Background: an optimization exercise with open tools, aiming at small area, a short achievable clock period and few clock cycles. Do not read the settings as production practice. RTL that was checked went through simulation tests only; none was proved equivalent to the original. Some runs may be left out. An edit can pass the tests and still lose a function that they never use. Function not checked in runs 2 to 5: the RTL went through the layout flow alone.

Fig. 1: run 1, full-chip view from the flow's report step
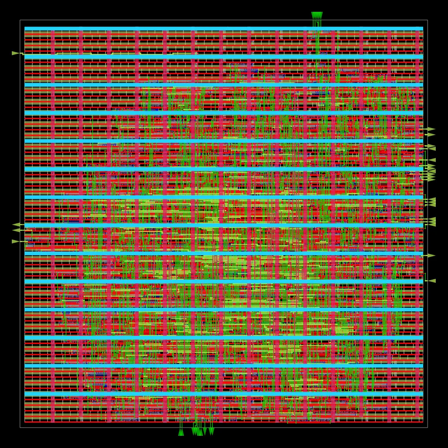
Fig. 2: run 1, clock distribution
(2 px per micron)
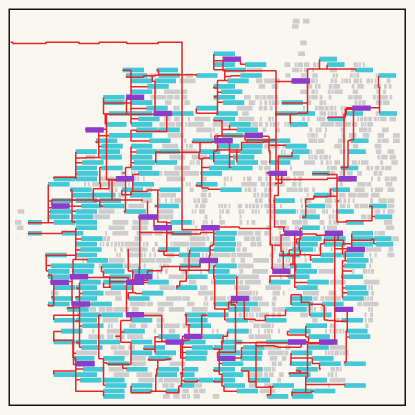
Fig. 3: run 1, routing view
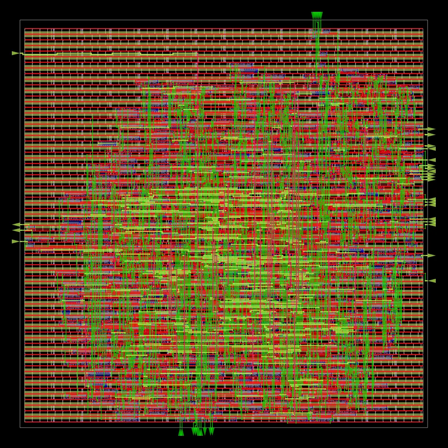
Fig. 4: run 1, sequential cells coloured by instance or generate block
(3 px per micron)
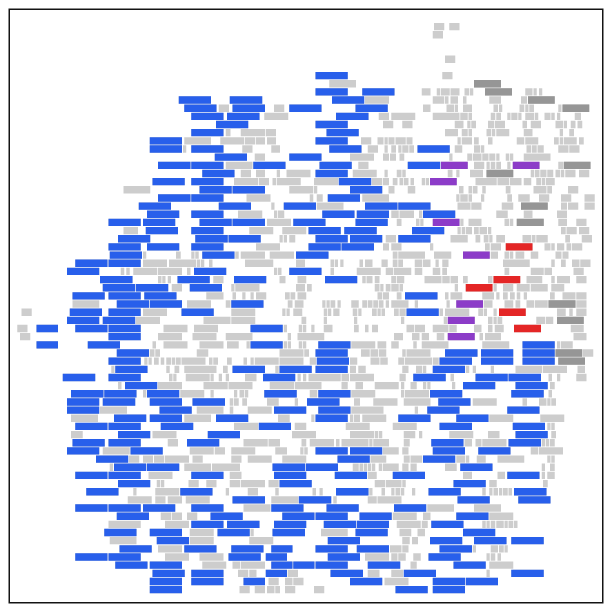
### design/flow/design.v
`timescale 1ns / 1ps
module Accum(
        input clk, rst,
        input load_ac,
        input [7:0] accm_din,
        output [7:0] accum_dout
    );
logic [7:0] accum_reg;
always_ff @(posedge clk or negedge rst) begin 
    if(~rst) 
            accum_reg <= 8'h0;
    else begin
        if(load_ac) accum_reg <= accm_din;
    end
end
assign accum_dout = accum_reg;
endmodule
`timescale 1ns / 1ps
module Alu(
    input [7:0] accum, data,
    input [2:0] opcode,
    output logic [7:0] out,
    output  zero 
    );
localparam [2:0] HLT = 3'd0, SKZ = 3'd1, ADD = 3'd2, AND = 3'd3,
                 XOR = 3'd4, LDA = 3'd5, STO = 3'd6, JMP = 3'd7;
  always_comb begin 
    case(opcode) 
        HLT : out = accum;
        SKZ : out = accum;
        ADD : out = data + accum;
        AND : out = data & accum;
        XOR : out = data ^ accum;
        LDA : out = data;
        STO : out = accum;
        JMP : out = accum;
        default : out = accum;
      endcase 
  end
  assign zero = (accum == 8'h0) ? 1 : 0 ;
endmodule
`timescale 1ns / 1ps
module Instruction_reg(
    input clk, rst,
    input load_ir,
    input [7:0] mdata_in,
    output logic [2:0] op_out,
    output logic [4:0] ir_addr
    );
    always_ff @(posedge clk or negedge rst) begin 
        if(~rst) begin 
                op_out <= 3'b0; ir_addr <= 5'b0;
        end        
        else begin
            if(load_ir) begin 
                op_out <= mdata_in[7:5] ;
                ir_addr <= mdata_in[4:0] ;
            end
        end
    end
endmodule
`timescale 1ns / 1ps
module Memory(
    input logic clk,
    input logic mem_rd, mem_wr,
    input logic [7:0] mem_din,
    input logic [4:0] mem_add,
    input logic prog_we,
    input logic [4:0] prog_addr,
    input logic [7:0] prog_data,
    input logic [4:0] dbg_addr,
    output logic [7:0] dbg_data,
    output logic [7:0] mem_dout
    );
logic [7:0] memory [31:0];
always_ff @(posedge clk) begin 
         if(prog_we) memory[prog_addr] <= prog_data;
         else if(mem_wr && !mem_rd) memory[mem_add] <= mem_din;
         if(mem_rd && !mem_wr ) mem_dout <= memory[mem_add];
         dbg_data <= memory[dbg_addr];
end
endmodule
`timescale 1ns / 1ps
module Progam_counter(
    input clk, rst,
    input load_pc, inc_pc,
    input [4:0] pc_addin,
    output logic [4:0] pc_addout
    );
logic [4:0] pc_reg;
always_ff @(posedge clk or negedge rst) begin 
    if(!rst) begin 
            pc_reg <= 5'h0;
    end
    else begin 
        if(load_pc) pc_reg <= pc_addin;
        else if(inc_pc)  pc_reg <= pc_reg + 1;
    end
end
assign pc_addout = pc_reg;
endmodule
`timescale 1ns / 1ps
module Controller(
        input [2:0] opcode,
        input zero, clk, rst, 
        output logic mem_rd, load_ir, halt, inc_pc, load_ac, load_pc, mem_wr,
        output logic [2:0] cs 
        );
localparam [2:0] HLT = 3'd0, SKZ = 3'd1, ADD = 3'd2, AND = 3'd3,
                 XOR = 3'd4, LDA = 3'd5, STO = 3'd6, JMP = 3'd7;
localparam [2:0] inst_addr = 3'd0, inst_fetch = 3'd1, inst_load = 3'd2, idle = 3'd3,
                 op_addr = 3'd4, op_fetch = 3'd5, alu_op = 3'd6, store = 3'd7;
logic [2:0] cur_st;
logic halted;
logic aluop;
assign aluop = (opcode == ADD || opcode == AND || opcode == XOR || opcode == LDA);
always_ff @(posedge clk, negedge rst) begin
    if(!rst) begin
        cur_st <= inst_addr;
        halted <= 1'b0;
    end
    else if(!halted) begin
        if(cur_st == op_addr && opcode == HLT)
            halted <= 1'b1;
        else
            cur_st <= cur_st + 1;
    end
end
assign halt = halted;
assign cs = cur_st;
always_comb begin 
    mem_rd = 0; load_ir = 0; inc_pc = 0; load_ac = 0; load_pc = 0; mem_wr = 0;
    if(!halted) begin
        case (cur_st)
            inst_addr : ;
            inst_fetch : mem_rd = 1;
            inst_load : begin mem_rd = 1; load_ir = 1; end
            idle      : begin mem_rd = 1; load_ir = 1; end
            op_addr   : if(opcode != HLT) inc_pc = 1;
            op_fetch  : if(aluop) mem_rd = 1;
            alu_op    : begin
                            if(aluop) mem_rd = 1;
                            else if(opcode == SKZ && zero) inc_pc = 1;
                            else if(opcode == JMP) load_pc = 1;
                        end
            store     : begin
                            if(aluop) begin mem_rd = 1; load_ac = 1; end
                            else if(opcode == JMP) begin inc_pc = 1; load_pc = 1; end
                            else if(opcode == STO) mem_wr = 1;
                        end
            default   : ;
        endcase
    end
end
endmodule
`timescale 1ns / 1ps
module cpu(
    input clk, rst,
    input prog_we,
    input [4:0] prog_addr,
    input [7:0] prog_data,
    input [4:0] dbg_addr,
    output halt,
    output [7:0] acc,
    output [7:0] dbg_data
    );
logic load_pc, inc_pc, load_ir, mem_rd, mem_wr, load_ac, zero, fetch;
logic [4:0] ir_addr, pc_addr, mxMem_addr;
logic [2:0] opcode , curren_state;
logic [7:0] alu_out, acc_out, mem_dout;
Progam_counter pc  (.clk(clk), .rst(rst), .load_pc(load_pc), .inc_pc(inc_pc), .pc_addin(ir_addr), .pc_addout(pc_addr));
Instruction_reg ir (.clk(clk), .rst(rst), .load_ir(load_ir), .mdata_in(mem_dout), .ir_addr (ir_addr), .op_out  (opcode));
Memory mem         (.clk(clk), .mem_rd(mem_rd), .mem_wr(mem_wr), .mem_add(mxMem_addr), .mem_din(alu_out), .mem_dout(mem_dout),
                    .prog_we(prog_we), .prog_addr(prog_addr), .prog_data(prog_data), .dbg_addr(dbg_addr), .dbg_data(dbg_data));
Accum acc_r        (.clk(clk), .rst(rst), .load_ac(load_ac), .accm_din(alu_out), .accum_dout(acc_out));
Alu   alu          (.opcode(opcode), .accum(acc_out), .data(mem_dout), .out(alu_out), .zero(zero));
Controller con     (.clk(clk), .rst(rst), .opcode(opcode), .zero(zero), .mem_rd (mem_rd), .mem_wr (mem_wr), .load_ir(load_ir), .load_ac(load_ac), 
                                                                        .load_pc(load_pc), .inc_pc (inc_pc), .halt(halt), .cs(curren_state));
assign fetch = (load_ir) ? 1'b1 : 1'b0 ;
assign mxMem_addr = (fetch) ? pc_addr : ir_addr; 
assign acc = acc_out;
endmodule
### design/flow/run.sh
#!/bin/bash
# synth_recipe.tcl (not shown) runs the flow's synth.tcl, then flattens the netlist and writes it again
# the make line also repeats each setting of config.mk as NAME=value (left out here)
make -C /OpenROAD-flow-scripts/flow DESIGN_CONFIG=/design/flow/config.mk WORK_HOME=/design/flow/orfs CLKGATE_MAP_FILE= SYNTH_SCRIPT=/design/flow/synth_recipe.tcl finish
### design/flow/config.mk
export PLATFORM = sky130hd
export DESIGN_NAME = cpu
export DESIGN_NICKNAME = cpu
export VERILOG_FILES = /design/flow/design.v
export SDC_FILE = /design/flow/constraint.sdc
export NUM_CORES = 4
export LEC_CHECK = 0
export CAP_MARGIN = 20
export CORE_MARGIN = 2
export CORE_UTILIZATION = 40
export SLEW_MARGIN = 20
### design/flow/constraint.sdc
create_clock -name core_clock -period 10.0 [get_ports {clk}]
set_input_delay 2.0000 -clock core_clock [delete_from_list [all_inputs] [get_ports {clk}]]
set_output_delay 2.0000 -clock core_clock [all_outputs]
set_load 0.01 [all_outputs]
==> summary.md, run 1 <==
| Metric | Value |
|---|---|
| Status | no timing/DRC/antenna violations |
| Setup WS pre-CTS | between 4 and 5 ns |
| Worst path bufs/invs | 1 |
| Metal-1 WL | between 15 and 20 mm |
| Post-route cell area | 16900 sq um |
| Avg Inst Size Synth | around 14 sq um |
| Most flop-heavy register | mem.memory |
| Startpoint Class | input port |
| Total negative slack | 0 ns |
| Fin nets | roughly 1100 |
| CTS Hold Bufs | 0 |
| Area contributors post-synth | edfxtp_1, mux4_2, dfrtp_1 |
| Setup ws final | roughly 4.8 ns |
| Cells after synthesis | about 1100 |
| M1 GR Usage | about 34% |
| Routed wire length | around 44 mm |
| Clock sink total | approximately 300 |
| Max Clk Rate | roughly 0.19 GHz |
| Post-synth EDFFs | about 260 |
| CP arrival | 5.32 ns |
| Fin. max-slew vios | 0 |
| Min-delay worst type | reg -> reg |
| CTS tree | done |
| Post-CTS Resized | 0 |
| Worst slew margin | between 20% and 30% |
| Gpl congestion | 0.959 |
| DRC Markers | 0 |
| Yosys warning total | 6 |
| Crit-path slowest cell | a32oi_2 |
| Share of cells above drive strength 1 | ~20% |
| First-pass GRT wire length | around 65 mm |
| Number of global-route vias before repair | 9546 |
| Num CTS Buffers | 34 |
| Vias post-DR | between 9000 and 10000 |
| Shortest period the worst path allows | 5.15 ns |
| Clock Tree Root | clkbuf_16 |
| Initial DRT Pass Iterations | 5 |
| Final Hold Viols | 0 |
| Family with the most delay on the worst path | simple AND/OR/NAND/NOR gates |
| Top_reg_cell synth | edfxtp_1 |
| WHS | between 0.5 and 0.6 ns |
| Worst-Skew Late Latency | ~0.52 ns |
| Post-synth ARST share | 8.42% |
| Clock Tree Buf Depth | 3 |
| Antenna Nets Post-Route | 0 |
| Met3 Use GR | under 10% |
| Synth-to-Final Area Change | 12.9% |
| Clk_skew | about 0.022 ns |
| Placed Area | approximately 16000 sq um |
| Gr busiest metal | met2 |
| Setup Fix Bufs, Post-CTS | 0 |
| Post-Syn Nets | ~1100 |
| Met2 Usage GRT | about a third |
| Dominant cell type by area after synthesis | edfxtp_1 |
| Post-synthesis sequential area ratio | between 50% and 60% |
| Fillers | 3138 |
| Diodes inserted | 0 |
| Post-synth top area share | 53.0% |
| Post-synthesis cell type count | 62 |
| Max incr delay on CP | 0.86 ns |
| Initial antenna violation count | 0 |
| Most common cell after layout, fill and taps aside | edfxtp_1 |
| Met2 routed WL | approximately 20 mm |
| Final Cycle Share | a little over 50% |
| Area of the mapped netlist | between 10000 and 15000 sq um |
| Crit Path Class | in -> reg |
| Grt ovf | 0 |
| DRT iter0 DRCs | ~1400 |
| Placeable Area | roughly 37000 sq um |
| # H-tree levels | 2 |
| RSZ-0062 raised after global routing | no |
| CTS clock-pin slew for the worst setup and hold paths | approximately 0.060 ns |
| Cell count after placement | around 1500 |
| Starting Density | roughly two fifths |
| CP dominant cell by count | nor2_1 |
| Max-cap viol count | 0 |
| Crit end category | register |
| Slew @ Worst Pin | roughly 1.1 ns |
| Largest net degree at the start of global routing | 65 |
| Cells along the critical path | clkdlybuf4s50_1 -> nor4b_1 -> nand3_2 -> nor2_1 -> a21oi_1 -> a32oi_2 -> nor2_1 |
| Yosys reg bits | just under 300 |
| Vias per cell | ~6.3 |
| Critical Path RT | around 10 ns |
| Max reg flops | approximately 260 |
| Routed WL per cell | between 20 and 30 microns |
| Finish-stage setup viols | 0 |
| Port-buffer cells | 37 |
| HPWL after DPL | 29.9 mm |
| Commonest cells after routing, fill and taps aside | edfxtp_1, nand2_1, mux4_2 |
| Site row count | 70 |
| CP max FO | 23 |
Testbench counts for the RTL of run 1, summed over its fixed seeds: cycles 82,768.
-- Fig. 1 (at the start) --
Die X: 197 microns
Die Area: 38900 sq um
Non-Filler Instances: 1567
I/O Pins: 38
Final Util: 46.0%

-- Fig. 2 (at the start) --
Key: cells driving clock nets = purple [count 34]; clock wires = red [length 3660 microns]; flip-flops = cyan [count 297]
Position of the flops: spread over the die. There are 35 routed clock nets.

-- Fig. 3 (at the start) --
Total Routing Usage GR: 23.3%
Top Metal Used: met4
metal3 WL: 4.03 mm

-- Fig. 4 (at the start) --
Key: pc = red [placed flops 5, where right middle]; mem = blue [placed flops 272]; ir = purple [placed flops 8]
Another 12 sequential cells are not coloured.

==> run 1: Yosys cell counts (13+ instances only) <==
master    number
buf_2         21
mux2i_1       48
clkbuf_1      26
dfrtp_1       25
nand3_1       40
a211oi_1      13
inv_1         15
ha_1          14
mux4_2        96
a21oi_1       26
nor2_1        66
nand2_1      149
o22ai_1       13
mux2_2        28
nor3_1        17
o21ai_0       30
edfxtp_1     264
==> run 1: kinds of logic (layout without fill, tap and decap cells) <==
| family | Yosys count | after routing | synth area share [%] |
|---|---|---|---|
| adder cells (fa/ha/maj) | 15 | 15 | 1.31 |
| flip-flops | 297 | 297 | 58.3 |
| buffers and inverters | 85 | 129 | 2.79 |
| multiplexers | 178 | 178 | 20.5 |
| XOR/XNOR | 9 | 9 | 0.527 |
| AO/OA/AOI/OAI | 146 | 146 | 6.80 |
| AND/OR/NAND/NOR | 325 | 325 | 9.75 |
==> run 1: final cells by class <==
cell class              instances  area (sq um)  share of cell area, %
repair buffers                 54           490                   2.91
clock buffers                  42           922                   5.46
well taps                     468           586                   3.47
clock inverters                18           230                   1.36
flip-flops and latches        297          8710                   51.6
inverters                      15          56.3                  0.334
multi-input cells             673          5880                   34.8
==> run 1: final timing paths <==
check                                           from                              to  slack [ns]  depth (start not counted)
max                                          prog_we     mem.memory[13][5]$_DFFE_PP_        4.85                          7
min                        mem.mem_dout[0]$_DFFE_PP_       ir.ir_addr[0]$_DFFE_PN0P_        0.55                          2
max reg2reg                     con.halted$_DFF_PN0_       mem.mem_dout[2]$_DFFE_PP_        5.81                          8
min reg2reg                mem.mem_dout[0]$_DFFE_PP_       ir.ir_addr[0]$_DFFE_PN0P_        0.55                          2
max in group asynchronous                        rst  acc_r.accum_reg[3]$_DFFE_PN0P_        7.86                          2
min in group asynchronous                        rst       con.cur_st[0]$_DFFE_PN0P_        1.86                          2
==> run 1: worst register-to-register path: cells and delay by family, from the launching register on <==
family	cells	cell delay, ns
AND/OR/NAND/NOR	2	0.55
multiplexers	2	0.83
buffers and inverters	2	1.09
flip-flops	1	0.53
AO/OA/AOI/OAI	2	0.98
--- run 2 (diff from run 1) ---
==> design/flow/design.v (replaced) <==
`timescale 1ns / 1ps
module cpu(
    input clk, rst,
    input prog_we,
    input [4:0] prog_addr,
    input [7:0] prog_data,
    input [4:0] dbg_addr,
    output halt,
    output [7:0] acc,
    output [7:0] dbg_data
    );
localparam [2:0] HLT = 3'd0, SKZ = 3'd1, ADD = 3'd2, AND = 3'd3,
                 XOR = 3'd4, LDA = 3'd5, STO = 3'd6, JMP = 3'd7;
logic [7:0] mem [0:31];
logic [7:0] ir;
logic [4:0] pc;
logic [7:0] ac;
logic       halted;
wire [2:0] op = ir[7:5];
wire [4:0] a  = ir[4:0];
wire       zero = (ac == 8'h00);
wire [4:0] pc1 = pc + 5'd1;
wire [4:0] pc2 = pc + 5'd2;
logic [4:0] pc_next;
always_comb begin
    if (op == JMP)               pc_next = a;
    else if (op == SKZ && zero)  pc_next = pc2;
    else                         pc_next = pc1;
end
logic [4:0] fa;
always_comb begin
    if (!rst)                        fa = 5'd0;
    else if (halted || op == HLT)    fa = dbg_addr;
    else                             fa = pc_next;
end
wire [31:0] fdec = 32'd1 << fa;
wire [31:0] adec = 32'd1 << a;
logic [7:0] fdata, odata;
always_comb begin
    fdata = 8'h00;
    odata = 8'h00;
    for (int i = 0; i < 32; i++) begin
        fdata = fdata | ({8{fdec[i]}} & mem[i]);
        odata = odata | ({8{adec[i]}} & mem[i]);
    end
end
wire sto = rst && !halted && op == STO;
wire [7:0] wdata = prog_we ? prog_data : ac;
always_ff @(posedge clk) begin
    for (int i = 0; i < 32; i++)
        if (prog_we ? (prog_addr == i[4:0]) : (sto && adec[i]))
            mem[i] <= wdata;
end
always_ff @(posedge clk) begin
    if (prog_we && prog_addr == 5'd0)  ir <= prog_data;
    else if (sto && a == pc1)          ir <= ac;
    else                               ir <= fdata;
end
logic [7:0] ac_next;
always_comb begin
    case (op)
        ADD:     ac_next = ac + odata;
        AND:     ac_next = ac & odata;
        XOR:     ac_next = ac ^ odata;
        LDA:     ac_next = odata;
        default: ac_next = ac;
    endcase
end
always_ff @(posedge clk or negedge rst) begin
    if (!rst) begin
        pc     <= 5'd0;
        ac     <= 8'h00;
        halted <= 1'b0;
    end else if (!halted) begin
        if (op == HLT) halted <= 1'b1;
        else begin
            pc <= pc_next;
            ac <= ac_next;
        end
    end
end
assign halt     = halted;
assign acc      = ac;
assign dbg_data = ir;
endmodule
==> run 2 against run 1 <==
Worst hold slack better by 0.069 ns. Clock skew is 0.016 ns higher. Still clean on timing, DRC and antenna. First-iteration DRC count increased by 55%. Critical path depth up 11. Setup slack got worse by 0.22 ns. Sequential cell count decreased by 19. Sequential share of layout area fell by 2.6 points. Highest routed layer is now met5. Via count grew 34%. Maximum frequency fell by 4.2%. Global-route usage up 21 points.
==> summary.md, run 2 <==
| Metric | Value |
|---|---|
| Post-synth ARST share | 5.04% |
| Top_reg_cell synth | edfxtp_1 |
| Fin nets | about 1300 |
| Worst path bufs/invs | 2 |
| DRT iter0 DRCs | approximately 2200 |
| CTS Hold Bufs | 0 |
| Gpl congestion | approximately 1.1 |
| Vias per cell | around 7.6 |
| Post-Syn Nets | roughly 1200 |
| Final Util | between 40 and 50% |
| Finish-stage setup viols | 0 |
| Gr busiest metal | met2 |
| Cells after synthesis | 1174 |
| Post-synth EDFFs | 256 |
| # H-tree levels | 1 |
| Slew @ Worst Pin | between 1 and 1.5 ns |
| Fin. max-slew vios | 0 |
| Commonest cells after routing, fill and taps aside | edfxtp_1, a22oi_1, buf_4 |
| Max incr delay on CP | 0.83 ns |
| M1 GR Usage | a little under three fifths |
| Crit end category | register |
| First-pass GRT wire length | 107 mm |
| Max-cap viol count | 0 |
| Synth-to-Final Area Change | 18.4% |
| Yosys warning total | 2 |
| Worst slew margin | around 16% |
| Avg Inst Size Synth | between 10 and 15 sq um |
| Area of the mapped netlist | 14100 sq um |
| R2R Path End | ac[7]$_DFFE_PN0P_ |
| Vias post-DR | about 13000 |
| Largest family of logic cells by synthesized area | compound AO/OA/AOI/OAI gates |
| Status | no timing/DRC/antenna violations |
| Largest net degree at the start of global routing | 34 |
| Num CTS Buffers | 30 |
| Shortest period the worst path allows | around 5.4 ns |
| Dominant cell type by area after synthesis | edfxtp_1 |
| Met3 Use GR | 15.0% |
| I/O Pins | 38 |
| Max Clk Rate | 0.186 GHz |
| Total Routing Usage GR | between 40% and 50% |
| CTS clock-pin slew for the worst setup and hold paths | 0.07 ns |
| Non-Filler Instances | 1751 |
| Share of cells above drive strength 1 | between 15 and 20% |
| Post-synth top area share | 54.5% |
| CP dominant cell by count | a21oi_1 |
| Setup Fix Bufs, Post-CTS | 0 |
| Clock Tree Buf Depth | 3 |
| Setup crit start | ir[1]$_DFF_P_ |
| Routed WL per cell | 46.0 microns |
| Initial antenna violation count | 1 |
| Site row count | 68 |
| Worst-Skew Late Latency | ~0.6 ns |
| Family with the most delay on the worst path | compound AO/OA/AOI/OAI gates |
| Total negative slack | 0 ns |
| Crit Path Class | reg -> reg |
| Clk_skew | between 0.03 and 0.04 ns |
| Most common cell after layout, fill and taps aside | edfxtp_1 |
| Number of global-route vias before repair | between 10000 and 15000 |
| Mux cell area share after synthesis | around 2.3% |
| Placeable Area | 34600 sq um |
| R2r worst-path depth | 18 |
| WHS | roughly 0.62 ns |
| Min-delay worst type | reg -> reg |
| Critical Path RT | about 10 ns |
| CTS tree | done |
-- run 2: cell count changes after synthesis, moves of 12 or more --
| cell | previous run | this run |
|---|---|---|
| or3_1 | 1 | 13 |
| mux2i_1 | 48 | 10 |
| a221oi_1 | 2 | 20 |
| nand4_1 | 2 | 39 |
| clkbuf_1 | 26 | 42 |
| nand2_1 | 149 | 77 |
| a22o_1 | 0 | 18 |
| a32oi_1 | 0 | 27 |
| mux4_2 | 96 | 0 |
| buf_2 | 21 | 9 |
| a22oi_1 | 2 | 140 |
| o32ai_1 | 0 | 31 |
| nor2_1 | 66 | 83 |
-- run 2: stage by stage --
stage / area, sq um / setup WS [ns]
5_1_grt: 16700 / 4.48
3_5_place_dp: 15700 / 4.28
2_1_floorplan: 14100 / 5.54
6_report: 16700 / 4.62
3_3_place_gp: 15700 / 4.26
4_1_cts: 16700 / 4.75
-- run 2: metal layers --
metal  wire (microns)  share of wire (%)
met5               11              0.014
met4             7170                8.9
met3            11000                 14
met2            32700                 41
met1            29600                 37
-- run 2: layout make-up --
cell class / instances / area (sq um)
Antenna cell: 2 / 5.00
Clock buffer: 36 / 795
Clock inverter: 17 / 178
Fill cell: 3148 / 17900
Inverter: 20 / 75.1
Multi-Input combinational cell: 821 / 5870
Sequential cell: 278 / 8200
Tap cell: 455 / 569
Timing Repair Buffer: 122 / 1010
-- run 2: how the worst min path moves through the flow --
stage / depth (start not counted) / startpoint / endpoint
after global placement: 2 / pc[4]$_DFFE_PN0N_ / pc[4]$_DFFE_PN0N_
after detailed placement: 2 / pc[4]$_DFFE_PN0N_ / pc[4]$_DFFE_PN0N_
after CTS: 2 / pc[4]$_DFFE_PN0N_ / pc[4]$_DFFE_PN0N_
after floorplan: 2 / mem[0][1]$_DFFE_PP_ / ir[1]$_DFF_P_
after global routing: 2 / pc[4]$_DFFE_PN0N_ / pc[4]$_DFFE_PN0N_
final: 2 / pc[4]$_DFFE_PN0N_ / pc[4]$_DFFE_PN0N_
-- run 2: tightest hold or removal path, cell delays in order, from the launching register on --
cell,delay [ns]
dfrtp_1,0.43
nor2_1,0.12
a31oi_1,0.04
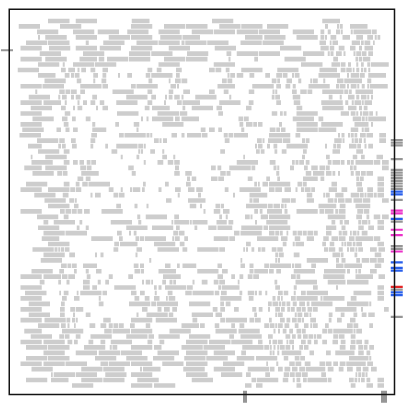
Fig. 5. I/O pins on the die edge (run 2).
(2 px per micron) Pins as bars across the die edge, other pins in grey.
Key: dbg_data = blue [pins 8, direction output, edge right]; dbg_addr = magenta [pins 5, direction input, edge right]; rst = red [pins 1, direction input, edge right]
All pins by edge: 32 right, 5 bottom, 1 left.
Port-buffer cells: 37
Die Height: 192 microns
Die X: 192 microns

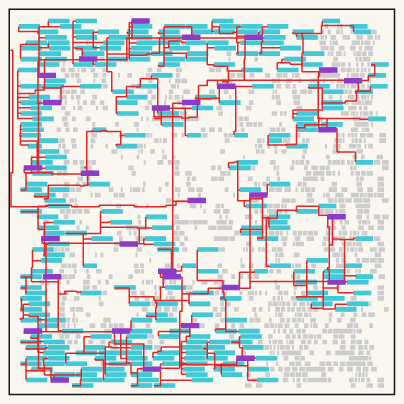
Fig. 6. Clock distribution (run 2).
(2 px per micron)
Key: clock wires = red [length 3650 microns]; cells driving clock nets = purple [count 30]; flip-flops = cyan [count 278]
There are 31 routed clock nets. Position of the flops: spread over the die.

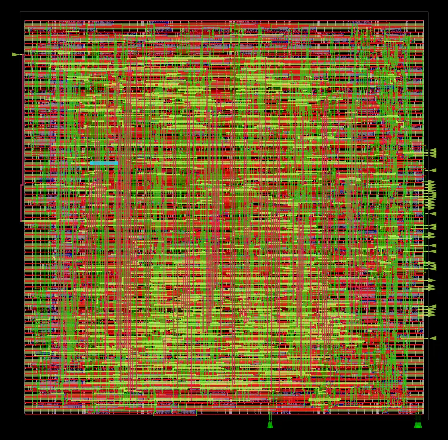
Fig. 7. Routing view (run 2).
metal3 WL: 11.0 mm
routed wire length: 80.5 mm
met2 routed WL: 32.7 mm

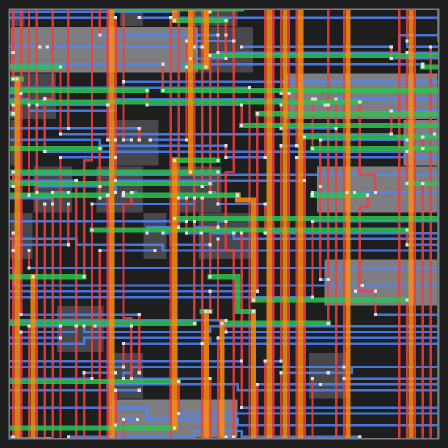
Fig. 8. Layout detail (run 2).
Window x 35 to 60, y 131 to 156 microns. Cells in grey, sequential cells in the stronger grey; small squares are vias.
Key: met3 = green; met2 = red; met4 = orange; met1 = blue
Sequential cells in the window: 5. Netlist names of flops here include mem (4), ir (1). 16 logic cells have their middle in the window. Most frequent: a22oi_1 (5), edfxtp_1 (4), a32oi_1 (2).

--- run 3 (diff from run 2) ---
--- a/design/flow/config.mk
+++ b/design/flow/config.mk
@@ -8,4 +8,5 @@
 export CAP_MARGIN = 20
 export CORE_MARGIN = 2
 export CORE_UTILIZATION = 40
+export SETUP_SLACK_MARGIN = 5
 export SLEW_MARGIN = 20
==> run 3 against run 2 <==
Cell count is 1.5% higher. Non-clock buffer count is 28 higher. Area after synthesis did not move. Synthesized cell count stayed put. Die area stayed put. Setup slack better by 0.31 ns. Clock skew is 0.0033 ns lower. Via count about the same. Sequential share of layout area is 1.1 points lower. Sequential cell count is the same. Cell area up 2.3%. Highest routed layer unchanged.
==> summary.md, run 3 <==
| Metric | Value |
|---|---|
| Mux cell area share after synthesis | approximately 2.3% |
| Synth Area in XOR/XNOR | less than 1% |
| Fin nets | 1333 |
| DRC Markers | 0 |
| Routed wire length | 80.8 mm |
| Most flop-heavy register | mem |
| DRT iter0 DRCs | roughly 2200 |
| Post-synthesis adder-cell area fraction | approximately 1.0% |
| Crit end category | register |
| Clock sink total | 278 |
| Min-delay worst type | reg -> reg |
| Post-synthesis sequential area ratio | ~58% |
| Worst-Skew Late Latency | between 0.5 and 0.6 ns |
| Max Clk Rate | 0.198 GHz |
| Die Height | around 190 microns |
| Status | no timing/DRC/antenna violations |
| Cells after synthesis | ~1200 |
| Max-cap viol count | 0 |
| Post-synth top area share | a little over half |
| Largest net degree at the start of global routing | 34 |
| Die Area | between 30000 and 40000 sq um |
| Area of the mapped netlist | 14100 sq um |
| Finish-stage setup viols | 0 |
| Yosys reg bits | between 200 and 300 |
| Fillers | approximately 3100 |
| Starting Density | between 40% and 50% |
| Most frequent cell after synthesis | edfxtp_1 |
| Commonest cells after routing, fill and taps aside | edfxtp_1, a22oi_1, buf_4 |
| I/O Pins | 38 |
| WHS | about 0.63 ns |
| Crit-path slowest cell | nor4_4 |
| Placeable Area | around 35000 sq um |
| Max incr delay on CP | ~0.93 ns |
| Cell count after placement | around 1700 |
| Initial antenna violation count | 3 |
| Clk_skew | roughly 0.034 ns |
| Yosys warning total | 2 |
| Critical path depth | 9 |
| Cells along the critical path | clkdlybuf4s50_1 -> a22oi_1 -> nand2_1 -> buf_4 -> nor4_4 -> a32oi_1 -> nand3_1 -> nor4_1 -> a21oi_1 |
| Vias post-DR | ~13000 |
| Shortest period the worst path allows | ~5 ns |
| # H-tree levels | 1 |
| Gpl congestion | roughly 1.1 |
| Setup WS pre-CTS | 4.28 ns |
| Post-Synth Simple-Gate Area | 14.7% |
| Setup ws final | between 4 and 5 ns |
| Area contributors post-synth | edfxtp_1, a22oi_1, dfrtp_1 |
| Die X | 192 microns |
| Post-Syn Nets | 1206 |
| Critical Path RT | around 11 ns |
| CP max FO | 15 |
| CTS clock-pin slew for the worst setup and hold paths | 0.07 ns |
| Share of cells above drive strength 1 | between 10% and 20% |
| Worst path bufs/invs | 2 |
| Post-synth ARST share | ~5% |
| Worst slew margin | 22.1% |
| Grt ovf | 0 |
| First-pass GRT wire length | 107 mm |
| Site row count | 68 |
| HPWL after DPL | approximately 55 mm |
| Total Routing Usage GR | a little over two fifths |
| Clock Tree Root | clkbuf_16 |
| Family with the most delay on the worst path | simple AND/OR/NAND/NOR gates |
| Routed WL per cell | ~45 microns |
| Startpoint Class | input port |
| RSZ-0062 raised after global routing | yes |
| Top_reg_cell synth | edfxtp_1 |
| Dominant cell type by area after synthesis | edfxtp_1 |
| Antenna Nets Post-Route | 0 |
| CTS tree | done |
| Final Hold Viols | 0 |
| Avg Inst Size Synth | about 12 sq um |
| Min-Delay Path Depth | 2 |
| Num CTS Buffers | 30 |
| Crit Path Class | in -> reg |
| Compound-Gate Fraction of Synth Area | 20.8% |
| Max reg flops | approximately 260 |
| R2r worst-path depth | 17 |
| Clock Tree Buf Depth | 3 |
| CP arrival | 5.56 ns |
| Slew @ Worst Pin | 1.16 ns |
| Total negative slack | 0 ns |
| Final Cycle Share | roughly half |
| Post-synth EDFFs | 256 |
| Number of global-route vias before repair | between 10000 and 15000 |
| Initial DRT Pass Iterations | 7 |
| Largest family of logic cells by synthesized area | compound AO/OA/AOI/OAI gates |
| Post-synthesis cell type count | 83 |
| Non-Filler Instances | about 1800 |
| Most common cell after layout, fill and taps aside | edfxtp_1 |
| Largest regs | mem x256, ac x8, ir x8 |
| Fin. max-slew vios | 0 |
| Port-buffer cells | 37 |
| Synth-to-Final Area Change | 21.1% |
| Vias per cell | between 7 and 8 |
| Most instantiated cells after synthesis | edfxtp_1, a22oi_1, nor2_1 |
-- run 3: path summary, 6_finish.rpt --
path	from	end	slack, ns
max	dbg_addr[4]	ir[4]$_DFF_P_	4.94
min	pc[4]$_DFFE_PN0N_	pc[4]$_DFFE_PN0N_	0.63
max reg2reg	ir[2]$_DFF_P_	ac[7]$_DFFE_PN0P_	5.02
min reg2reg	pc[4]$_DFFE_PN0N_	pc[4]$_DFFE_PN0N_	0.63
max in group asynchronous	rst	ac[5]$_DFFE_PN0P_	7.70
min in group asynchronous	rst	pc[3]$_DFFE_PN0N_	1.87
-- run 3: what timing repair did --
item / CTS / global route
resized for setup: 6 / 20
gates cloned: 0 / 0
endpoints found under the setup margin: 8 / 41
buffers inserted: 2 / 26
pin swaps: 1 / 8
hold buffers: 0 / 0
-- run 3: metrics by stage --
stage / cell area, sq um
6_report: 17100
5_1_grt: 17100
4_1_cts: 16700
3_5_place_dp: 15700
3_3_place_gp: 15700
2_1_floorplan: 14100
-- run 3: layout make-up --
| cell class | instances | area (sq um) | area share (%) |
|---|---|---|---|
| Sequential cell | 278 | 8200 | 48.0 |
| Multi-Input combinational cell | 821 | 5980 | 35.0 |
| Timing Repair Buffer | 150 | 1280 | 7.52 |
| Clock buffer | 36 | 795 | 4.65 |
| Tap cell | 455 | 569 | 3.33 |
| Clock inverter | 17 | 178 | 1.04 |
| Inverter | 20 | 75.1 | 0.439 |
| Antenna cell | 1 | 2.50 | 0.0146 |
-- run 3: worst reg2reg max path: cells and delay by family, from the launching register on --
kind	cells	cell delay [ns]
compound gates	9	1.93
xor+xnor	1	0.13
fa+ha+maj	1	0.39
buf+inv	1	0.25
flops	1	0.54
simple gates	5	1.60
-- run 3: routing by layer --
layer | vias up | wire, microns | track usage (%)
met4 | 4 | 7010 | 31.7
met5 | - | 27 | 0
met1 | 6631 | 29500 | 56.4
li1 | 5161 | - | -
met2 | 1170 | 32900 | 61.7
met3 | 307 | 11400 | 14.8
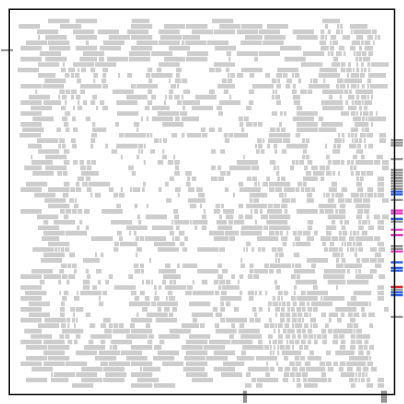
Fig. 9. I/O pins on the die edge (run 3).
(2 px per micron) Pins as bars across the die edge, other pins in grey.
Key: dbg_data = blue [pins 8, direction output, edge right]; rst = red [pins 1, direction input, edge right]; dbg_addr = magenta [pins 5, direction input, edge right]
All pins by edge: 32 right, 5 bottom, 1 left.

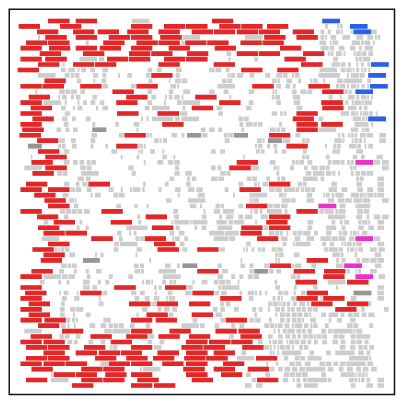
Fig. 10. Sequential cells coloured by netlist name (run 3).
(2 px per micron)
Key: pc = magenta [placed flops 5, where right middle]; ac = blue [placed flops 8, where top right]; mem = red [placed flops 256, where spread over the die]
Another 9 sequential cells are not coloured.
Sequential cell area: 8200 sq um
fraction of area in registers: 48.0%
Final Util: 49.3%

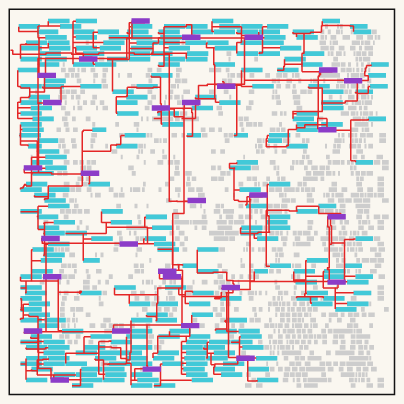
Fig. 11. Clock distribution (run 3).
(2 px per micron)
Key: clock wires = red [length 3650 microns]; cells driving clock nets = purple [count 30]; flip-flops = cyan [count 278]
Position of the flops: spread over the die.

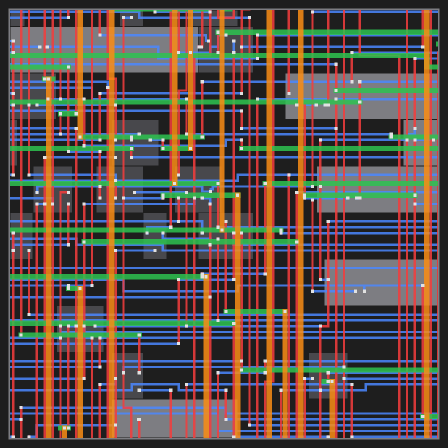
Fig. 12. Layout detail (run 3).
Window x 35 to 60, y 131 to 156 microns. Cells in grey, sequential cells in the stronger grey; small squares are vias.
Key: met4 = orange; met1 = blue; met2 = red; met3 = green
Netlist names of flops here include mem (4), ir (1). 16 logic cells have their middle in the window. Most frequent: a22oi_1 (5), edfxtp_1 (4), a32oi_1 (2). Sequential cells in the window: 5.

--- run 4 (diff from run 3) ---
--- a/design/flow/design.v
+++ b/design/flow/design.v
@@ -27,17 +27,20 @@
     else if (op == SKZ && zero)  pc_next = pc2;
     else                         pc_next = pc1;
 end
-logic [4:0] fa;
+wire [4:0]  fa    = (halted || op == HLT) ? dbg_addr : pc_next;
+wire [31:0] fonehot = 32'd1 << fa;
+wire fwd_p = !rst && prog_we && prog_addr == 5'd0;
+wire fwd_s = !halted && op == STO && a == pc1;
+logic [31:0] fdec;
 always_comb begin
-    if (!rst)                        fa = 5'd0;
-    else if (halted || op == HLT)    fa = dbg_addr;
-    else                             fa = pc_next;
+    for (int i = 0; i < 32; i++)
+        fdec[i] = rst ? (fonehot[i] && !fwd_s) : (i == 0 && !fwd_p);
 end
-wire [31:0] fdec = 32'd1 << fa;
-wire [31:0] adec = 32'd1 << a;
+wire [4:0]  wa   = rst ? a : prog_addr;
+wire [31:0] adec = 32'd1 << wa;
 logic [7:0] fdata, odata;
 always_comb begin
-    fdata = 8'h00;
+    fdata = ({8{fwd_p}} & prog_data) | ({8{rst && fwd_s}} & ac);
     odata = 8'h00;
     for (int i = 0; i < 32; i++) begin
         fdata = fdata | ({8{fdec[i]}} & mem[i]);
@@ -45,17 +48,15 @@
     end
 end
 wire sto = rst && !halted && op == STO;
-wire [7:0] wdata = prog_we ? prog_data : ac;
+wire we  = prog_we || sto;
+wire [7:0] wdata = rst ? ac : prog_data;
 always_ff @(posedge clk) begin
     for (int i = 0; i < 32; i++)
-        if (prog_we ? (prog_addr == i[4:0]) : (sto && adec[i]))
+        if (we && adec[i])
             mem[i] <= wdata;
 end
-always_ff @(posedge clk) begin
-    if (prog_we && prog_addr == 5'd0)  ir <= prog_data;
-    else if (sto && a == pc1)          ir <= ac;
-    else                               ir <= fdata;
-end
+always_ff @(posedge clk)
+    ir <= fdata;
 logic [7:0] ac_next;
 always_comb begin
     case (op)
==> design/flow/flow/run.sh (new file) <==
#!/bin/bash
# Layout flow: the standard ORFS flow, with two changes:
#  - synthesis maps logic with flow/abc.script instead of ORFS's abc_speed.script
#    (same synth -nofsm -noshare, flatten and renaming as synth_recipe.tcl);
#  - optional extra environment settings from flow/env.sh (repair targets etc).
# Every tool's output is in orfs/logs/...; make's own output goes to flow_make.log.
set -euo pipefail
here=$(pwd)
# synthesis script: synth_recipe.tcl with our copy of ORFS synth.tcl
sed "s#log_cmd abc {\*}\$abc_args#set abc_args [lreplace \$abc_args 1 1 $here/flow/abc.script]\n  log_cmd abc {*}\$abc_args#" \
    "$FLOW_HOME/scripts/synth.tcl" > "$here/synth_custom.tcl"
grep -q "flow/abc.script" "$here/synth_custom.tcl"
sed "s#source \$::env(SCRIPTS_DIR)/synth.tcl#source $here/synth_custom.tcl#" synth_recipe.tcl > synth_recipe_custom.tcl
grep -q "synth_custom.tcl" synth_recipe_custom.tcl
sed "s#SYNTH_SCRIPT=[^ ]*#SYNTH_SCRIPT=$here/synth_recipe_custom.tcl#" standard.sh > standard_custom.sh
grep -q "synth_recipe_custom.tcl" standard_custom.sh
if [[ -f flow/env.sh ]]; then source flow/env.sh; fi
bash standard_custom.sh > flow_make.log 2>&1
==> design/flow/flow/abc.script (new file) <==
&get -n
&st
&dch
&nf -p -R 1000
&st
&dch
&nf -p -R 1000
&st
&dch
&nf -p -R 1000
&put
buffer -c
topo
stime -c
upsize -c
dnsize -c
==> design/flow/standard.sh (new file) <==
#!/bin/bash
# synth_recipe.tcl (not shown) runs the flow's synth.tcl, then flattens the netlist and writes it again
# the make line also repeats each setting of config.mk as NAME=value (left out here)
make -C /OpenROAD-flow-scripts/flow DESIGN_CONFIG=/design/flow/config.mk WORK_HOME=/design/flow/orfs CLKGATE_MAP_FILE= SYNTH_SCRIPT=/design/flow/synth_recipe.tcl "${@:-finish}"
--- a/design/flow/config.mk
+++ b/design/flow/config.mk
@@ -8,5 +8,4 @@
 export CAP_MARGIN = 20
 export CORE_MARGIN = 2
 export CORE_UTILIZATION = 40
-export SETUP_SLACK_MARGIN = 5
 export SLEW_MARGIN = 20
removed: design/flow/run.sh
==> run 4 against run 3 <==
Still clean. Worst hold slack lost 0.041 ns. Maximum frequency shrank 25%. Clock-buffer cell count is 1 lower. Setup slack worse by 1.6 ns. Highest routed layer unchanged.
==> summary.md, run 4 <==
| Metric | Value |
|---|---|
| Status | no timing/DRC/antenna violations |
| Clock sink total | about 280 |
| Most frequent cell after synthesis | edfxtp_1 |
| Placed Area | about 14000 sq um |
| Fillers | ~2800 |
| Finish-stage setup viols | 0 |
| Clk_skew | 0.0175 ns |
| Port-buffer cells | 37 |
| Fin. max-slew vios | 0 |
| Routed WL per cell | between 40 and 50 microns |
| Gpl congestion | between 1 and 1.5 |
| Initial antenna violation count | 8 |
| DRC Markers | 0 |
| Setup Fix Bufs, Post-CTS | 0 |
| Vias post-DR | 11300 |
| Post-synthesis sequential area ratio | between 60 and 70% |
| Synth Area in XOR/XNOR | less than 1% |
| Post-Syn Nets | ~960 |
| Clock Tree Buf Depth | 3 |
| CTS Hold Bufs | 0 |
| Post-Synth Simple-Gate Area | 12.5% |
| Shortest period the worst path allows | ~6.7 ns |
| Compound-Gate Fraction of Synth Area | around 18% |
| Worst slew margin | 11.8% |
| Total Routing Usage GR | around 43% |
| HPWL after DPL | a little over 50 mm |
| Mux cell area share after synthesis | under 10% |
| Min-delay worst type | reg -> reg |
| Startpoint Class | input port |
| Largest family of logic cells by synthesized area | compound AO/OA/AOI/OAI gates |
| Post-route cell area | 15200 sq um |
| Worst hold start | pc[4]$_DFFE_PN0N_ |
| Avg Inst Size Synth | roughly 14 sq um |
| Yosys reg bits | 278 |
| Placeable Area | about 31000 sq um |
| CTS tree | done |
| Sequential cell area | ~8200 sq um |
| Dominant cell type by area after synthesis | edfxtp_1 |
| Post-synthesis adder-cell area fraction | between 1 and 1.5% |
| Max reg flops | about 260 |
| Antenna Nets Post-Route | 0 |
| Commonest cells after routing, fill and taps aside | edfxtp_1, nand2_1, a222oi_1, buf_4, a221oi_1 |
| Area of the mapped netlist | 12700 sq um |
| Slew @ Worst Pin | 1.32 ns |
| RR Startpoint | ir[4]$_DFF_P_ |
| Cells after synthesis | a little over 900 |
| DRT iter0 DRCs | 2858 |
| Max-cap viol count | 0 |
| Routed wire length | 72.2 mm |
| Worst-Skew Late Latency | 0.57 ns |
| Synth-to-Final Area Change | 20.1% |
| Setup crit start | prog_addr[4] |
| Share of cells above drive strength 1 | roughly a fifth |
| CP arrival | between 7 and 8 ns |
| Number of global-route vias before repair | around 11000 |
| Most common cell after layout, fill and taps aside | edfxtp_1 |
| Critical Path RT | approximately 10 ns |
| Initial DRT Pass Iterations | 10 |
| Post-synth EDFFs | 256 |
| Area contributors post-synth | edfxtp_1, a222oi_1, a221oi_1 |
| Fin nets | 1080 |
| Most flop-heavy register | mem |
| Die Height | between 150 and 200 microns |
| # H-tree levels | 1 |
| CP max FO | 32 |
| First-pass GRT wire length | roughly 95 mm |
| Clock Tree Root | clkbuf_16 |
| Yosys warning total | 2 |
| I/O Pins | 38 |
| Diodes inserted | 0 |
| Vias per cell | 7.69 |
| Multi-input gate area | between 4000 and 5000 sq um |
| CTS clock-pin slew for the worst setup and hold paths | ~0.06 ns |
| Total negative slack | 0 ns |
| Final Cycle Share | ~67% |
| Grt ovf | 0 |
| Largest net degree at the start of global routing | 33 |
| Largest regs | mem x256, ac x8, ir x8 |
| Post-synth ARST share | a little over 5% |
| Die X | around 180 microns |
| RSZ-0062 raised after global routing | no |
| Most instantiated cells after synthesis | edfxtp_1, nand2_1, a222oi_1 |
| Site row count | 65 |
| Top_reg_cell synth | edfxtp_1 |
| Crit Path Class | in -> reg |
| Num CTS Buffers | 31 |
| Max Clk Rate | ~0.15 GHz |
| Crit end category | register |
| Post-synthesis cell type count | 57 |
| Final Hold Viols | 0 |
| Post-CTS Resized | 0 |
| Starting Density | between 40% and 50% |
| Post-synth top area share | between 60% and 70% |
[run 4: kinds of logic after synthesis]
group	after synthesis
fa+ha+maj	12
flops	278
buf+inv	30
simple gates	312
mux	14
compound gates	269
xor+xnor	14
[run 4: routing by layer]
| layer | wire, microns | vias to the layer above | GRT usage, % |
|---|---|---|---|
| met5 | 59 | - | 1.19 |
| met4 | 6230 | 8 | 28.7 |
| met3 | 10700 | 310 | 16.3 |
| met2 | 29800 | 1213 | 62.3 |
| met1 | 25400 | 5563 | 54.5 |
| li1 | - | 4227 | - |
[run 4: final timing paths]
check	slack (ns)	depth (start not counted)	endpoint
setup reg to reg	4.69	11	ac[7]$_DFFE_PN0P_
setup / recovery	3.29	12	ac[7]$_DFFE_PN0P_
max in group asynchronous	7.89	2	ac[7]$_DFFE_PN0P_
hold / removal	0.59	2	pc[4]$_DFFE_PN0N_
hold reg to reg	0.59	2	pc[4]$_DFFE_PN0N_
min in group asynchronous	1.77	2	pc[3]$_DFFE_PN0N_
[run 4: cell type report]
class                   count  area share, %
multi-input cells         621           29.8
repair buffers            108           5.89
well taps                 402           3.30
inverters                   7          0.172
clock buffers              35           5.25
clock inverters            21           1.78
flip-flops and latches    278           53.8
[run 4: critical path, stage by stage]
cell and delay, ns:
clkdlybuf4s50_1 0.60, mux2_2 0.80, nor2_1 0.13, buf_4 0.27
a221oi_1 1.12, nand3_1 0.17, nor2_1 0.67, nand4_1 0.36
ha_1 0.42, a221o_1 0.32, a211oi_1 0.20, a21oi_1 0.06
[run 4: per-stage QoR]
step                setup WS (ns)  hold slack (ns)  utilization [%]  cells
floorplan                    4.29            0.471                -    929
global placement             2.94            0.532             45.0   1415
detailed placement           2.97            0.539             45.1   1416
CTS                          3.52            0.567             48.5   1472
global route                 3.10            0.594             48.6   1472
finish                       3.29            0.590             48.6   1472
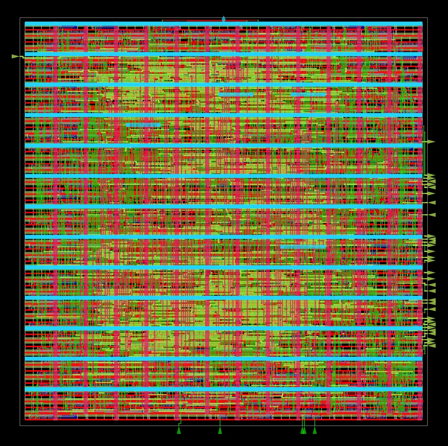
Fig. 13. Full-chip view from the flow's report step (run 4).
Final Util: 48.6%
Non-Filler Instances: 1472
Die Area: 33200 sq um

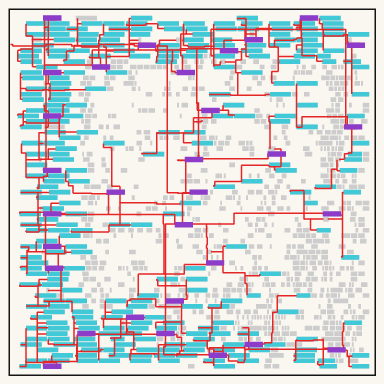
Fig. 14. Clock distribution (run 4).
(2 px per micron)
Key: clock wires = red [length 3630 microns]; flip-flops = cyan [count 278]; cells driving clock nets = purple [count 31]
There are 32 routed clock nets.

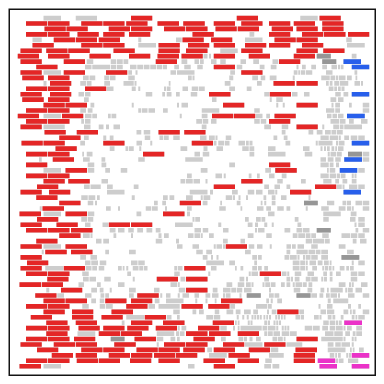
Fig. 15. Sequential cells coloured by netlist name (run 4).
(2 px per micron)
Key: ac = blue [placed flops 8]; mem = red [placed flops 256, where spread over the die]; pc = magenta [placed flops 5, where bottom right]
fraction of area in registers: 53.8%

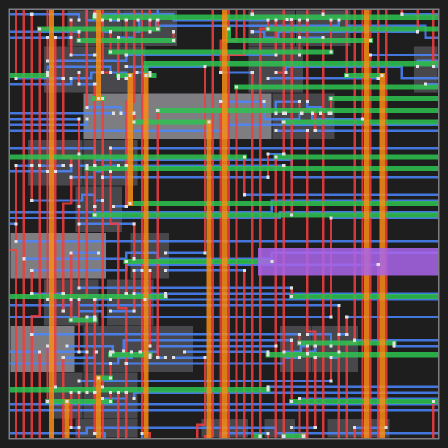
Fig. 16. Layout detail (run 4).
Window x 33 to 58, y 124 to 149 microns. Cells in grey, sequential cells in the stronger grey; small squares are vias.
Key: met5 = purple; met1 = blue; met2 = red; met4 = orange; met3 = green
Netlist names of flops here include mem (2). 22 logic cells have their middle in the window. Sequential cells in the window: 2. Most frequent: a22o_1 (5), a22oi_1 (5), a221oi_1 (4).

--- run 5 (diff from run 4) ---
==> design/flow/flow/env.sh (new file) <==
export SETUP_SLACK_MARGIN=6.5; export TNS_END_PERCENT=20
==> run 5 against run 4 <==
Still clean. Worst hold slack worse by 0.0025 ns. Sequential cell count is the same. Register-to-register slack improved by 1.2 ns. Cell count up 12%. First-iteration DRC count rose by 2.3%. Core utilization grew 8.8 points. Critical path type unchanged.
==> summary.md, run 5 <==
| Metric | Value |
|---|---|
| Post-Syn Nets | 962 |
| Synth-to-Final Area Change | 41.9% |
| Clock sink total | 278 |
| Slew @ Worst Pin | 1.03 ns |
| Crit Path Class | in -> reg |
| Worst hold start | pc[1]$_DFFE_PN0N_ |
| CP max FO | 8 |
| Clock Tree Buf Depth | 3 |
| DRC Markers | 0 |
| Grt ovf | 0 |
| Setup ws final | ~4.6 ns |
| Setup WS pre-CTS | between 2 and 3 ns |
| CP arrival | 5.81 ns |
| Site row count | 65 |
| DRT iter0 DRCs | 2924 |
| Num CTS Buffers | 30 |
| Final Cycle Share | about 54% |
| Post-synth EDFFs | 256 |
| Top_reg_cell synth | edfxtp_1 |
| Startpoint Class | input port |
| Largest net degree at the start of global routing | 33 |
| Shortest period the worst path allows | about 5.4 ns |
| Number of global-route vias before repair | between 10000 and 15000 |
| Worst-Skew Late Latency | 0.60 ns |
| Area contributors post-synth | edfxtp_1, a222oi_1, a221oi_1 |
| Min-Delay Path Depth | 2 |
| # H-tree levels | 1 |
| Crit end category | register |
| Largest regs | mem x256, ac x8, ir x8 |
| Cells along the critical path | buf_16 -> buf_16 -> buf_4 -> a21oi_4 -> buf_4 -> nor2_2 -> nand2_2 -> nor2_4 -> a222oi_1 -> nand4_1 -> or4_4 -> ha_1 -> a21o_1 -> o21ai_1 -> a21oi_1 -> a211oi_1 -> a21oi_1 |
| Max reg flops | 256 |
| Finish-stage setup viols | 0 |
| R2r worst-path depth | 12 |
| Vias per cell | 7.48 |
| Starting Density | about two fifths |
| Yosys reg bits | around 280 |
| HPWL after DPL | 46.9 mm |
| Max incr delay on CP | about 0.66 ns |
| Gpl congestion | around 1.1 |
| Hold endpoint | pc[1]$_DFFE_PN0N_ |
| Final Hold Viols | 0 |
| Post-synth top area share | 60.5% |
| Max Clk Rate | ~0.19 GHz |
| Share of cells above drive strength 1 | between 40 and 50% |
| Worst slew margin | a little under a third |
| Status | no timing/DRC/antenna violations |
| WHS | about 0.59 ns |
| Final Util | about 57% |
| Dominant cell type by area after synthesis | edfxtp_1 |
| Most frequent cell after synthesis | edfxtp_1 |
| Routed WL per cell | 43.4 microns |
| Die Area | roughly 33000 sq um |
| Post-synthesis sequential area ratio | 64.5% |
| Port-buffer cells | 37 |
| Commonest cells after routing, fill and taps aside | edfxtp_1, buf_4, a222oi_1 |
| RR Startpoint | ir[3]$_DFF_P_ |
| Most flop-heavy register | mem |
| CTS clock-pin slew for the worst setup and hold paths | 0.07 ns |
| Most common cell after layout, fill and taps aside | edfxtp_1 |
| Yosys warning total | 2 |
| Critical Path RT | about 10 ns |
| R2R Path End | ac[7]$_DFFE_PN0P_ |
| Cells after synthesis | between 900 and 1000 |
| R2R Setup Slk | a little under 6 ns |
| Post-synth ARST share | roughly 5.0% |
| First-pass GRT wire length | roughly 94 mm |
| CTS Hold Bufs | 0 |
| Avg Inst Size Synth | between 10 and 15 sq um |
| Placeable Area | ~31000 sq um |
| Clock Tree Root | clkbuf_16 |
| Total negative slack | 0 ns |
| Initial DRT Pass Iterations | 10 |
| I/O Pins | 38 |
| Min-delay worst type | reg -> reg |
| Crit-path slowest cell | a222oi_1 |
| Most instantiated cells after synthesis | edfxtp_1, nand2_1, a222oi_1 |
| Fin nets | roughly 1300 |
| Antenna Nets Post-Route | 0 |
| Post-synthesis cell type count | between 50 and 60 |
| Max-cap viol count | 0 |
| Area of the mapped netlist | ~13000 sq um |
| RSZ-0062 raised after global routing | yes |
| Initial antenna violation count | 3 |
| CTS tree | done |
| Fin. max-slew vios | 0 |
-- run 5: cell counts after synthesis --
No cell type changed its count.
-- run 5: worst max-delay path: cells and delay by family --
kind | cells | cell delay (ns)
simple gates | 5 | 1.39
fa+ha+maj | 1 | 0.36
buf+inv | 4 | 0.54
compound gates | 7 | 1.52
-- run 5: repair_timing --
action                     CTS  global route
pin swaps                   90            61
resized for setup          230            49
setup endpoints to repair  289           157
gates cloned                 7             0
hold endpoints to repair     0             0
setup buffers              122            49
-- run 5: worst max-delay path by stage --
stage | from | to | cells after the start
2_1_floorplan | rst | ac[7]$_DFFE_PN0P_ | 20
5_1_grt | rst | ac[7]$_DFFE_PN0P_ | 22
3_3_place_gp | rst | ac[7]$_DFFE_PN0P_ | 18
4_1_cts | prog_addr[0] | ac[7]$_DFFE_PN0P_ | 22
3_5_place_dp | rst | ac[6]$_DFFE_PN0P_ | 21
6_report | rst | ac[7]$_DFFE_PN0P_ | 17
-- run 5: final cells by class --
type	instances	area, sq um
multi-input cells	625	5670
inverters	7	30.0
clock buffers	31	754
diodes	2	5.00
fillers	2480	13400
repair buffers	276	2620
well taps	402	503
flip-flops and latches	278	8210
clock inverters	23	243
-- run 5: kinds of logic after synthesis --
| family | Yosys count | synth area share, % |
|---|---|---|
| and+or+nand+nor | 312 | 12.5 |
| buffers and inverters | 30 | 1.34 |
| muxes | 14 | 1.19 |
| DFF | 278 | 64.5 |
| xor gates and xnor gates | 14 | 0.965 |
| adders and majority gates | 12 | 1.24 |
| AOI/OAI and AO/OA | 269 | 18.2 |
-- run 5: per-layer routing --
layer,vias to the layer above,part of all wire [%],global-route usage [%]
li1,4592,-,-
met2,1337,39,56.6
met4,2,7.2,21.0
met3,330,17,18.8
met1,6035,37,56.6
met5,-,0.015,0
-- run 5: metrics by stage --
step           cell area [sq um]  cells
6_report                   18000   1644
5_1_grt                    18000   1642
4_1_cts                    17400   1593
3_5_place_dp               14300   1410
3_3_place_gp               14300   1408
2_1_floorplan              13000    929
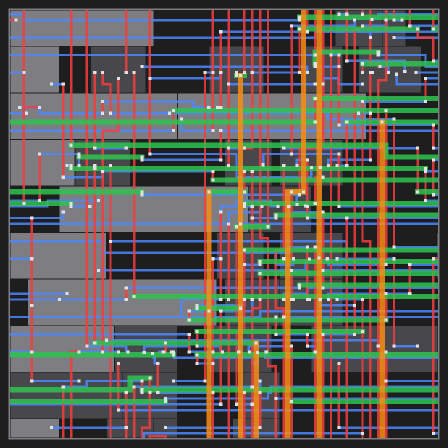
Fig. 17. Layout detail (run 5).
Window x 33 to 58, y 124 to 149 microns. Cells in grey, sequential cells in the stronger grey; small squares are vias.
Key: met1 = blue; met2 = red; met3 = green; met4 = orange
Netlist names of flops here include mem (7). Sequential cells in the window: 7. Most frequent: a222oi_1 (7), edfxtp_1 (7), a22o_1 (3). 27 logic cells have their middle in the window.

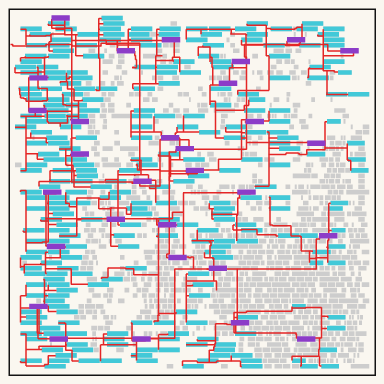
Fig. 18. Clock distribution (run 5).
(2 px per micron)
Key: flip-flops = cyan [count 278]; clock wires = red [length 3680 microns]; cells driving clock nets = purple [count 30]
Position of the flops: spread over the die.
clk_skew: 0.0174 ns

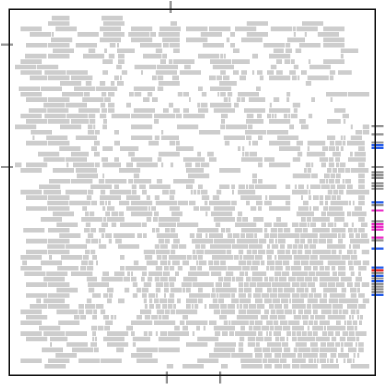
Fig. 19. I/O pins on the die edge (run 5).
(2 px per micron) Pins as bars across the die edge, other pins in grey.
Key: dbg_addr = magenta [pins 5, direction input, edge right]; rst = red [pins 1, direction input, edge right]; dbg_data = blue [pins 8, direction output, edge right]
All pins by edge: 33 right, 2 left, 2 bottom, 1 top.
Die Height: 182 microns
Die X: 182 microns

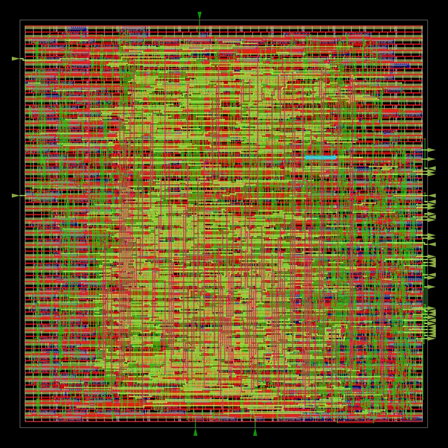
Fig. 20. Routing view (run 5).
Total Routing Usage GR: 41.9%
routed wire length: 71.4 mm
vias post-DR: 12300
Metal-1 WL: 26.4 mm
Top Metal Used: met5

--- run 6 (diff from run 5) ---
--- a/design/flow/design.v
+++ b/design/flow/design.v
@@ -36,8 +36,8 @@
     for (int i = 0; i < 32; i++)
         fdec[i] = rst ? (fonehot[i] && !fwd_s) : (i == 0 && !fwd_p);
 end
-wire [4:0]  wa   = rst ? a : prog_addr;
-wire [31:0] adec = 32'd1 << wa;
+wire [31:0] adec = 32'd1 << a;
+wire [31:0] pdec = 32'd1 << prog_addr;
 logic [7:0] fdata, odata;
 always_comb begin
     fdata = ({8{fwd_p}} & prog_data) | ({8{rst && fwd_s}} & ac);
@@ -48,11 +48,10 @@
     end
 end
 wire sto = rst && !halted && op == STO;
-wire we  = prog_we || sto;
 wire [7:0] wdata = rst ? ac : prog_data;
 always_ff @(posedge clk) begin
     for (int i = 0; i < 32; i++)
-        if (we && adec[i])
+        if ((prog_we && pdec[i]) || (sto && adec[i]))
             mem[i] <= wdata;
 end
 always_ff @(posedge clk)
==> design/flow/flow/env.sh (replaced) <==
export SETUP_SLACK_MARGIN=6
export BUFFER_PORTS_ARGS="-buffer_cell sky130_fd_sc_hd__buf_2"
==> run 6 against run 5 <==
Setup slack improved by 1.3 ns. Synthesized cell count up 5.3%. Via count fell by 3.8%. Cell area is 12% lower. Clock skew up 0.018 ns. First-iteration DRC count shrank 1.5%. Die area is 2.2% higher. Maximum frequency rose by 31%. Critical path type is now reg -> reg. Critical endpoint is now ac[6]$_DFFE_PN0P_. Largest cell class unchanged.
==> summary.md, run 6 <==
| Metric | Value |
|---|---|
| Area contributors post-synth | edfxtp_1, a222oi_1, a22oi_1 |
| Max reg flops | 256 |
| Area of the mapped netlist | between 10000 and 15000 sq um |
| Num CTS Buffers | 29 |
| Post-Syn Nets | 1010 |
| Finish-stage setup viols | 0 |
| Worst-Skew Late Latency | 0.59 ns |
| Starting Density | ~40% |
| DRT iter0 DRCs | 2879 |
| Die Area | between 30000 and 40000 sq um |
| Crit end category | register |
| Cells along the critical path | buf_12 -> clkinv_8 -> buf_12 -> buf_4 -> nor4_2 -> buf_4 -> a222oi_1 -> and4_1 -> nand4_1 -> ha_2 -> inv_1 -> fa_2 -> nor2b_1 -> o21ai_1 -> nand2b_1 -> a21o_1 -> a21o_1 -> o21ai_1 -> a21oi_1 -> a221oi_2 -> nand2_1 -> mux2_2 |
| Clock Tree Root | clkbuf_16 |
| Crit-path slowest cell | a222oi_1 |
| Most instantiated cells after synthesis | edfxtp_1, nand2_1, a22oi_1 |
| Vias per cell | roughly 7.4 |
| RSZ-0062 raised after global routing | yes |
| I/O Pins | 38 |
| Gpl congestion | about 1.1 |
| Crit Path Class | reg -> reg |
| CP max FO | 14 |
| Fin. max-slew vios | 0 |
| Post-synth EDFFs | between 200 and 300 |
| Post-synthesis sequential area ratio | 63.1% |
| Cells after synthesis | approximately 980 |
| HPWL after DPL | 46.4 mm |
| Most flop-heavy register | mem |
| Avg Inst Size Synth | between 10 and 15 sq um |
| Most common cell after layout, fill and taps aside | edfxtp_1 |
| Dominant cell type by area after synthesis | edfxtp_1 |
| Post-route cell area | between 15000 and 20000 sq um |
| Max Clk Rate | around 0.24 GHz |
| Min-Delay Path Depth | 2 |
| R2r worst-path depth | 22 |
| Critical Path RT | ~10 ns |
| WHS | about 0.54 ns |
| Worst slew margin | between 20% and 30% |
| Number of global-route vias before repair | between 10000 and 15000 |
| Largest net degree at the start of global routing | 37 |
| Initial antenna violation count | 0 |
| Post-synth top area share | 59.2% |
| CP arrival | ~4.6 ns |
| Family with the most delay on the worst path | compound AO/OA/AOI/OAI gates |
| Clk_skew | approximately 0.035 ns |
| Routed WL per cell | roughly 43 microns |
| Final Hold Viols | 0 |
| Worst hold start | mem[12][0]$_DFFE_PP_ |
| Routed wire length | 67.6 mm |
| Clock sink total | 278 |
| Placed Area | approximately 14000 sq um |
| First-pass GRT wire length | roughly 90 mm |
| R2R Setup Slk | about 5.9 ns |
| Startpoint Class | register |
| Min-delay worst type | reg -> reg |
| Status | no timing/DRC/antenna violations |
| Shortest period the worst path allows | between 4 and 5 ns |
| Multi-input gate area | 4840 sq um |
| Total Routing Usage GR | between 30% and 40% |
| # H-tree levels | 1 |
| Final Cycle Share | 41.1% |
| Post-synthesis cell type count | 69 |
| Most frequent cell after synthesis | edfxtp_1 |
| Fillers | 2761 |
| Site row count | 65 |
| Top_reg_cell synth | edfxtp_1 |
| Critical path depth | 22 |
| CTS tree | done |
| Worst path bufs/invs | 6 |
| Total negative slack | 0 ns |
| R2R Path End | ac[6]$_DFFE_PN0P_ |
| Yosys warning total | 2 |
| Max incr delay on CP | roughly 0.42 ns |
| Vias post-DR | 11800 |
| Placeable Area | between 30000 and 40000 sq um |
| Clock Tree Buf Depth | 3 |
| Initial DRT Pass Iterations | 13 |
| Max-cap viol count | 0 |
| Synth-to-Final Area Change | 22.3% |
| Commonest cells after routing, fill and taps aside | edfxtp_1, buf_4, a22oi_1 |
| Share of cells above drive strength 1 | 26.6% |
| Yosys reg bits | 278 |
| Antenna Nets Post-Route | 0 |
| RR Startpoint | ir[4]$_DFF_P_ |
| DRC Markers | 0 |
| Largest regs | mem x256, ac x8, ir x8 |
| CTS clock-pin slew for the worst setup and hold paths | 0.07 ns |
| Post-synth ARST share | under 10% |
| Hold endpoint | ir[0]$_DFF_P_ |
| Slew @ Worst Pin | ~1.1 ns |
| Grt ovf | 0 |
| Port-buffer cells | 37 |
| Fin nets | ~1200 |
Testbench counts for the RTL of run 6, summed over its fixed seeds: cycles 15,794.
==> run 6: what timing repair did <==
action | 4_1_cts | 5_1_grt
setup endpoints to repair | 15 | 11
resized for setup | 45 | 30
hold buffers | 0 | 0
buffers inserted | 13 | 30
pin swaps | 11 | 26
cloned | 0 | 3
==> run 6: cell families after synthesis <==
kind of cell / Yosys count / share of synthesized area (%)
multiplexers: 2 / 0.164
AO/OA/AOI/OAI: 305 / 19.2
flip-flops: 278 / 63.1
AND/OR/NAND/NOR: 307 / 13.5
XOR/XNOR: 12 / 0.809
adder cells (fa/ha/maj): 11 / 1.12
buffers and inverters: 63 / 2.09
==> run 6: worst register-to-register path: cells and delay by family (launching register included) <==
family,cells,cell delay (ns)
compound gates,7,1.27
simple gates,6,0.81
buf+inv,6,0.77
fa+ha+maj,2,0.53
flops,1,0.37
mux,1,0.25
==> run 6: final cells by class <==
type,count,share of cell area [%]
Clock buffer,39,4.81
Timing Repair Buffer,160,7.83
Clock inverter,12,0.930
Antenna cell,1,0.0158
Multi-Input combinational cell,637,30.5
Inverter,29,0.764
Sequential cell,278,51.7
Tap cell,435,3.43
==> run 6: metal layers <==
| layer | routed length (microns) | track usage, % | vias to the layer above |
|---|---|---|---|
| met2 | 26800 | 54.7 | 1244 |
| met5 | 0 | 0 | - |
| met4 | 6460 | 27.3 | 0 |
| met3 | 10800 | 16.9 | 369 |
| li1 | - | - | 4492 |
| met1 | 23600 | 49.3 | 5720 |
==> run 6: worst max path at each step <==
stage,startpoint,endpoint,slack [ns]
2_1_floorplan,rst,mem[0][0]$_DFFE_PP_,5.84
3_3_place_gp,rst,ir[0]$_DFF_P_,5.11
3_5_place_dp,rst,ir[0]$_DFF_P_,5.11
4_1_cts,ir[4]$_DFF_P_,ac[6]$_DFFE_PN0P_,5.89
5_1_grt,ir[2]$_DFF_P_,ac[6]$_DFFE_PN0P_,5.85
6_report,ir[4]$_DFF_P_,ac[6]$_DFFE_PN0P_,5.89
==> run 6: stage by stage <==
stage | setup WS (ns) | std cells
2_1_floorplan | 5.84 | 978
3_3_place_gp | 5.11 | 1490
6_report | 5.89 | 1591
3_5_place_dp | 5.11 | 1492
5_1_grt | 5.85 | 1590
4_1_cts | 5.89 | 1556
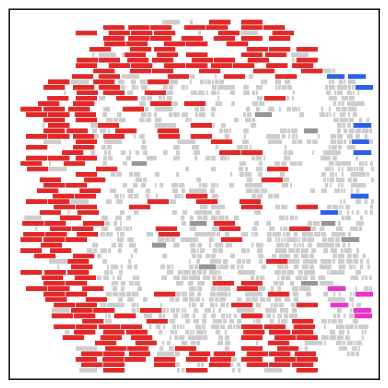
Fig. 21. Sequential cells coloured by netlist name (run 6).
(2 px per micron)
Key: pc = magenta [placed flops 5, where bottom right]; ac = blue [placed flops 8]; mem = red [placed flops 256, where spread over the die]
Another 9 sequential cells are not coloured.
fraction of area in registers: 51.7%
Final Util: 49.9%
Sequential cell area: 8210 sq um

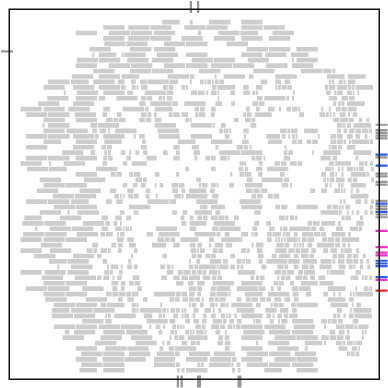
Fig. 22. I/O pins on the die edge (run 6).
(2 px per micron) Pins as bars across the die edge, other pins in grey.
Key: dbg_data = blue [pins 8, direction output, edge right]; rst = red [pins 1, direction input, edge right]; dbg_addr = magenta [pins 5, direction input, edge right]

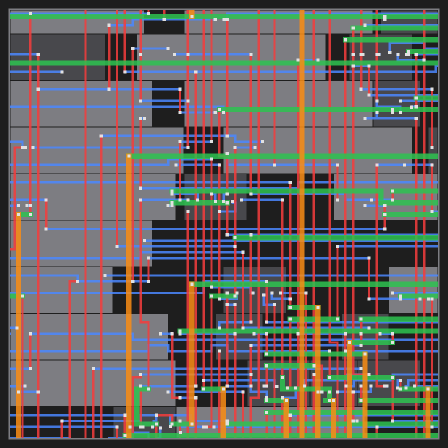
Fig. 23. Layout detail (run 6).
Window x 34 to 59, y 126 to 151 microns. Cells in grey, sequential cells in the stronger grey; small squares are vias.
Key: met3 = green; met1 = blue; met4 = orange; met2 = red
Most frequent: edfxtp_1 (14), a222oi_1 (6), a22oi_1 (4). Sequential cells in the window: 14. Netlist names of flops here include mem (14). 25 logic cells have their middle in the window.

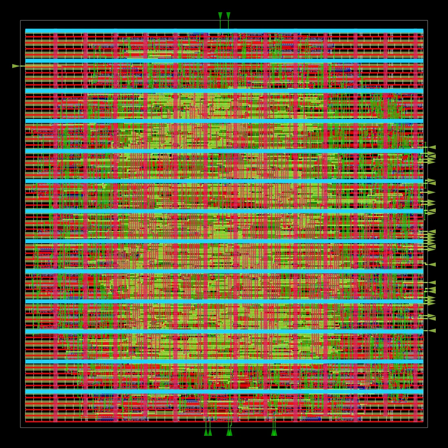
Fig. 24. Full-chip view from the flow's report step (run 6).
Die X: 184 microns
Die Height: 184 microns

--- run 7 (diff from run 6) ---
--- a/design/flow/design.v
+++ b/design/flow/design.v
@@ -21,26 +21,29 @@
 wire       zero = (ac == 8'h00);
 wire [4:0] pc1 = pc + 5'd1;
 wire [4:0] pc2 = pc + 5'd2;
+function automatic [31:0] dec32(input [4:0] x, input en);
+    logic [3:0] lo;
+    logic [7:0] hi;
+    for (int j = 0; j < 4; j++) lo[j] = (x[1:0] == j[1:0]);
+    for (int k = 0; k < 8; k++) hi[k] = en && (x[4:2] == k[2:0]);
+    for (int i = 0; i < 32; i++) dec32[i] = lo[i % 4] && hi[i / 4];
+endfunction
 logic [4:0] pc_next;
 always_comb begin
     if (op == JMP)               pc_next = a;
     else if (op == SKZ && zero)  pc_next = pc2;
     else                         pc_next = pc1;
 end
-wire [4:0]  fa    = (halted || op == HLT) ? dbg_addr : pc_next;
-wire [31:0] fonehot = 32'd1 << fa;
+wire [4:0] fsel = (halted || op == HLT) ? dbg_addr : pc_next;
+wire [4:0] fa   = fsel & {5{rst}};
 wire fwd_p = !rst && prog_we && prog_addr == 5'd0;
-wire fwd_s = !halted && op == STO && a == pc1;
-logic [31:0] fdec;
-always_comb begin
-    for (int i = 0; i < 32; i++)
-        fdec[i] = rst ? (fonehot[i] && !fwd_s) : (i == 0 && !fwd_p);
-end
-wire [31:0] adec = 32'd1 << a;
-wire [31:0] pdec = 32'd1 << prog_addr;
+wire fwd_s = rst && !halted && op == STO && a == pc1;
+wire [31:0] fdec = dec32(fa, !(fwd_p || fwd_s));
+wire [31:0] adec = dec32(a, 1'b1);
+wire [31:0] pdec = dec32(prog_addr, prog_we);
 logic [7:0] fdata, odata;
 always_comb begin
-    fdata = ({8{fwd_p}} & prog_data) | ({8{rst && fwd_s}} & ac);
+    fdata = ({8{fwd_p}} & prog_data) | ({8{fwd_s}} & ac);
     odata = 8'h00;
     for (int i = 0; i < 32; i++) begin
         fdata = fdata | ({8{fdec[i]}} & mem[i]);
@@ -51,17 +54,30 @@
 wire [7:0] wdata = rst ? ac : prog_data;
 always_ff @(posedge clk) begin
     for (int i = 0; i < 32; i++)
-        if ((prog_we && pdec[i]) || (sto && adec[i]))
+        if (pdec[i] || (sto && adec[i]))
             mem[i] <= wdata;
 end
 always_ff @(posedge clk)
     ir <= fdata;
+logic [7:0] g, p, cg, cp, sum;
+always_comb begin
+    g = ac & odata;
+    p = ac ^ odata;
+    cg = g;
+    cp = p;
+    for (int s = 1; s < 8; s = s * 2)
+        for (int i = 7; i >= s; i--) begin
+            cg[i] = cg[i] | (cp[i] & cg[i - s]);
+            cp[i] = cp[i] & cp[i - s];
+        end
+    sum = p ^ {cg[6:0], 1'b0};
+end
 logic [7:0] ac_next;
 always_comb begin
     case (op)
-        ADD:     ac_next = ac + odata;
-        AND:     ac_next = ac & odata;
-        XOR:     ac_next = ac ^ odata;
+        ADD:     ac_next = sum;
+        AND:     ac_next = g;
+        XOR:     ac_next = p;
         LDA:     ac_next = odata;
         default: ac_next = ac;
     endcase
==> design/flow/flow/env.sh (replaced) <==
export SETUP_SLACK_MARGIN=6
export BUFFER_PORTS_ARGS="-buffer_cell sky130_fd_sc_hd__buf_2"
export CTS_BUF_LIST=sky130_fd_sc_hd__clkbuf_8
export CTS_CLUSTER_SIZE=30
export CTS_CLUSTER_DIAMETER=60
==> run 7 against run 6 <==
Still clean on timing, DRC and antenna. Wire length up 1.5%. Register-to-register slack better by 0.11 ns. First-iteration DRC count down 7.3%. Sequential share of layout area up 1.7 points. Via count down 3.3%. Clock skew down 0.0099 ns. Area after synthesis down 3.1%. Cell area down 3.1%.
==> summary.md, run 7 <==
| Metric | Value |
|---|---|
| Number of global-route vias before repair | 10600 |
| Max-cap viol count | 0 |
| Final Util | between 50% and 60% |
| CTS tree | done |
| Fillers | about 2700 |
| Post-synth top area share | 61.1% |
| Shortest period the worst path allows | approximately 4.0 ns |
| Yosys reg bits | approximately 280 |
| Vias per cell | about 7.6 |
| Area contributors post-synth | edfxtp_1, a222oi_1, a22oi_1 |
| Min-Delay Path Depth | 2 |
| Max reg flops | 256 |
| Largest regs | mem x256, ac x8, ir x8 |
| Most instantiated cells after synthesis | edfxtp_1, nor2_1, a22oi_1 |
| Sequential cell area | 8220 sq um |
| Clock sink total | 278 |
| Crit end category | register |
| R2r worst-path depth | 16 |
| Final Cycle Share | roughly two fifths |
| Multi-input gate area | approximately 4700 sq um |
| Startpoint Class | register |
| Max Clk Rate | ~0.25 GHz |
| Fin nets | approximately 1100 |
| Worst slew margin | 21.2% |
| RSZ-0062 raised after global routing | yes |
| Crit Path Class | reg -> reg |
| Most flop-heavy register | mem |
| Gpl congestion | slightly below 1 |
| Setup WS pre-CTS | 3.88 ns |
| Num CTS Buffers | 27 |
| Area of the mapped netlist | approximately 13000 sq um |
| Worst path bufs/invs | 0 |
| R2R Path End | ac[7]$_DFFE_PN0P_ |
| Max incr delay on CP | 0.80 ns |
| Clock Tree Root | clkbuf_8 |
| Most common cell after layout, fill and taps aside | edfxtp_1 |
| Starting Density | 40.9% |
| Family with the most delay on the worst path | simple AND/OR/NAND/NOR gates |
| CP arrival | around 4.5 ns |
| DRT iter0 DRCs | roughly 2700 |
| HPWL after DPL | between 40 and 50 mm |
| Dominant cell type by area after synthesis | edfxtp_1 |
| Worst-Skew Late Latency | between 0.6 and 0.7 ns |
| Status | no timing/DRC/antenna violations |
| Min-delay worst type | reg -> reg |
| DRC Markers | 0 |
| Setup Fix Bufs, Post-CTS | 32 |
| Most frequent cell after synthesis | edfxtp_1 |
| Antenna Nets Post-Route | 0 |
| Avg Inst Size Synth | ~14 sq um |
| Crit-path slowest cell | nor2_2 |
| Compound-Gate Fraction of Synth Area | between 20% and 30% |
| Total Routing Usage GR | 41.0% |
| Cells after synthesis | 920 |
| First-pass GRT wire length | roughly 90 mm |
| Commonest cells after routing, fill and taps aside | edfxtp_1, buf_4, a22oi_1 |
| Worst hold start | mem[1][2]$_DFFE_PP_ |
| R2R Setup Slk | between 6 and 7 ns |
| Post-synthesis adder-cell area fraction | under 10% |
| I/O Pins | 38 |
| Slew @ Worst Pin | 1.18 ns |
| Critical path depth | 16 |
| Grt ovf | 0 |
| CTS clock-pin slew for the worst setup and hold paths | about 0.11 ns |
| Fin. max-slew vios | 0 |
| Hold endpoint | ir[2]$_DFF_P_ |
| Finish-stage setup viols | 0 |
| Setup ws final | 6.00 ns |
| Post-synth ARST share | roughly 5.0% |
| Final Hold Viols | 0 |
| Post-synthesis sequential area ratio | between 60 and 70% |
| RR Startpoint | ir[2]$_DFF_P_ |
| Critical Path RT | roughly 11 ns |
Testbench counts for the RTL of run 7, summed over its fixed seeds: cycles 15,794.
run 7: cell types whose count changed after synthesis, sizes merged, moves of 12 or more:
cell | before | now
a22o | 19 | 40
nor2 | 51 | 89
inv | 28 | 4
o32ai | 16 | 32
nor3 | 36 | 12
o22ai | 16 | 2
a222oi | 78 | 66
nand2 | 90 | 61
run 7: worst max-delay path by stage:
stage                   from                 to  slack, ns
3_5_place_dp             rst      ir[0]$_DFF_P_       3.88
6_report       ir[2]$_DFF_P_  ac[7]$_DFFE_PN0P_       6.00
4_1_cts                  rst      ir[0]$_DFF_P_       5.99
2_1_floorplan            rst      ir[3]$_DFF_P_       5.90
3_3_place_gp             rst      ir[0]$_DFF_P_       3.95
5_1_grt        ir[3]$_DFF_P_  ac[7]$_DFFE_PN0P_       5.95
run 7: final cells by class:
type                            instances  area share [%]
Antenna cell                            1          0.0163
Clock buffer                           27            2.42
Clock inverter                         22            2.04
Inverter                                4          0.0976
Multi-Input combinational cell        611            30.8
Sequential cell                       278            53.4
Tap cell                              396            3.22
Timing Repair Buffer                  162            8.01
run 7: through the flow:
step / instances / area (sq um) / hold WS, ns
6_report: 1501 / 15400 / 0.535
5_1_grt: 1500 / 15400 / 0.573
4_1_cts: 1486 / 15100 / 0.539
3_5_place_dp: 1404 / 14000 / 0.520
3_3_place_gp: 1404 / 14000 / 0.524
2_1_floorplan: 920 / 12700 / 0.471
run 7: worst register-to-register path, stage by stage, from the launching register on:
cell and delay (ns):
dfxtp_4 0.41, or3_4 0.49, nor2_2 0.80, a222oi_1 0.16, nand3_1 0.18, or4_4 0.24
ha_4 0.23, a21o_1 0.16, a21o_1 0.16, and2_4 0.13, o21a_1 0.19, o21a_1 0.20
o21ai_1 0.11, nand2b_1 0.08, a21oi_1 0.12, o21ai_1 0.08, a41oi_1 0.19
run 7: metal layers:
metal  part of all wire, %  global-route usage (%)  vias to the layer above  routed length, microns
met1                    37                    53.8                     5695                   25400
met2                    40                    57.0                     1133                   27600
met3                    15                    15.7                      274                   10200
met5                 0.042                       0                        -                      29
met4                   7.9                    25.9                        2                    5400
li1                      -                       -                     4325                       -
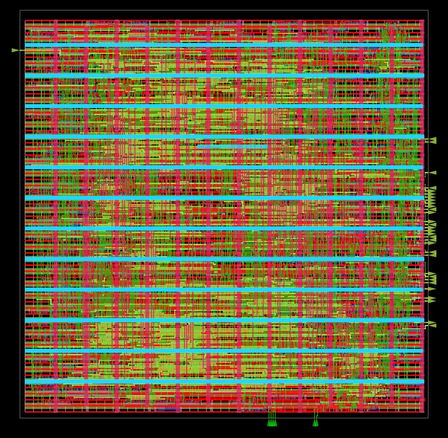
Fig. 25. Full-chip view from the flow's report step (run 7).
Non-Filler Instances: 1501
Die X: 181 microns
Die Height: 181 microns
routed wire length: 68.7 mm
Die Area: 32900 sq um

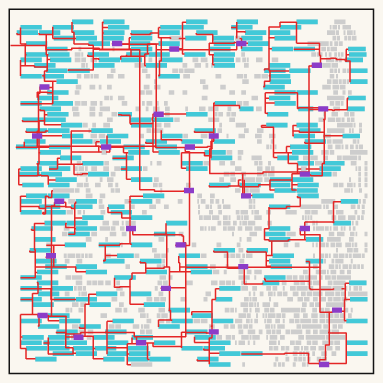
Fig. 26. Clock distribution (run 7).
(2 px per micron)
Key: clock wires = red [length 3510 microns]; cells driving clock nets = purple [count 27]; flip-flops = cyan [count 278]
Position of the flops: spread over the die.
clk_skew: 0.0253 ns

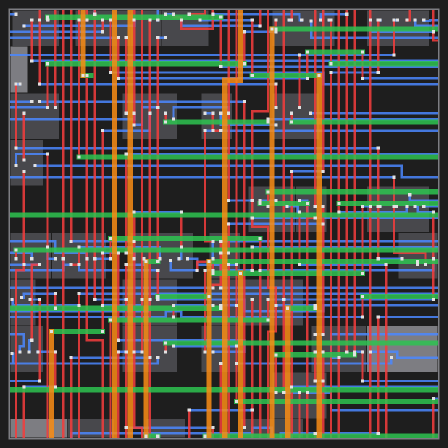
Fig. 27. Layout detail (run 7).
Window x 33 to 58, y 124 to 149 microns. Cells in grey, sequential cells in the stronger grey; small squares are vias.
Key: met2 = red; met1 = blue; met4 = orange; met3 = green
Sequential cells in the window: 1. 27 logic cells have their middle in the window. Netlist names of flops here include ir (1). Most frequent: a222oi_1 (5), a22oi_1 (5), a22o_1 (5).

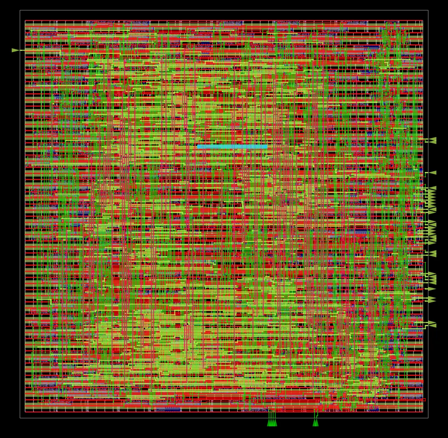
Fig. 28. Routing view (run 7).
met2 routed WL: 27.6 mm
Routed WL per cell: 45.7 microns
Metal-1 WL: 25.4 mm
metal3 WL: 10.2 mm
vias post-DR: 11400

--- run 8 (diff from run 7) ---
--- a/design/flow/design.v
+++ b/design/flow/design.v
@@ -34,31 +34,39 @@
     else if (op == SKZ && zero)  pc_next = pc2;
     else                         pc_next = pc1;
 end
-wire [4:0] fsel = (halted || op == HLT) ? dbg_addr : pc_next;
-wire [4:0] fa   = fsel & {5{rst}};
-wire fwd_p = !rst && prog_we && prog_addr == 5'd0;
-wire fwd_s = rst && !halted && op == STO && a == pc1;
-wire [31:0] fdec = dec32(fa, !(fwd_p || fwd_s));
+wire [4:0] fa = (halted || op == HLT) ? dbg_addr : pc_next;
+wire fwd_s = !halted && op == STO && a == pc1;
 wire [31:0] adec = dec32(a, 1'b1);
 wire [31:0] pdec = dec32(prog_addr, prog_we);
-logic [7:0] fdata, odata;
-always_comb begin
-    fdata = ({8{fwd_p}} & prog_data) | ({8{fwd_s}} & ac);
-    odata = 8'h00;
-    for (int i = 0; i < 32; i++) begin
-        fdata = fdata | ({8{fdec[i]}} & mem[i]);
-        odata = odata | ({8{adec[i]}} & mem[i]);
+function automatic [7:0] rd32(input [4:0] x, input en, input [255:0] m);
+    logic [3:0] lo;
+    logic [7:0] hi;
+    logic [7:0] grp;
+    for (int j = 0; j < 4; j++) lo[j] = (x[1:0] == j[1:0]);
+    for (int k = 0; k < 8; k++) hi[k] = en && (x[4:2] == k[2:0]);
+    rd32 = 8'h00;
+    for (int k = 0; k < 8; k++) begin
+        grp = 8'h00;
+        for (int j = 0; j < 4; j++) grp = grp | ({8{lo[j]}} & m[8 * (4 * k + j) +: 8]);
+        rd32 = rd32 | ({8{hi[k]}} & grp);
     end
-end
-wire sto = rst && !halted && op == STO;
+endfunction
+logic [255:0] mflat;
+always_comb
+    for (int i = 0; i < 32; i++) mflat[8 * i +: 8] = mem[i];
+wire [7:0] fdata = rd32(fa, !fwd_s, mflat) | ({8{fwd_s}} & ac);
+wire [7:0] odata = rd32(a, 1'b1, mflat);
+wire sto = !halted && op == STO;
 wire [7:0] wdata = rst ? ac : prog_data;
 always_ff @(posedge clk) begin
     for (int i = 0; i < 32; i++)
         if (pdec[i] || (sto && adec[i]))
             mem[i] <= wdata;
 end
-always_ff @(posedge clk)
-    ir <= fdata;
+localparam [7:0] IR_RESET = {AND, 5'd0};
+always_ff @(posedge clk or negedge rst)
+    if (!rst) ir <= IR_RESET;
+    else      ir <= fdata;
 logic [7:0] g, p, cg, cp, sum;
 always_comb begin
     g = ac & odata;
@@ -84,7 +92,7 @@
 end
 always_ff @(posedge clk or negedge rst) begin
     if (!rst) begin
-        pc     <= 5'd0;
+        pc     <= 5'd31;
         ac     <= 8'h00;
         halted <= 1'b0;
     end else if (!halted) begin
==> design/flow/flow/env.sh (replaced) <==
export SETUP_SLACK_MARGIN=6.5
export BUFFER_PORTS_ARGS="-buffer_cell sky130_fd_sc_hd__buf_2"
--- a/design/flow/config.mk
+++ b/design/flow/config.mk
@@ -7,5 +7,8 @@
 export LEC_CHECK = 0
 export CAP_MARGIN = 20
 export CORE_MARGIN = 2
-export CORE_UTILIZATION = 40
+export CORE_UTILIZATION = 60
+export CTS_CLUSTER_DIAMETER = 60
+export CTS_CLUSTER_SIZE = 30
+export PLACE_DENSITY = 0.75
 export SLEW_MARGIN = 20
==> run 8 against run 7 <==
Sequential cell count stayed put. Highest routed layer is now met4. Area after synthesis is 4.3% higher. Sequential share of layout area is 0.68 points higher.
==> summary.md, run 8 <==
| Metric | Value |
|---|---|
| Status | no timing/DRC/antenna violations |
| Number of global-route vias before repair | a little under 10000 |
| Final Hold Viols | 0 |
| RR Startpoint | ir[1]$_DFF_PN0_ |
| Vias per cell | 7.69 |
| Critical Path Sink | ac[7]$_DFFE_PN0P_ |
| Most frequent cell after synthesis | edfxtp_1 |
| Synth-to-Final Area Change | 16.2% |
| Largest net degree at the start of global routing | 65 |
| Most flop-heavy register | mem |
| CTS clock-pin slew for the worst setup and hold paths | 0.08 ns |
| Worst slew margin | between 20% and 30% |
| Mux cell area share after synthesis | less than 1% |
| Max reg flops | approximately 260 |
| Min-delay worst type | reg -> reg |
| Largest regs | mem x256, ac x8, ir x8 |
| Avg Inst Size Synth | 12.7 sq um |
| Clock Tree Buf Depth | 3 |
| R2R Setup Slk | about 6.4 ns |
| Port-buffer cells | 37 |
| Largest family of logic cells by synthesized area | compound AO/OA/AOI/OAI gates |
| # H-tree levels | 1 |
| Dominant cell type by area after synthesis | edfxtp_1 |
| Critical Path RT | 10.44 ns |
| Synth Area in XOR/XNOR | less than 1% |
| Most instantiated cells after synthesis | edfxtp_1, a22oi_1, nand2_1 |
| Initial antenna violation count | 0 |
| Compound-Gate Fraction of Synth Area | between 20% and 30% |
| Crit end category | register |
| R2R Path End | ac[7]$_DFFE_PN0P_ |
| Cells after synthesis | approximately 1000 |
| Top_reg_cell synth | edfxtp_1 |
| Vias post-DR | roughly 11000 |
| First-pass GRT wire length | 63.1 mm |
| I/O Pins | 38 |
| Final Cycle Share | roughly 36% |
| Placeable Area | between 20000 and 25000 sq um |
| Setup WS pre-CTS | roughly 5.3 ns |
| Crit Path Class | reg -> reg |
| Max-cap viol count | 0 |
| Site row count | between 50 and 60 |
| Total negative slack | 0 ns |
| Setup crit start | ir[1]$_DFF_PN0_ |
| Worst-Skew Late Latency | 0.54 ns |
| Post-synth EDFFs | 256 |
| Post-synth top area share | around 60% |
| Clock Tree Root | clkbuf_16 |
| Post-synth ARST share | ~7.9% |
| CTS Hold Bufs | 0 |
| Starting Density | roughly three fifths |
| HPWL after DPL | ~25 mm |
| Clock sink total | 278 |
| CP arrival | roughly 4 ns |
| Post-synthesis cell type count | 56 |
| RSZ-0062 raised after global routing | yes |
| Total Routing Usage GR | between 30% and 40% |
| R2r worst-path depth | 16 |
| Worst hold start | pc[4]$_DFFE_PN1N_ |
| Yosys warning total | 2 |
| Post-Synth Simple-Gate Area | under 10% |
| Antenna Nets Post-Route | 0 |
| Grt ovf | 0 |
| Area of the mapped netlist | between 10000 and 15000 sq um |
| Slew @ Worst Pin | about 1.2 ns |
| Num CTS Buffers | 21 |
| Hold endpoint | pc[4]$_DFFE_PN1N_ |
| Post-Syn Nets | 1064 |
| CP max FO | 17 |
| Initial DRT Pass Iterations | 7 |
| Share of cells above drive strength 1 | 21.0% |
Testbench counts for the RTL of run 8, summed over its fixed seeds: cycles 15,986.
[run 8: metal layers]
metal  share of wire [%]  global-route usage (%)  up-vias
met5                   0                       0        -
met4                 6.8                    18.6        0
met3                  16                    9.04      213
met2                  44                    54.5      954
met1                  34                    49.2     5026
li1                    -                       -     4313
[run 8: layout make-up]
cell class	instances	area (sq um)
tap	280	350
clock buffer	23	533
timing repair buffer	97	1020
fill	1424	6360
clock inverter	14	144
sequential	278	8250
multi-input combinational	669	4930
inverter	6	22.5
[run 8: critical path, cell delays in order, from the launching register on]
cell       delay [ns]
dfrtp_2          0.50
nor2_4           0.08
buf_12           0.13
buf_12           0.15
bufbuf_16        0.31
a22oi_1          0.21
nand2_1          0.16
a211oi_1         0.46
nand3_1          0.31
ha_4             0.32
a21oi_1          0.18
nor2b_1          0.08
o21ai_1          0.13
nand2b_1         0.08
a21oi_1          0.13
o21ai_1          0.09
a41oi_2          0.15
[run 8: logic make-up after synthesis]
group	after synthesis
AOI/OAI and AO/OA	440
xor gates and xnor gates	12
adders and majority gates	11
buffers and inverters	85
DFF	278
muxes	10
and+or+nand+nor	196
[run 8: per-stage QoR]
step                      std cells  instance area, sq um  hold WS [ns]  utilization [%]
after floorplan                1032                 13100         0.459                -
after global placement         1289                 13500         0.477             62.4
after detailed placement       1289                 13500         0.472             62.4
after CTS                      1343                 14800         0.484             68.4
after global routing           1367                 15300         0.512             70.6
final                          1367                 15300         0.486             70.6
[run 8: what timing repair did]
action,4_1_cts,5_1_grt
buffers inserted,12,17
gates cloned,5,6
pin swaps,16,25
setup endpoints to repair,15,10
resized for setup,75,37
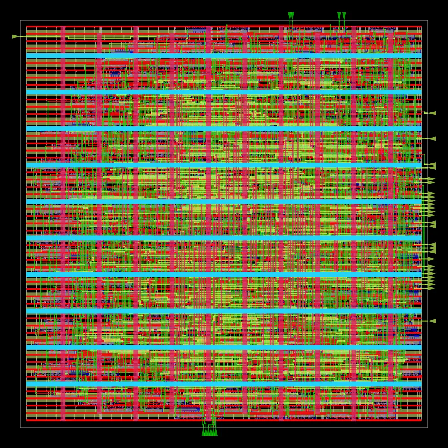
Fig. 29. Full-chip view from the flow's report step (run 8).
Die Height: 152 microns
Die Area: 23100 sq um
routed wire length: 44.9 mm
Non-Filler Instances: 1367

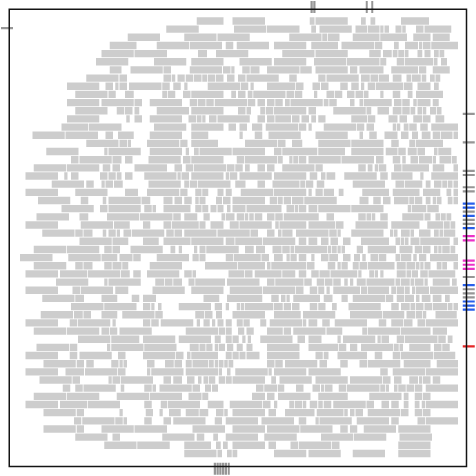
Fig. 30. I/O pins on the die edge (run 8).
(3 px per micron) Pins as bars across the die edge, other pins in grey.
Key: rst = red [pins 1, direction input, edge right]; dbg_addr = magenta [pins 5, direction input, edge right]; dbg_data = blue [pins 8, direction output, edge right]

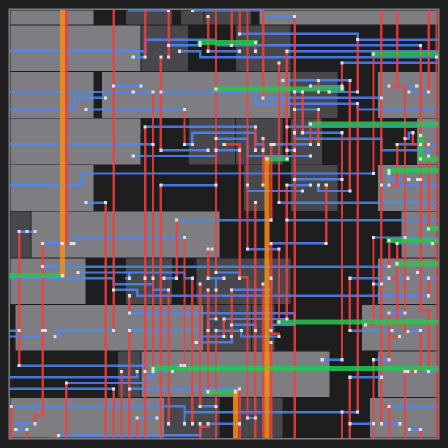
Fig. 31. Layout detail (run 8).
Window x 25 to 50, y 101 to 126 microns. Cells in grey, sequential cells in the stronger grey; small squares are vias.
Key: met1 = blue; met2 = red; met3 = green; met4 = orange
22 logic cells have their middle in the window. Sequential cells in the window: 7. Netlist names of flops here include mem (7). Most frequent: a22oi_1 (7), edfxtp_1 (7), nand2_1 (3).

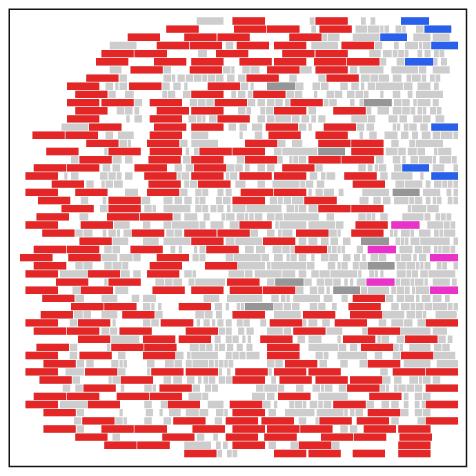
Fig. 32. Sequential cells coloured by netlist name (run 8).
(3 px per micron)
Key: mem = red [placed flops 256, where spread over the die]; ac = blue [placed flops 8, where top right]; pc = magenta [placed flops 5, where right middle]
Another 9 sequential cells are not coloured.
Sequential cell area: 8250 sq um
Final Util: 70.6%
fraction of area in registers: 54.1%

--- run 9 (diff from run 8) ---
--- a/design/flow/design.v
+++ b/design/flow/design.v
@@ -35,15 +35,16 @@
     else                         pc_next = pc1;
 end
 wire [4:0] fa = (halted || op == HLT) ? dbg_addr : pc_next;
-wire fwd_s = !halted && op == STO && a == pc1;
+wire fwd_p = !rst && prog_we && prog_addr == 5'd0;
+wire fwd_s = rst && !halted && op == STO && a == pc1;
 wire [31:0] adec = dec32(a, 1'b1);
 wire [31:0] pdec = dec32(prog_addr, prog_we);
-function automatic [7:0] rd32(input [4:0] x, input en, input [255:0] m);
+function automatic [7:0] rd32(input [4:0] x, input en, input run, input [255:0] m);
     logic [3:0] lo;
     logic [7:0] hi;
     logic [7:0] grp;
-    for (int j = 0; j < 4; j++) lo[j] = (x[1:0] == j[1:0]);
-    for (int k = 0; k < 8; k++) hi[k] = en && (x[4:2] == k[2:0]);
+    for (int j = 0; j < 4; j++) lo[j] = run ? (x[1:0] == j[1:0]) : (j == 0);
+    for (int k = 0; k < 8; k++) hi[k] = en && (run ? (x[4:2] == k[2:0]) : (k == 0));
     rd32 = 8'h00;
     for (int k = 0; k < 8; k++) begin
         grp = 8'h00;
@@ -54,19 +55,18 @@
 logic [255:0] mflat;
 always_comb
     for (int i = 0; i < 32; i++) mflat[8 * i +: 8] = mem[i];
-wire [7:0] fdata = rd32(fa, !fwd_s, mflat) | ({8{fwd_s}} & ac);
-wire [7:0] odata = rd32(a, 1'b1, mflat);
-wire sto = !halted && op == STO;
+wire [7:0] fdata = rd32(fa, !(fwd_p || fwd_s), rst, mflat) |
+                   ({8{fwd_p}} & prog_data) | ({8{fwd_s}} & ac);
+wire [7:0] odata = rd32(a, 1'b1, 1'b1, mflat);
+wire sto = rst && !halted && op == STO;
 wire [7:0] wdata = rst ? ac : prog_data;
 always_ff @(posedge clk) begin
     for (int i = 0; i < 32; i++)
         if (pdec[i] || (sto && adec[i]))
             mem[i] <= wdata;
 end
-localparam [7:0] IR_RESET = {AND, 5'd0};
-always_ff @(posedge clk or negedge rst)
-    if (!rst) ir <= IR_RESET;
-    else      ir <= fdata;
+always_ff @(posedge clk)
+    ir <= fdata;
 logic [7:0] g, p, cg, cp, sum;
 always_comb begin
     g = ac & odata;
@@ -92,7 +92,7 @@
 end
 always_ff @(posedge clk or negedge rst) begin
     if (!rst) begin
-        pc     <= 5'd31;
+        pc     <= 5'd0;
         ac     <= 8'h00;
         halted <= 1'b0;
     end else if (!halted) begin
==> run 9 against run 8 <==
Setup slack got worse by 0.046 ns. Critical endpoint unchanged. Sequential cell count unchanged. Cell count increased by 0.66%. Maximum frequency decreased by 1.3%. Via count increased by 3.5%. Area after synthesis increased by 0.51%. Global-route usage increased by 1.5 points. Die area increased by 0.50%. Non-clock buffer count decreased by 3. Core utilization increased by 0.96 points.
==> summary.md, run 9 <==
| Metric | Value |
|---|---|
| Status | no timing/DRC/antenna violations |
| R2r worst-path depth | 16 |
| Avg Inst Size Synth | around 13 sq um |
| I/O Pins | 38 |
| Min-delay worst type | reg -> reg |
| Gpl congestion | between 1 and 1.5 |
| Post-Syn Nets | about 1100 |
| Final Cycle Share | ~36% |
| Shortest period the worst path allows | 3.61 ns |
| Antenna Nets Post-Route | 0 |
| Fin. max-slew vios | 0 |
| Largest net degree at the start of global routing | 65 |
| R2R Setup Slk | ~6.4 ns |
| CP arrival | 4.05 ns |
| Area of the mapped netlist | ~13000 sq um |
| Startpoint Class | register |
| RR Startpoint | ir[4]$_DFF_P_ |
| Slew @ Worst Pin | 1.08 ns |
| Setup WS pre-CTS | between 4 and 5 ns |
| Family with the most delay on the worst path | compound AO/OA/AOI/OAI gates |
| Yosys warning total | 2 |
| Post-synth top area share | 58.3% |
| Post-synth ARST share | approximately 5.0% |
| Min-Delay Path Depth | 2 |
| Most flop-heavy register | mem |
| Worst-Skew Late Latency | about 0.54 ns |
| Placed Area | ~14000 sq um |
| Total Routing Usage GR | 37.7% |
| CTS Hold Bufs | 0 |
| Max Clk Rate | 0.277 GHz |
| Clock sink total | roughly 280 |
| Commonest cells after routing, fill and taps aside | edfxtp_1, a22oi_1, nand2_1 |
| Clock Tree Root | clkbuf_16 |
| Finish-stage setup viols | 0 |
| CP max FO | 17 |
| CTS clock-pin slew for the worst setup and hold paths | about 0.090 ns |
| # H-tree levels | 1 |
| DRC Markers | 0 |
| Num CTS Buffers | 20 |
| Max incr delay on CP | 0.67 ns |
| Routed WL per cell | 33.3 microns |
| Max reg flops | 256 |
| Worst hold start | pc[4]$_DFFE_PN0N_ |
| Crit-path slowest cell | dfxtp_2 |
| Post-synth EDFFs | between 200 and 300 |
| Share of cells above drive strength 1 | ~24% |
| Dominant cell type by area after synthesis | edfxtp_1 |
| Grt ovf | 0 |
| Site row count | 54 |
| Setup ws final | 6.39 ns |
| Max-cap viol count | 0 |
| Crit Path Class | reg -> reg |
| Initial antenna violation count | 0 |
| RSZ-0062 raised after global routing | yes |
| Fin nets | between 1000 and 1500 |
| Post-synthesis sequential area ratio | 62.1% |
| Most common cell after layout, fill and taps aside | edfxtp_1 |
| R2R Path End | ac[7]$_DFFE_PN0P_ |
| Initial DRT Pass Iterations | 7 |
| First-pass GRT wire length | 66.2 mm |
| Total negative slack | 0 ns |
| Clock Tree Buf Depth | 3 |
| Vias per cell | slightly below 8 |
| Clk_skew | approximately 0.037 ns |
| Crit end category | register |
| Post-synthesis cell type count | between 60 and 70 |
| Most instantiated cells after synthesis | edfxtp_1, a22oi_1, nand2_1 |
| Final Hold Viols | 0 |
| Port-buffer cells | 37 |
| Number of global-route vias before repair | 9941 |
| Synth-to-Final Area Change | 17.6% |
| Cells after synthesis | ~1000 |
| Top_reg_cell synth | edfxtp_1 |
| Most frequent cell after synthesis | edfxtp_1 |
| Worst path bufs/invs | 0 |
| Cells along the critical path | nand3_1 -> a21oi_1 -> nor4_2 -> nand3_2 -> ha_4 -> a21o_1 -> a21o_1 -> and2_4 -> o21a_1 -> o21ai_2 -> nand2b_1 -> a21oi_2 -> a21oi_1 -> o21ai_1 -> nand3_1 -> o21ai_1 |
| Placeable Area | between 20000 and 25000 sq um |
| Vias post-DR | about 11000 |
| Critical Path RT | 10.44 ns |
| Starting Density | ~60% |
| HPWL after DPL | approximately 27 mm |
| Area contributors post-synth | edfxtp_1, a22oi_1, a22o_1 |
| CTS tree | done |
| DRT iter0 DRCs | about 2000 |
| Diodes inserted | 0 |
| Yosys reg bits | ~280 |
| Largest regs | mem x256, ac x8, ir x8 |
| Hold endpoint | pc[4]$_DFFE_PN0N_ |
Testbench counts for the RTL of run 9, summed over its fixed seeds: cycles 15,794.
## run 9: per-stage QoR
step | hold slack [ns] | cells
5_1_grt | 0.590 | 1376
2_1_floorplan | 0.506 | 1042
4_1_cts | 0.550 | 1361
3_3_place_gp | 0.529 | 1301
6_report | 0.552 | 1376
3_5_place_dp | 0.529 | 1301
## run 9: how the worst max path moves through the flow
stage,cells past startpoint,startpoint,slack (ns),end
2_1_floorplan,4,rst,6.21,mem[0][2]$_DFFE_PP_
3_3_place_gp,10,rst,4.94,ir[5]$_DFF_P_
3_5_place_dp,10,rst,4.85,ir[5]$_DFF_P_
4_1_cts,20,ir[0]$_DFF_P_,6.45,ac[7]$_DFFE_PN0P_
5_1_grt,20,ir[0]$_DFF_P_,6.28,ac[7]$_DFFE_PN0P_
6_report,16,ir[4]$_DFF_P_,6.39,ac[7]$_DFFE_PN0P_
## run 9: layout make-up
type | count | area, sq um
Sequential cell | 278 | 8210
Multi-Input combinational cell | 681 | 5310
Fill cell | 1435 | 6180
Tap cell | 280 | 350
Clock buffer | 21 | 526
Clock inverter | 14 | 181
Timing Repair Buffer | 94 | 902
Inverter | 8 | 30.0
## run 9: what timing repair did
| action | in CTS | in global routing |
|---|---|---|
| pin swaps | 13 | 15 |
| buffers inserted | 20 | 11 |
| resized for setup | 76 | 57 |
| cloned | 5 | 4 |
| setup endpoints to repair | 292 | 145 |
## run 9: logic make-up after synthesis
kind of cell | after synthesis | share of synthesized area, %
compound gates | 458 | 25.5
xor+xnor | 9 | 0.598
fa+ha+maj | 11 | 1.10
buf+inv | 85 | 2.83
flops | 278 | 62.1
mux | 5 | 0.427
simple gates | 196 | 7.41
## run 9: routing by layer
layer / vias to the layer above / track usage (%) / wire (microns)
li1: 4416 / - / -
met1: 5259 / 55.6 / 16400
met2: 1036 / 56.5 / 20000
met3: 161 / 7.85 / 7000
met4: 0 / 12.9 / 2400
met5: - / 0 / 0
## run 9: worst min-delay path: stages, from the launching register on
cell	delay, ns
dfrtp_1	0.40
nand2_1	0.06
nand2_1	0.06
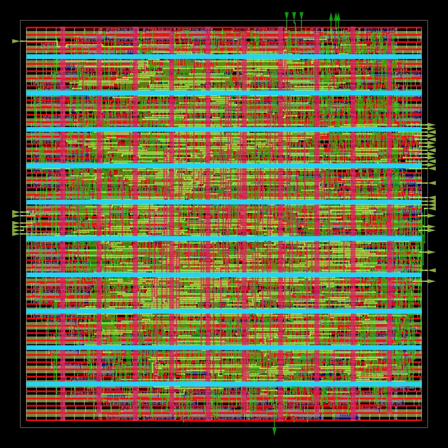
Fig. 33. Full-chip view from the flow's report step (run 9).
Final Util: 71.5%
Die Area: 23200 sq um
Die Height: 152 microns
Die X: 152 microns
post-route cell area: 15500 sq um

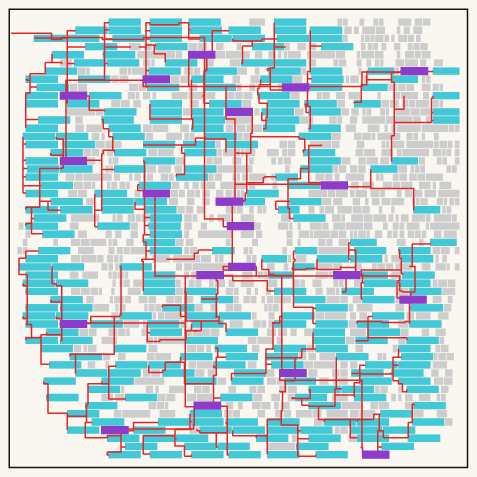
Fig. 34. Clock distribution (run 9).
(3 px per micron)
Key: clock wires = red [length 2890 microns]; cells driving clock nets = purple [count 20]; flip-flops = cyan [count 278]
There are 21 routed clock nets. Position of the flops: spread over the die.

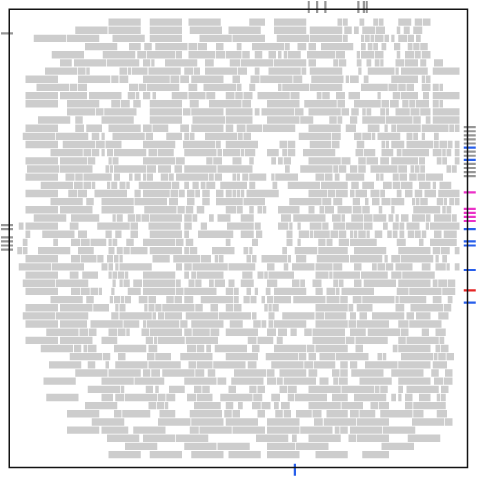
Fig. 35. I/O pins on the die edge (run 9).
(3 px per micron) Pins as bars across the die edge, other pins in grey.
Key: dbg_data = blue [pins 8, direction output, edge 7 right, 1 bottom]; rst = red [pins 1, direction input, edge right]; dbg_addr = magenta [pins 5, direction input, edge right]
All pins by edge: 24 right, 7 left, 6 top, 1 bottom.

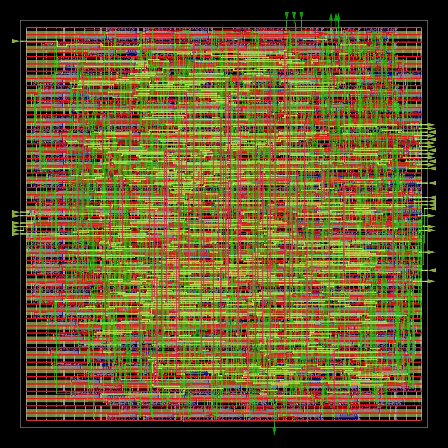
Fig. 36. Routing view (run 9).
routed wire length: 45.8 mm
met2 routed WL: 20.0 mm

==> run 10: a larger rewrite; changed files in full <==
==> design/flow/design.v <==
`timescale 1ns / 1ps
module Alu(
    input  [2:0] op,
    input  [7:0] ac,
    input  [7:0] d,
    output logic [7:0] out
    );
localparam [2:0] ADD = 3'd2, AND = 3'd3, XOR = 3'd4, LDA = 3'd5;
always_comb begin
    case (op)
        ADD:     out = ac + d;
        AND:     out = ac & d;
        XOR:     out = ac ^ d;
        LDA:     out = d;
        default: out = ac;
    endcase
end
endmodule
`timescale 1ns / 1ps
module cpu(
    input clk, rst,
    input prog_we,
    input [4:0] prog_addr,
    input [7:0] prog_data,
    input [4:0] dbg_addr,
    output halt,
    output [7:0] acc,
    output [7:0] dbg_data
    );
localparam [2:0] HLT = 3'd0, SKZ = 3'd1, ADD = 3'd2, AND = 3'd3,
                 XOR = 3'd4, LDA = 3'd5, STO = 3'd6, JMP = 3'd7;
logic [7:0] mem [0:31];
logic [7:0] ir;
logic [4:0] pc;
logic [7:0] ac;
logic       halted;
wire [2:0] op = ir[7:5];
wire [4:0] a  = ir[4:0];
wire       zero = (ac == 8'h00);
wire [4:0] pc1 = pc + 5'd1;
wire [4:0] pc2 = pc + 5'd2;
function automatic [31:0] dec32(input [4:0] x, input en);
    logic [3:0] lo;
    logic [7:0] hi;
    for (int j = 0; j < 4; j++) lo[j] = (x[1:0] == j[1:0]);
    for (int k = 0; k < 8; k++) hi[k] = en && (x[4:2] == k[2:0]);
    for (int i = 0; i < 32; i++) dec32[i] = lo[i % 4] && hi[i / 4];
endfunction
logic [4:0] pc_next;
always_comb begin
    if (op == JMP)               pc_next = a;
    else if (op == SKZ && zero)  pc_next = pc2;
    else                         pc_next = pc1;
end
wire [4:0] fa = (halted || op == HLT) ? dbg_addr : pc_next;
wire fwd_s = !halted && op == STO && a == pc1;
wire [31:0] adec = dec32(a, 1'b1);
wire [31:0] pdec = dec32(prog_addr, prog_we);
function automatic [7:0] rd32(input [4:0] x, input en, input [255:0] m);
    logic [3:0] lo;
    logic [7:0] hi;
    logic [7:0] col;
    for (int j = 0; j < 4; j++) lo[j] = en && (x[1:0] == j[1:0]);
    for (int k = 0; k < 8; k++) hi[k] = (x[4:2] == k[2:0]);
    rd32 = 8'h00;
    for (int j = 0; j < 4; j++) begin
        col = 8'h00;
        for (int k = 0; k < 8; k++) col = col | ({8{hi[k]}} & m[8 * (4 * k + j) +: 8]);
        rd32 = rd32 | ({8{lo[j]}} & col);
    end
endfunction
logic [255:0] mflat;
always_comb
    for (int i = 0; i < 32; i++) mflat[8 * i +: 8] = mem[i];
wire [7:0] fdata = rd32(fa, !fwd_s, mflat) | ({8{fwd_s}} & ac);
wire [7:0] odata = rd32(a, 1'b1, mflat);
wire sto = !halted && op == STO;
wire [7:0] wdata = rst ? ac : prog_data;
always_ff @(posedge clk) begin
    for (int i = 0; i < 32; i++)
        if (pdec[i] || (sto && adec[i]))
            mem[i] <= wdata;
end
localparam [7:0] IR_RESET = {AND, 5'd0};
always_ff @(posedge clk or negedge rst)
    if (!rst) ir <= IR_RESET;
    else      ir <= fdata;
wire [7:0] ac_next;
Alu alu (.op(op), .ac(ac), .d(odata), .out(ac_next));
always_ff @(posedge clk or negedge rst) begin
    if (!rst) begin
        pc     <= 5'd31;
        ac     <= 8'h00;
        halted <= 1'b0;
    end else if (!halted) begin
        if (op == HLT) halted <= 1'b1;
        else begin
            pc <= pc_next;
            ac <= ac_next;
        end
    end
end
assign halt     = halted;
assign acc      = ac;
assign dbg_data = ir;
endmodule
==> design/flow/flow/run.sh <==
#!/bin/bash
# Layout flow: the standard ORFS flow, with these changes:
#  - synthesis keeps module Alu separate until logic mapping; the Alu is mapped
#    with ORFS's abc_speed.script and the rest with flow/abc.script (same
#    synth -nofsm -noshare, flatten and renaming as synth_recipe.tcl, which
#    flattens the Alu back into the top before writing the netlist);
#  - extra environment settings from flow/env.sh (repair targets etc).
# Every tool's output is in orfs/logs/...; make's own output goes to flow_make.log.
set -euo pipefail
here=$(pwd)
sed "s#log_cmd abc {\*}\$abc_args#set abc_args_area [lreplace \$abc_args 1 1 $here/flow/abc.script]\n  set abc_args_fast [lreplace \$abc_args 1 1 \$::env(SCRIPTS_DIR)/abc_speed.script]\n  log_cmd abc {*}\$abc_args_area \$::env(DESIGN_NAME)\n  log_cmd abc {*}\$abc_args_fast Alu#" \
    "$FLOW_HOME/scripts/synth.tcl" > "$here/synth_custom.tcl"
grep -q "flow/abc.script" "$here/synth_custom.tcl"
sed "s#source \$::env(SCRIPTS_DIR)/synth.tcl#source $here/synth_custom.tcl#" synth_recipe.tcl > synth_recipe_custom.tcl
grep -q "synth_custom.tcl" synth_recipe_custom.tcl
sed "s#SYNTH_SCRIPT=[^ ]*#SYNTH_SCRIPT=$here/synth_recipe_custom.tcl#" standard.sh > standard_custom.sh
grep -q "synth_recipe_custom.tcl" standard_custom.sh
export SYNTH_KEEP_MODULES=Alu
if [[ -f flow/env.sh ]]; then source flow/env.sh; fi
bash standard_custom.sh > flow_make.log 2>&1
==> run 10 against run 9 <==
Still clean on timing, DRC and antenna. Setup slack gained 0.12 ns. Wire length is 11% lower. Cell count shrank 4.8%. Sequential share of layout area increased by 3.6 points. Clock-buffer cell count is the same. Worst hold slack lost 0.056 ns. Synthesized cell count shrank 5.3%. Global-route usage down 2.1 points. Sequential cell count did not move. Highest routed layer unchanged.
==> summary.md, run 10 <==
| Metric | Value |
|---|---|
| Status | no timing/DRC/antenna violations |
| Final Cycle Share | roughly a third |
| Cells after synthesis | between 900 and 1000 |
| Final Hold Viols | 0 |
| Die Area | around 23000 sq um |
| Clock sink total | about 280 |
| Routed WL per cell | ~31 microns |
| Fin nets | roughly 1100 |
| RR Startpoint | ir[6]$_DFF_PN1_ |
| Most frequent cell after synthesis | edfxtp_1 |
| Share of cells above drive strength 1 | about a fifth |
| Max reg flops | ~260 |
| Non-Filler Instances | approximately 1300 |
| Critical Path RT | around 10 ns |
| Max-cap viol count | 0 |
| Commonest cells after routing, fill and taps aside | edfxtp_1, nand2_1, a22oi_1 |
| Post-synth EDFFs | between 200 and 300 |
| Met2 Usage GRT | slightly above 50% |
| RSZ-0062 raised after global routing | yes |
| Critical Path Sink | ir[5]$_DFF_PN1_ |
| Startpoint Class | input port |
| Area contributors post-synth | edfxtp_1, a22oi_1, a222oi_1 |
| Initial antenna violation count | 0 |
| Number of global-route vias before repair | 9659 |
| Synth-to-Final Area Change | 12.5% |
| Max incr delay on CP | 0.51 ns |
| CP dominant cell by count | nand3_1 |
| CP max FO | 32 |
| Vias post-DR | around 10000 |
| Post-Syn Nets | between 1000 and 1500 |
| Setup crit start | dbg_addr[2] |
| Worst path bufs/invs | 2 |
| Placeable Area | around 21000 sq um |
| Yosys warning total | 3 |
| Crit Path Class | in -> reg |
| Cells along the critical path | buf_2 -> a21o_2 -> nand3_1 -> nor2_2 -> buf_4 -> a222oi_1 -> a31oi_1 -> a21oi_1 -> nand3_1 |
| CTS tree | done |
| Total negative slack | 0 ns |
| Avg Inst Size Synth | around 13 sq um |
| Post-synthesis sequential area ratio | 63.5% |
| I/O Pins | 38 |
| Finish-stage setup viols | 0 |
| Compound-Gate Fraction of Synth Area | a little over a fifth |
| Min-delay worst type | reg -> reg |
| Post-synthesis adder-cell area fraction | roughly 1.1% |
| Mux cell area share after synthesis | about 1.3% |
| Crit end category | register |
| Clock Tree Root | clkbuf_16 |
| Most flop-heavy register | mem |
| Site row count | 53 |
| Largest regs | mem x256, ac x8, ir x8 |
| Area of the mapped netlist | 13000 sq um |
| Worst hold start | pc[3]$_DFFE_PN1N_ |
| Post-synth top area share | slightly below 60% |
| Gpl congestion | about 1.0 |
| Dominant cell type by area after synthesis | edfxtp_1 |
| Most common cell after layout, fill and taps aside | edfxtp_1 |
| Crit-path slowest cell | a31oi_1 |
| Slew @ Worst Pin | roughly 1.3 ns |
| First-pass GRT wire length | 59.0 mm |
| Worst slew margin | between 10 and 15% |
| Antenna Nets Post-Route | 0 |
| Critical path depth | 9 |
| Final Util | approximately 69% |
| Largest net degree at the start of global routing | 33 |
| Hold endpoint | pc[3]$_DFFE_PN1N_ |
| Initial DRT Pass Iterations | 12 |
| Gr busiest metal | met2 |
| Setup WS pre-CTS | between 5 and 6 ns |
| Port-buffer cells | 37 |
| R2r worst-path depth | 12 |
| Top_reg_cell synth | edfxtp_1 |
| R2R Setup Slk | about 6.6 ns |
| Post-synthesis cell type count | 66 |
| Cell count after placement | 1244 |
| Grt ovf | 0 |
| Starting Density | 61.4% |
| Clock Tree Buf Depth | 3 |
| DRT iter0 DRCs | 2198 |
| Yosys reg bits | between 200 and 300 |
| Total Routing Usage GR | approximately 36% |
| Max Clk Rate | around 0.29 GHz |
| Placed Area | about 13000 sq um |
| Min-Delay Path Depth | 2 |
| Family with the most delay on the worst path | compound AO/OA/AOI/OAI gates |
| Post-Synth Simple-Gate Area | between 9 and 10% |
| Diodes inserted | 0 |
| Shortest period the worst path allows | 3.48 ns |
| DRC Markers | 0 |
| Synth Area in XOR/XNOR | less than 1% |
| R2R Path End | ir[5]$_DFF_PN1_ |
| HPWL after DPL | between 20 and 25 mm |
| CTS clock-pin slew for the worst setup and hold paths | approximately 0.080 ns |
| Fin. max-slew vios | 0 |
| Setup ws final | approximately 6.5 ns |
| M1 GR Usage | 47.7% |
| # H-tree levels | 1 |
| Met3 Use GR | a little under an eighth |
| Num CTS Buffers | 21 |
| Post-synth ARST share | a little under 8% |
| Vias per cell | between 7 and 8 |
| CP arrival | about 4 ns |
| Largest family of logic cells by synthesized area | compound AO/OA/AOI/OAI gates |
| Most instantiated cells after synthesis | edfxtp_1, nand2_1, a22oi_1 |
Testbench counts for the RTL of run 10, summed over its fixed seeds: cycles 15,986.
run 10: cell types whose count changed in the layout (fill, tap and decap cells not counted), sizes merged, moves of 29 or more:
cell    previous run  this run
a222oi             9        69
a21oi             80        33
a22oi            139        99
nand3             19        54
a221oi            59        28
a22o              57        28
run 10: timing repair:
item                                    in CTS  in global routing
endpoints found under the setup margin      20                 29
gates cloned                                 1                  0
resized for setup                           33                 35
buffers inserted                            18                  9
hold buffers                                 0                  0
pin swaps                                    6                 24
run 10: logic make-up (layout without fill, tap and decap cells):
| kind of cell | after synthesis | after routing |
|---|---|---|
| buffers and inverters | 78 | 126 |
| DFF | 278 | 278 |
| and+or+nand+nor | 234 | 234 |
| AOI/OAI and AO/OA | 357 | 357 |
| adders and majority gates | 11 | 11 |
| muxes | 16 | 16 |
| xor gates and xnor gates | 13 | 13 |
run 10: worst reg2reg max path, delay by kind of cell, from the launching register on:
kind,cells,cell delay [ns]
compound gates,6,1.43
buf+inv,1,0.45
flops,1,0.76
simple gates,5,0.74
run 10: layout make-up:
class | count | area [sq um]
clock buffers | 21 | 526
clock inverters | 16 | 185
fillers | 1450 | 6540
inverters | 2 | 11.3
multi-input cells | 631 | 4660
flip-flops and latches | 278 | 8260
well taps | 275 | 344
repair buffers | 86 | 614
repair inverters | 1 | 5.00
run 10: metal layers:
metal,vias to the layer above,wire length [microns]
met1,4838,13900
met3,206,6790
met5,-,0
met2,1009,17500
met4,0,2570
li1,4201,-
run 10: metrics by stage:
step	hold slack (ns)
floorplan	0.465
global placement	0.481
detailed placement	0.483
CTS	0.496
global route	0.510
finish	0.496
run 10: modules after synthesis, one instance, submodules excluded:
module	cells	times used	cell area, sq um
cpu	880	1	12300
Alu	107	1	683
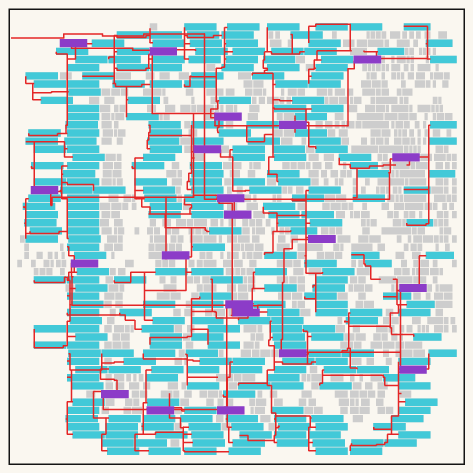
Fig. 37. Clock distribution (run 10).
(3 px per micron)
Key: clock wires = red [length 2780 microns]; cells driving clock nets = purple [count 21]; flip-flops = cyan [count 278]
There are 22 routed clock nets. Position of the flops: spread over the die.
Worst-Skew Late Latency: 0.54 ns
clk_skew: 0.0249 ns

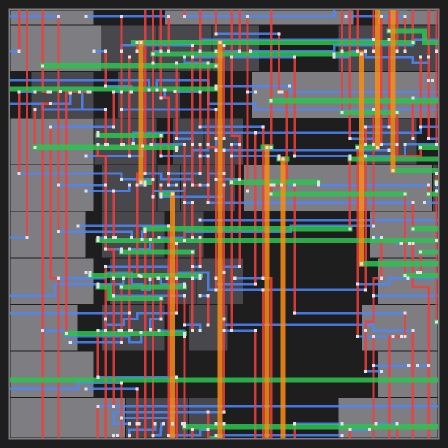
Fig. 38. Layout detail (run 10).
Window x 25 to 50, y 101 to 126 microns. Cells in grey, sequential cells in the stronger grey; small squares are vias.
Key: met1 = blue; met2 = red; met3 = green; met4 = orange
Netlist names of flops here include mem (4). 27 logic cells have their middle in the window. Sequential cells in the window: 4. Most frequent: a222oi_1 (7), a221oi_1 (4), edfxtp_1 (4).

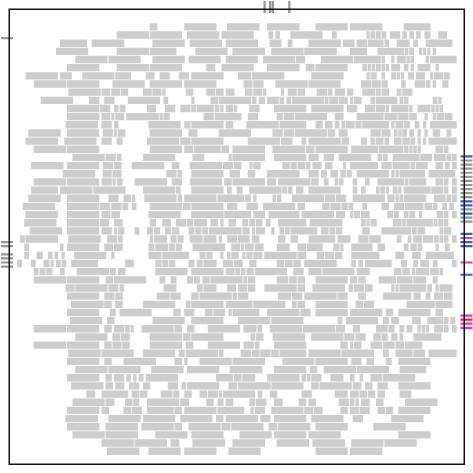
Fig. 39. I/O pins on the die edge (run 10).
(3 px per micron) Pins as bars across the die edge, other pins in grey.
Key: dbg_data = blue [pins 8, direction output, edge right]; rst = red [pins 1, direction input, edge right]; dbg_addr = magenta [pins 5, direction input, edge right]
All pins by edge: 27 right, 7 left, 4 top.

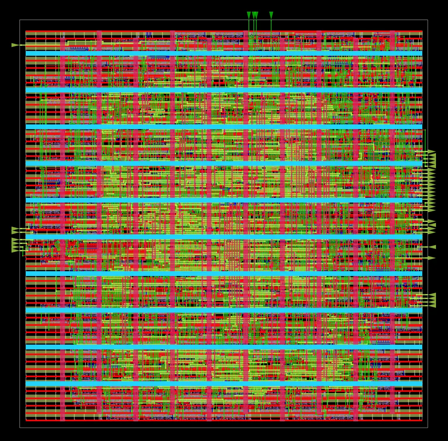
Fig. 40. Full-chip view from the flow's report step (run 10).
routed wire length: 40.8 mm
post-route cell area: 14600 sq um
Die X: 151 microns

-- re-timing with driven ports --
Ports are ideal in the flow. The routed layouts listed here were re-timed in OpenROAD.
Step 1 sets driving cells, clkbuf_16 on the clock port and buf_2 on the other inputs (assumed; they add their load-dependent delay and slew).
Step 2 times the ports against the registers' clock, not the clock port: input delays grow and output delays shrink by t, the midpoint of the rising clock arrivals with the driver on.
a / b / c = no drivers / after step 1 / after step 2; a / b = the first two.
run | t, ns | setup WS [ns] | worst setup path after step 2 | worst register clock-pin slew, ns | worst data-port slew with drivers (ns)
run 1 | 0.565 | 4.846 / 4.879 / 4.314 | input to register | 0.06 / 0.06 | 0.04
run 2 | 0.632 | 4.622 / 4.622 / 4.034 | input to register | 0.07 / 0.07 | 0.06
run 3 | 0.632 | 4.937 / 4.964 / 4.332 | input to register | 0.07 / 0.07 | 0.06
run 4 | 0.619 | 3.288 / 3.318 / 2.699 | input to register | 0.07 / 0.07 | 0.05
run 5 | 0.641 | 4.635 / 4.600 / 3.959 | input to register | 0.07 / 0.07 | 0.13
run 6 | 0.625 | 5.891 / 5.891 / 5.438 | input to register | 0.07 / 0.07 | 0.03
run 7 | 0.654 | 6.002 / 5.915 / 5.261 | input to register | 0.12 / 0.12 | 0.18
run 8 | 0.573 | 6.439 / 6.439 / 5.931 | input to register | 0.09 / 0.09 | 0.04
run 9 | 0.571 | 6.393 / 6.393 / 5.846 | input to register | 0.10 / 0.10 | 0.17
run 10 | 0.571 | 6.518 / 6.496 / 5.971 | input to register | 0.09 / 0.09 | 0.04
After both steps every run listed still meets setup and hold. The setup slack of run 7, which loses most, moves by -0.087 ns with the drivers and by -0.741 ns with both steps.
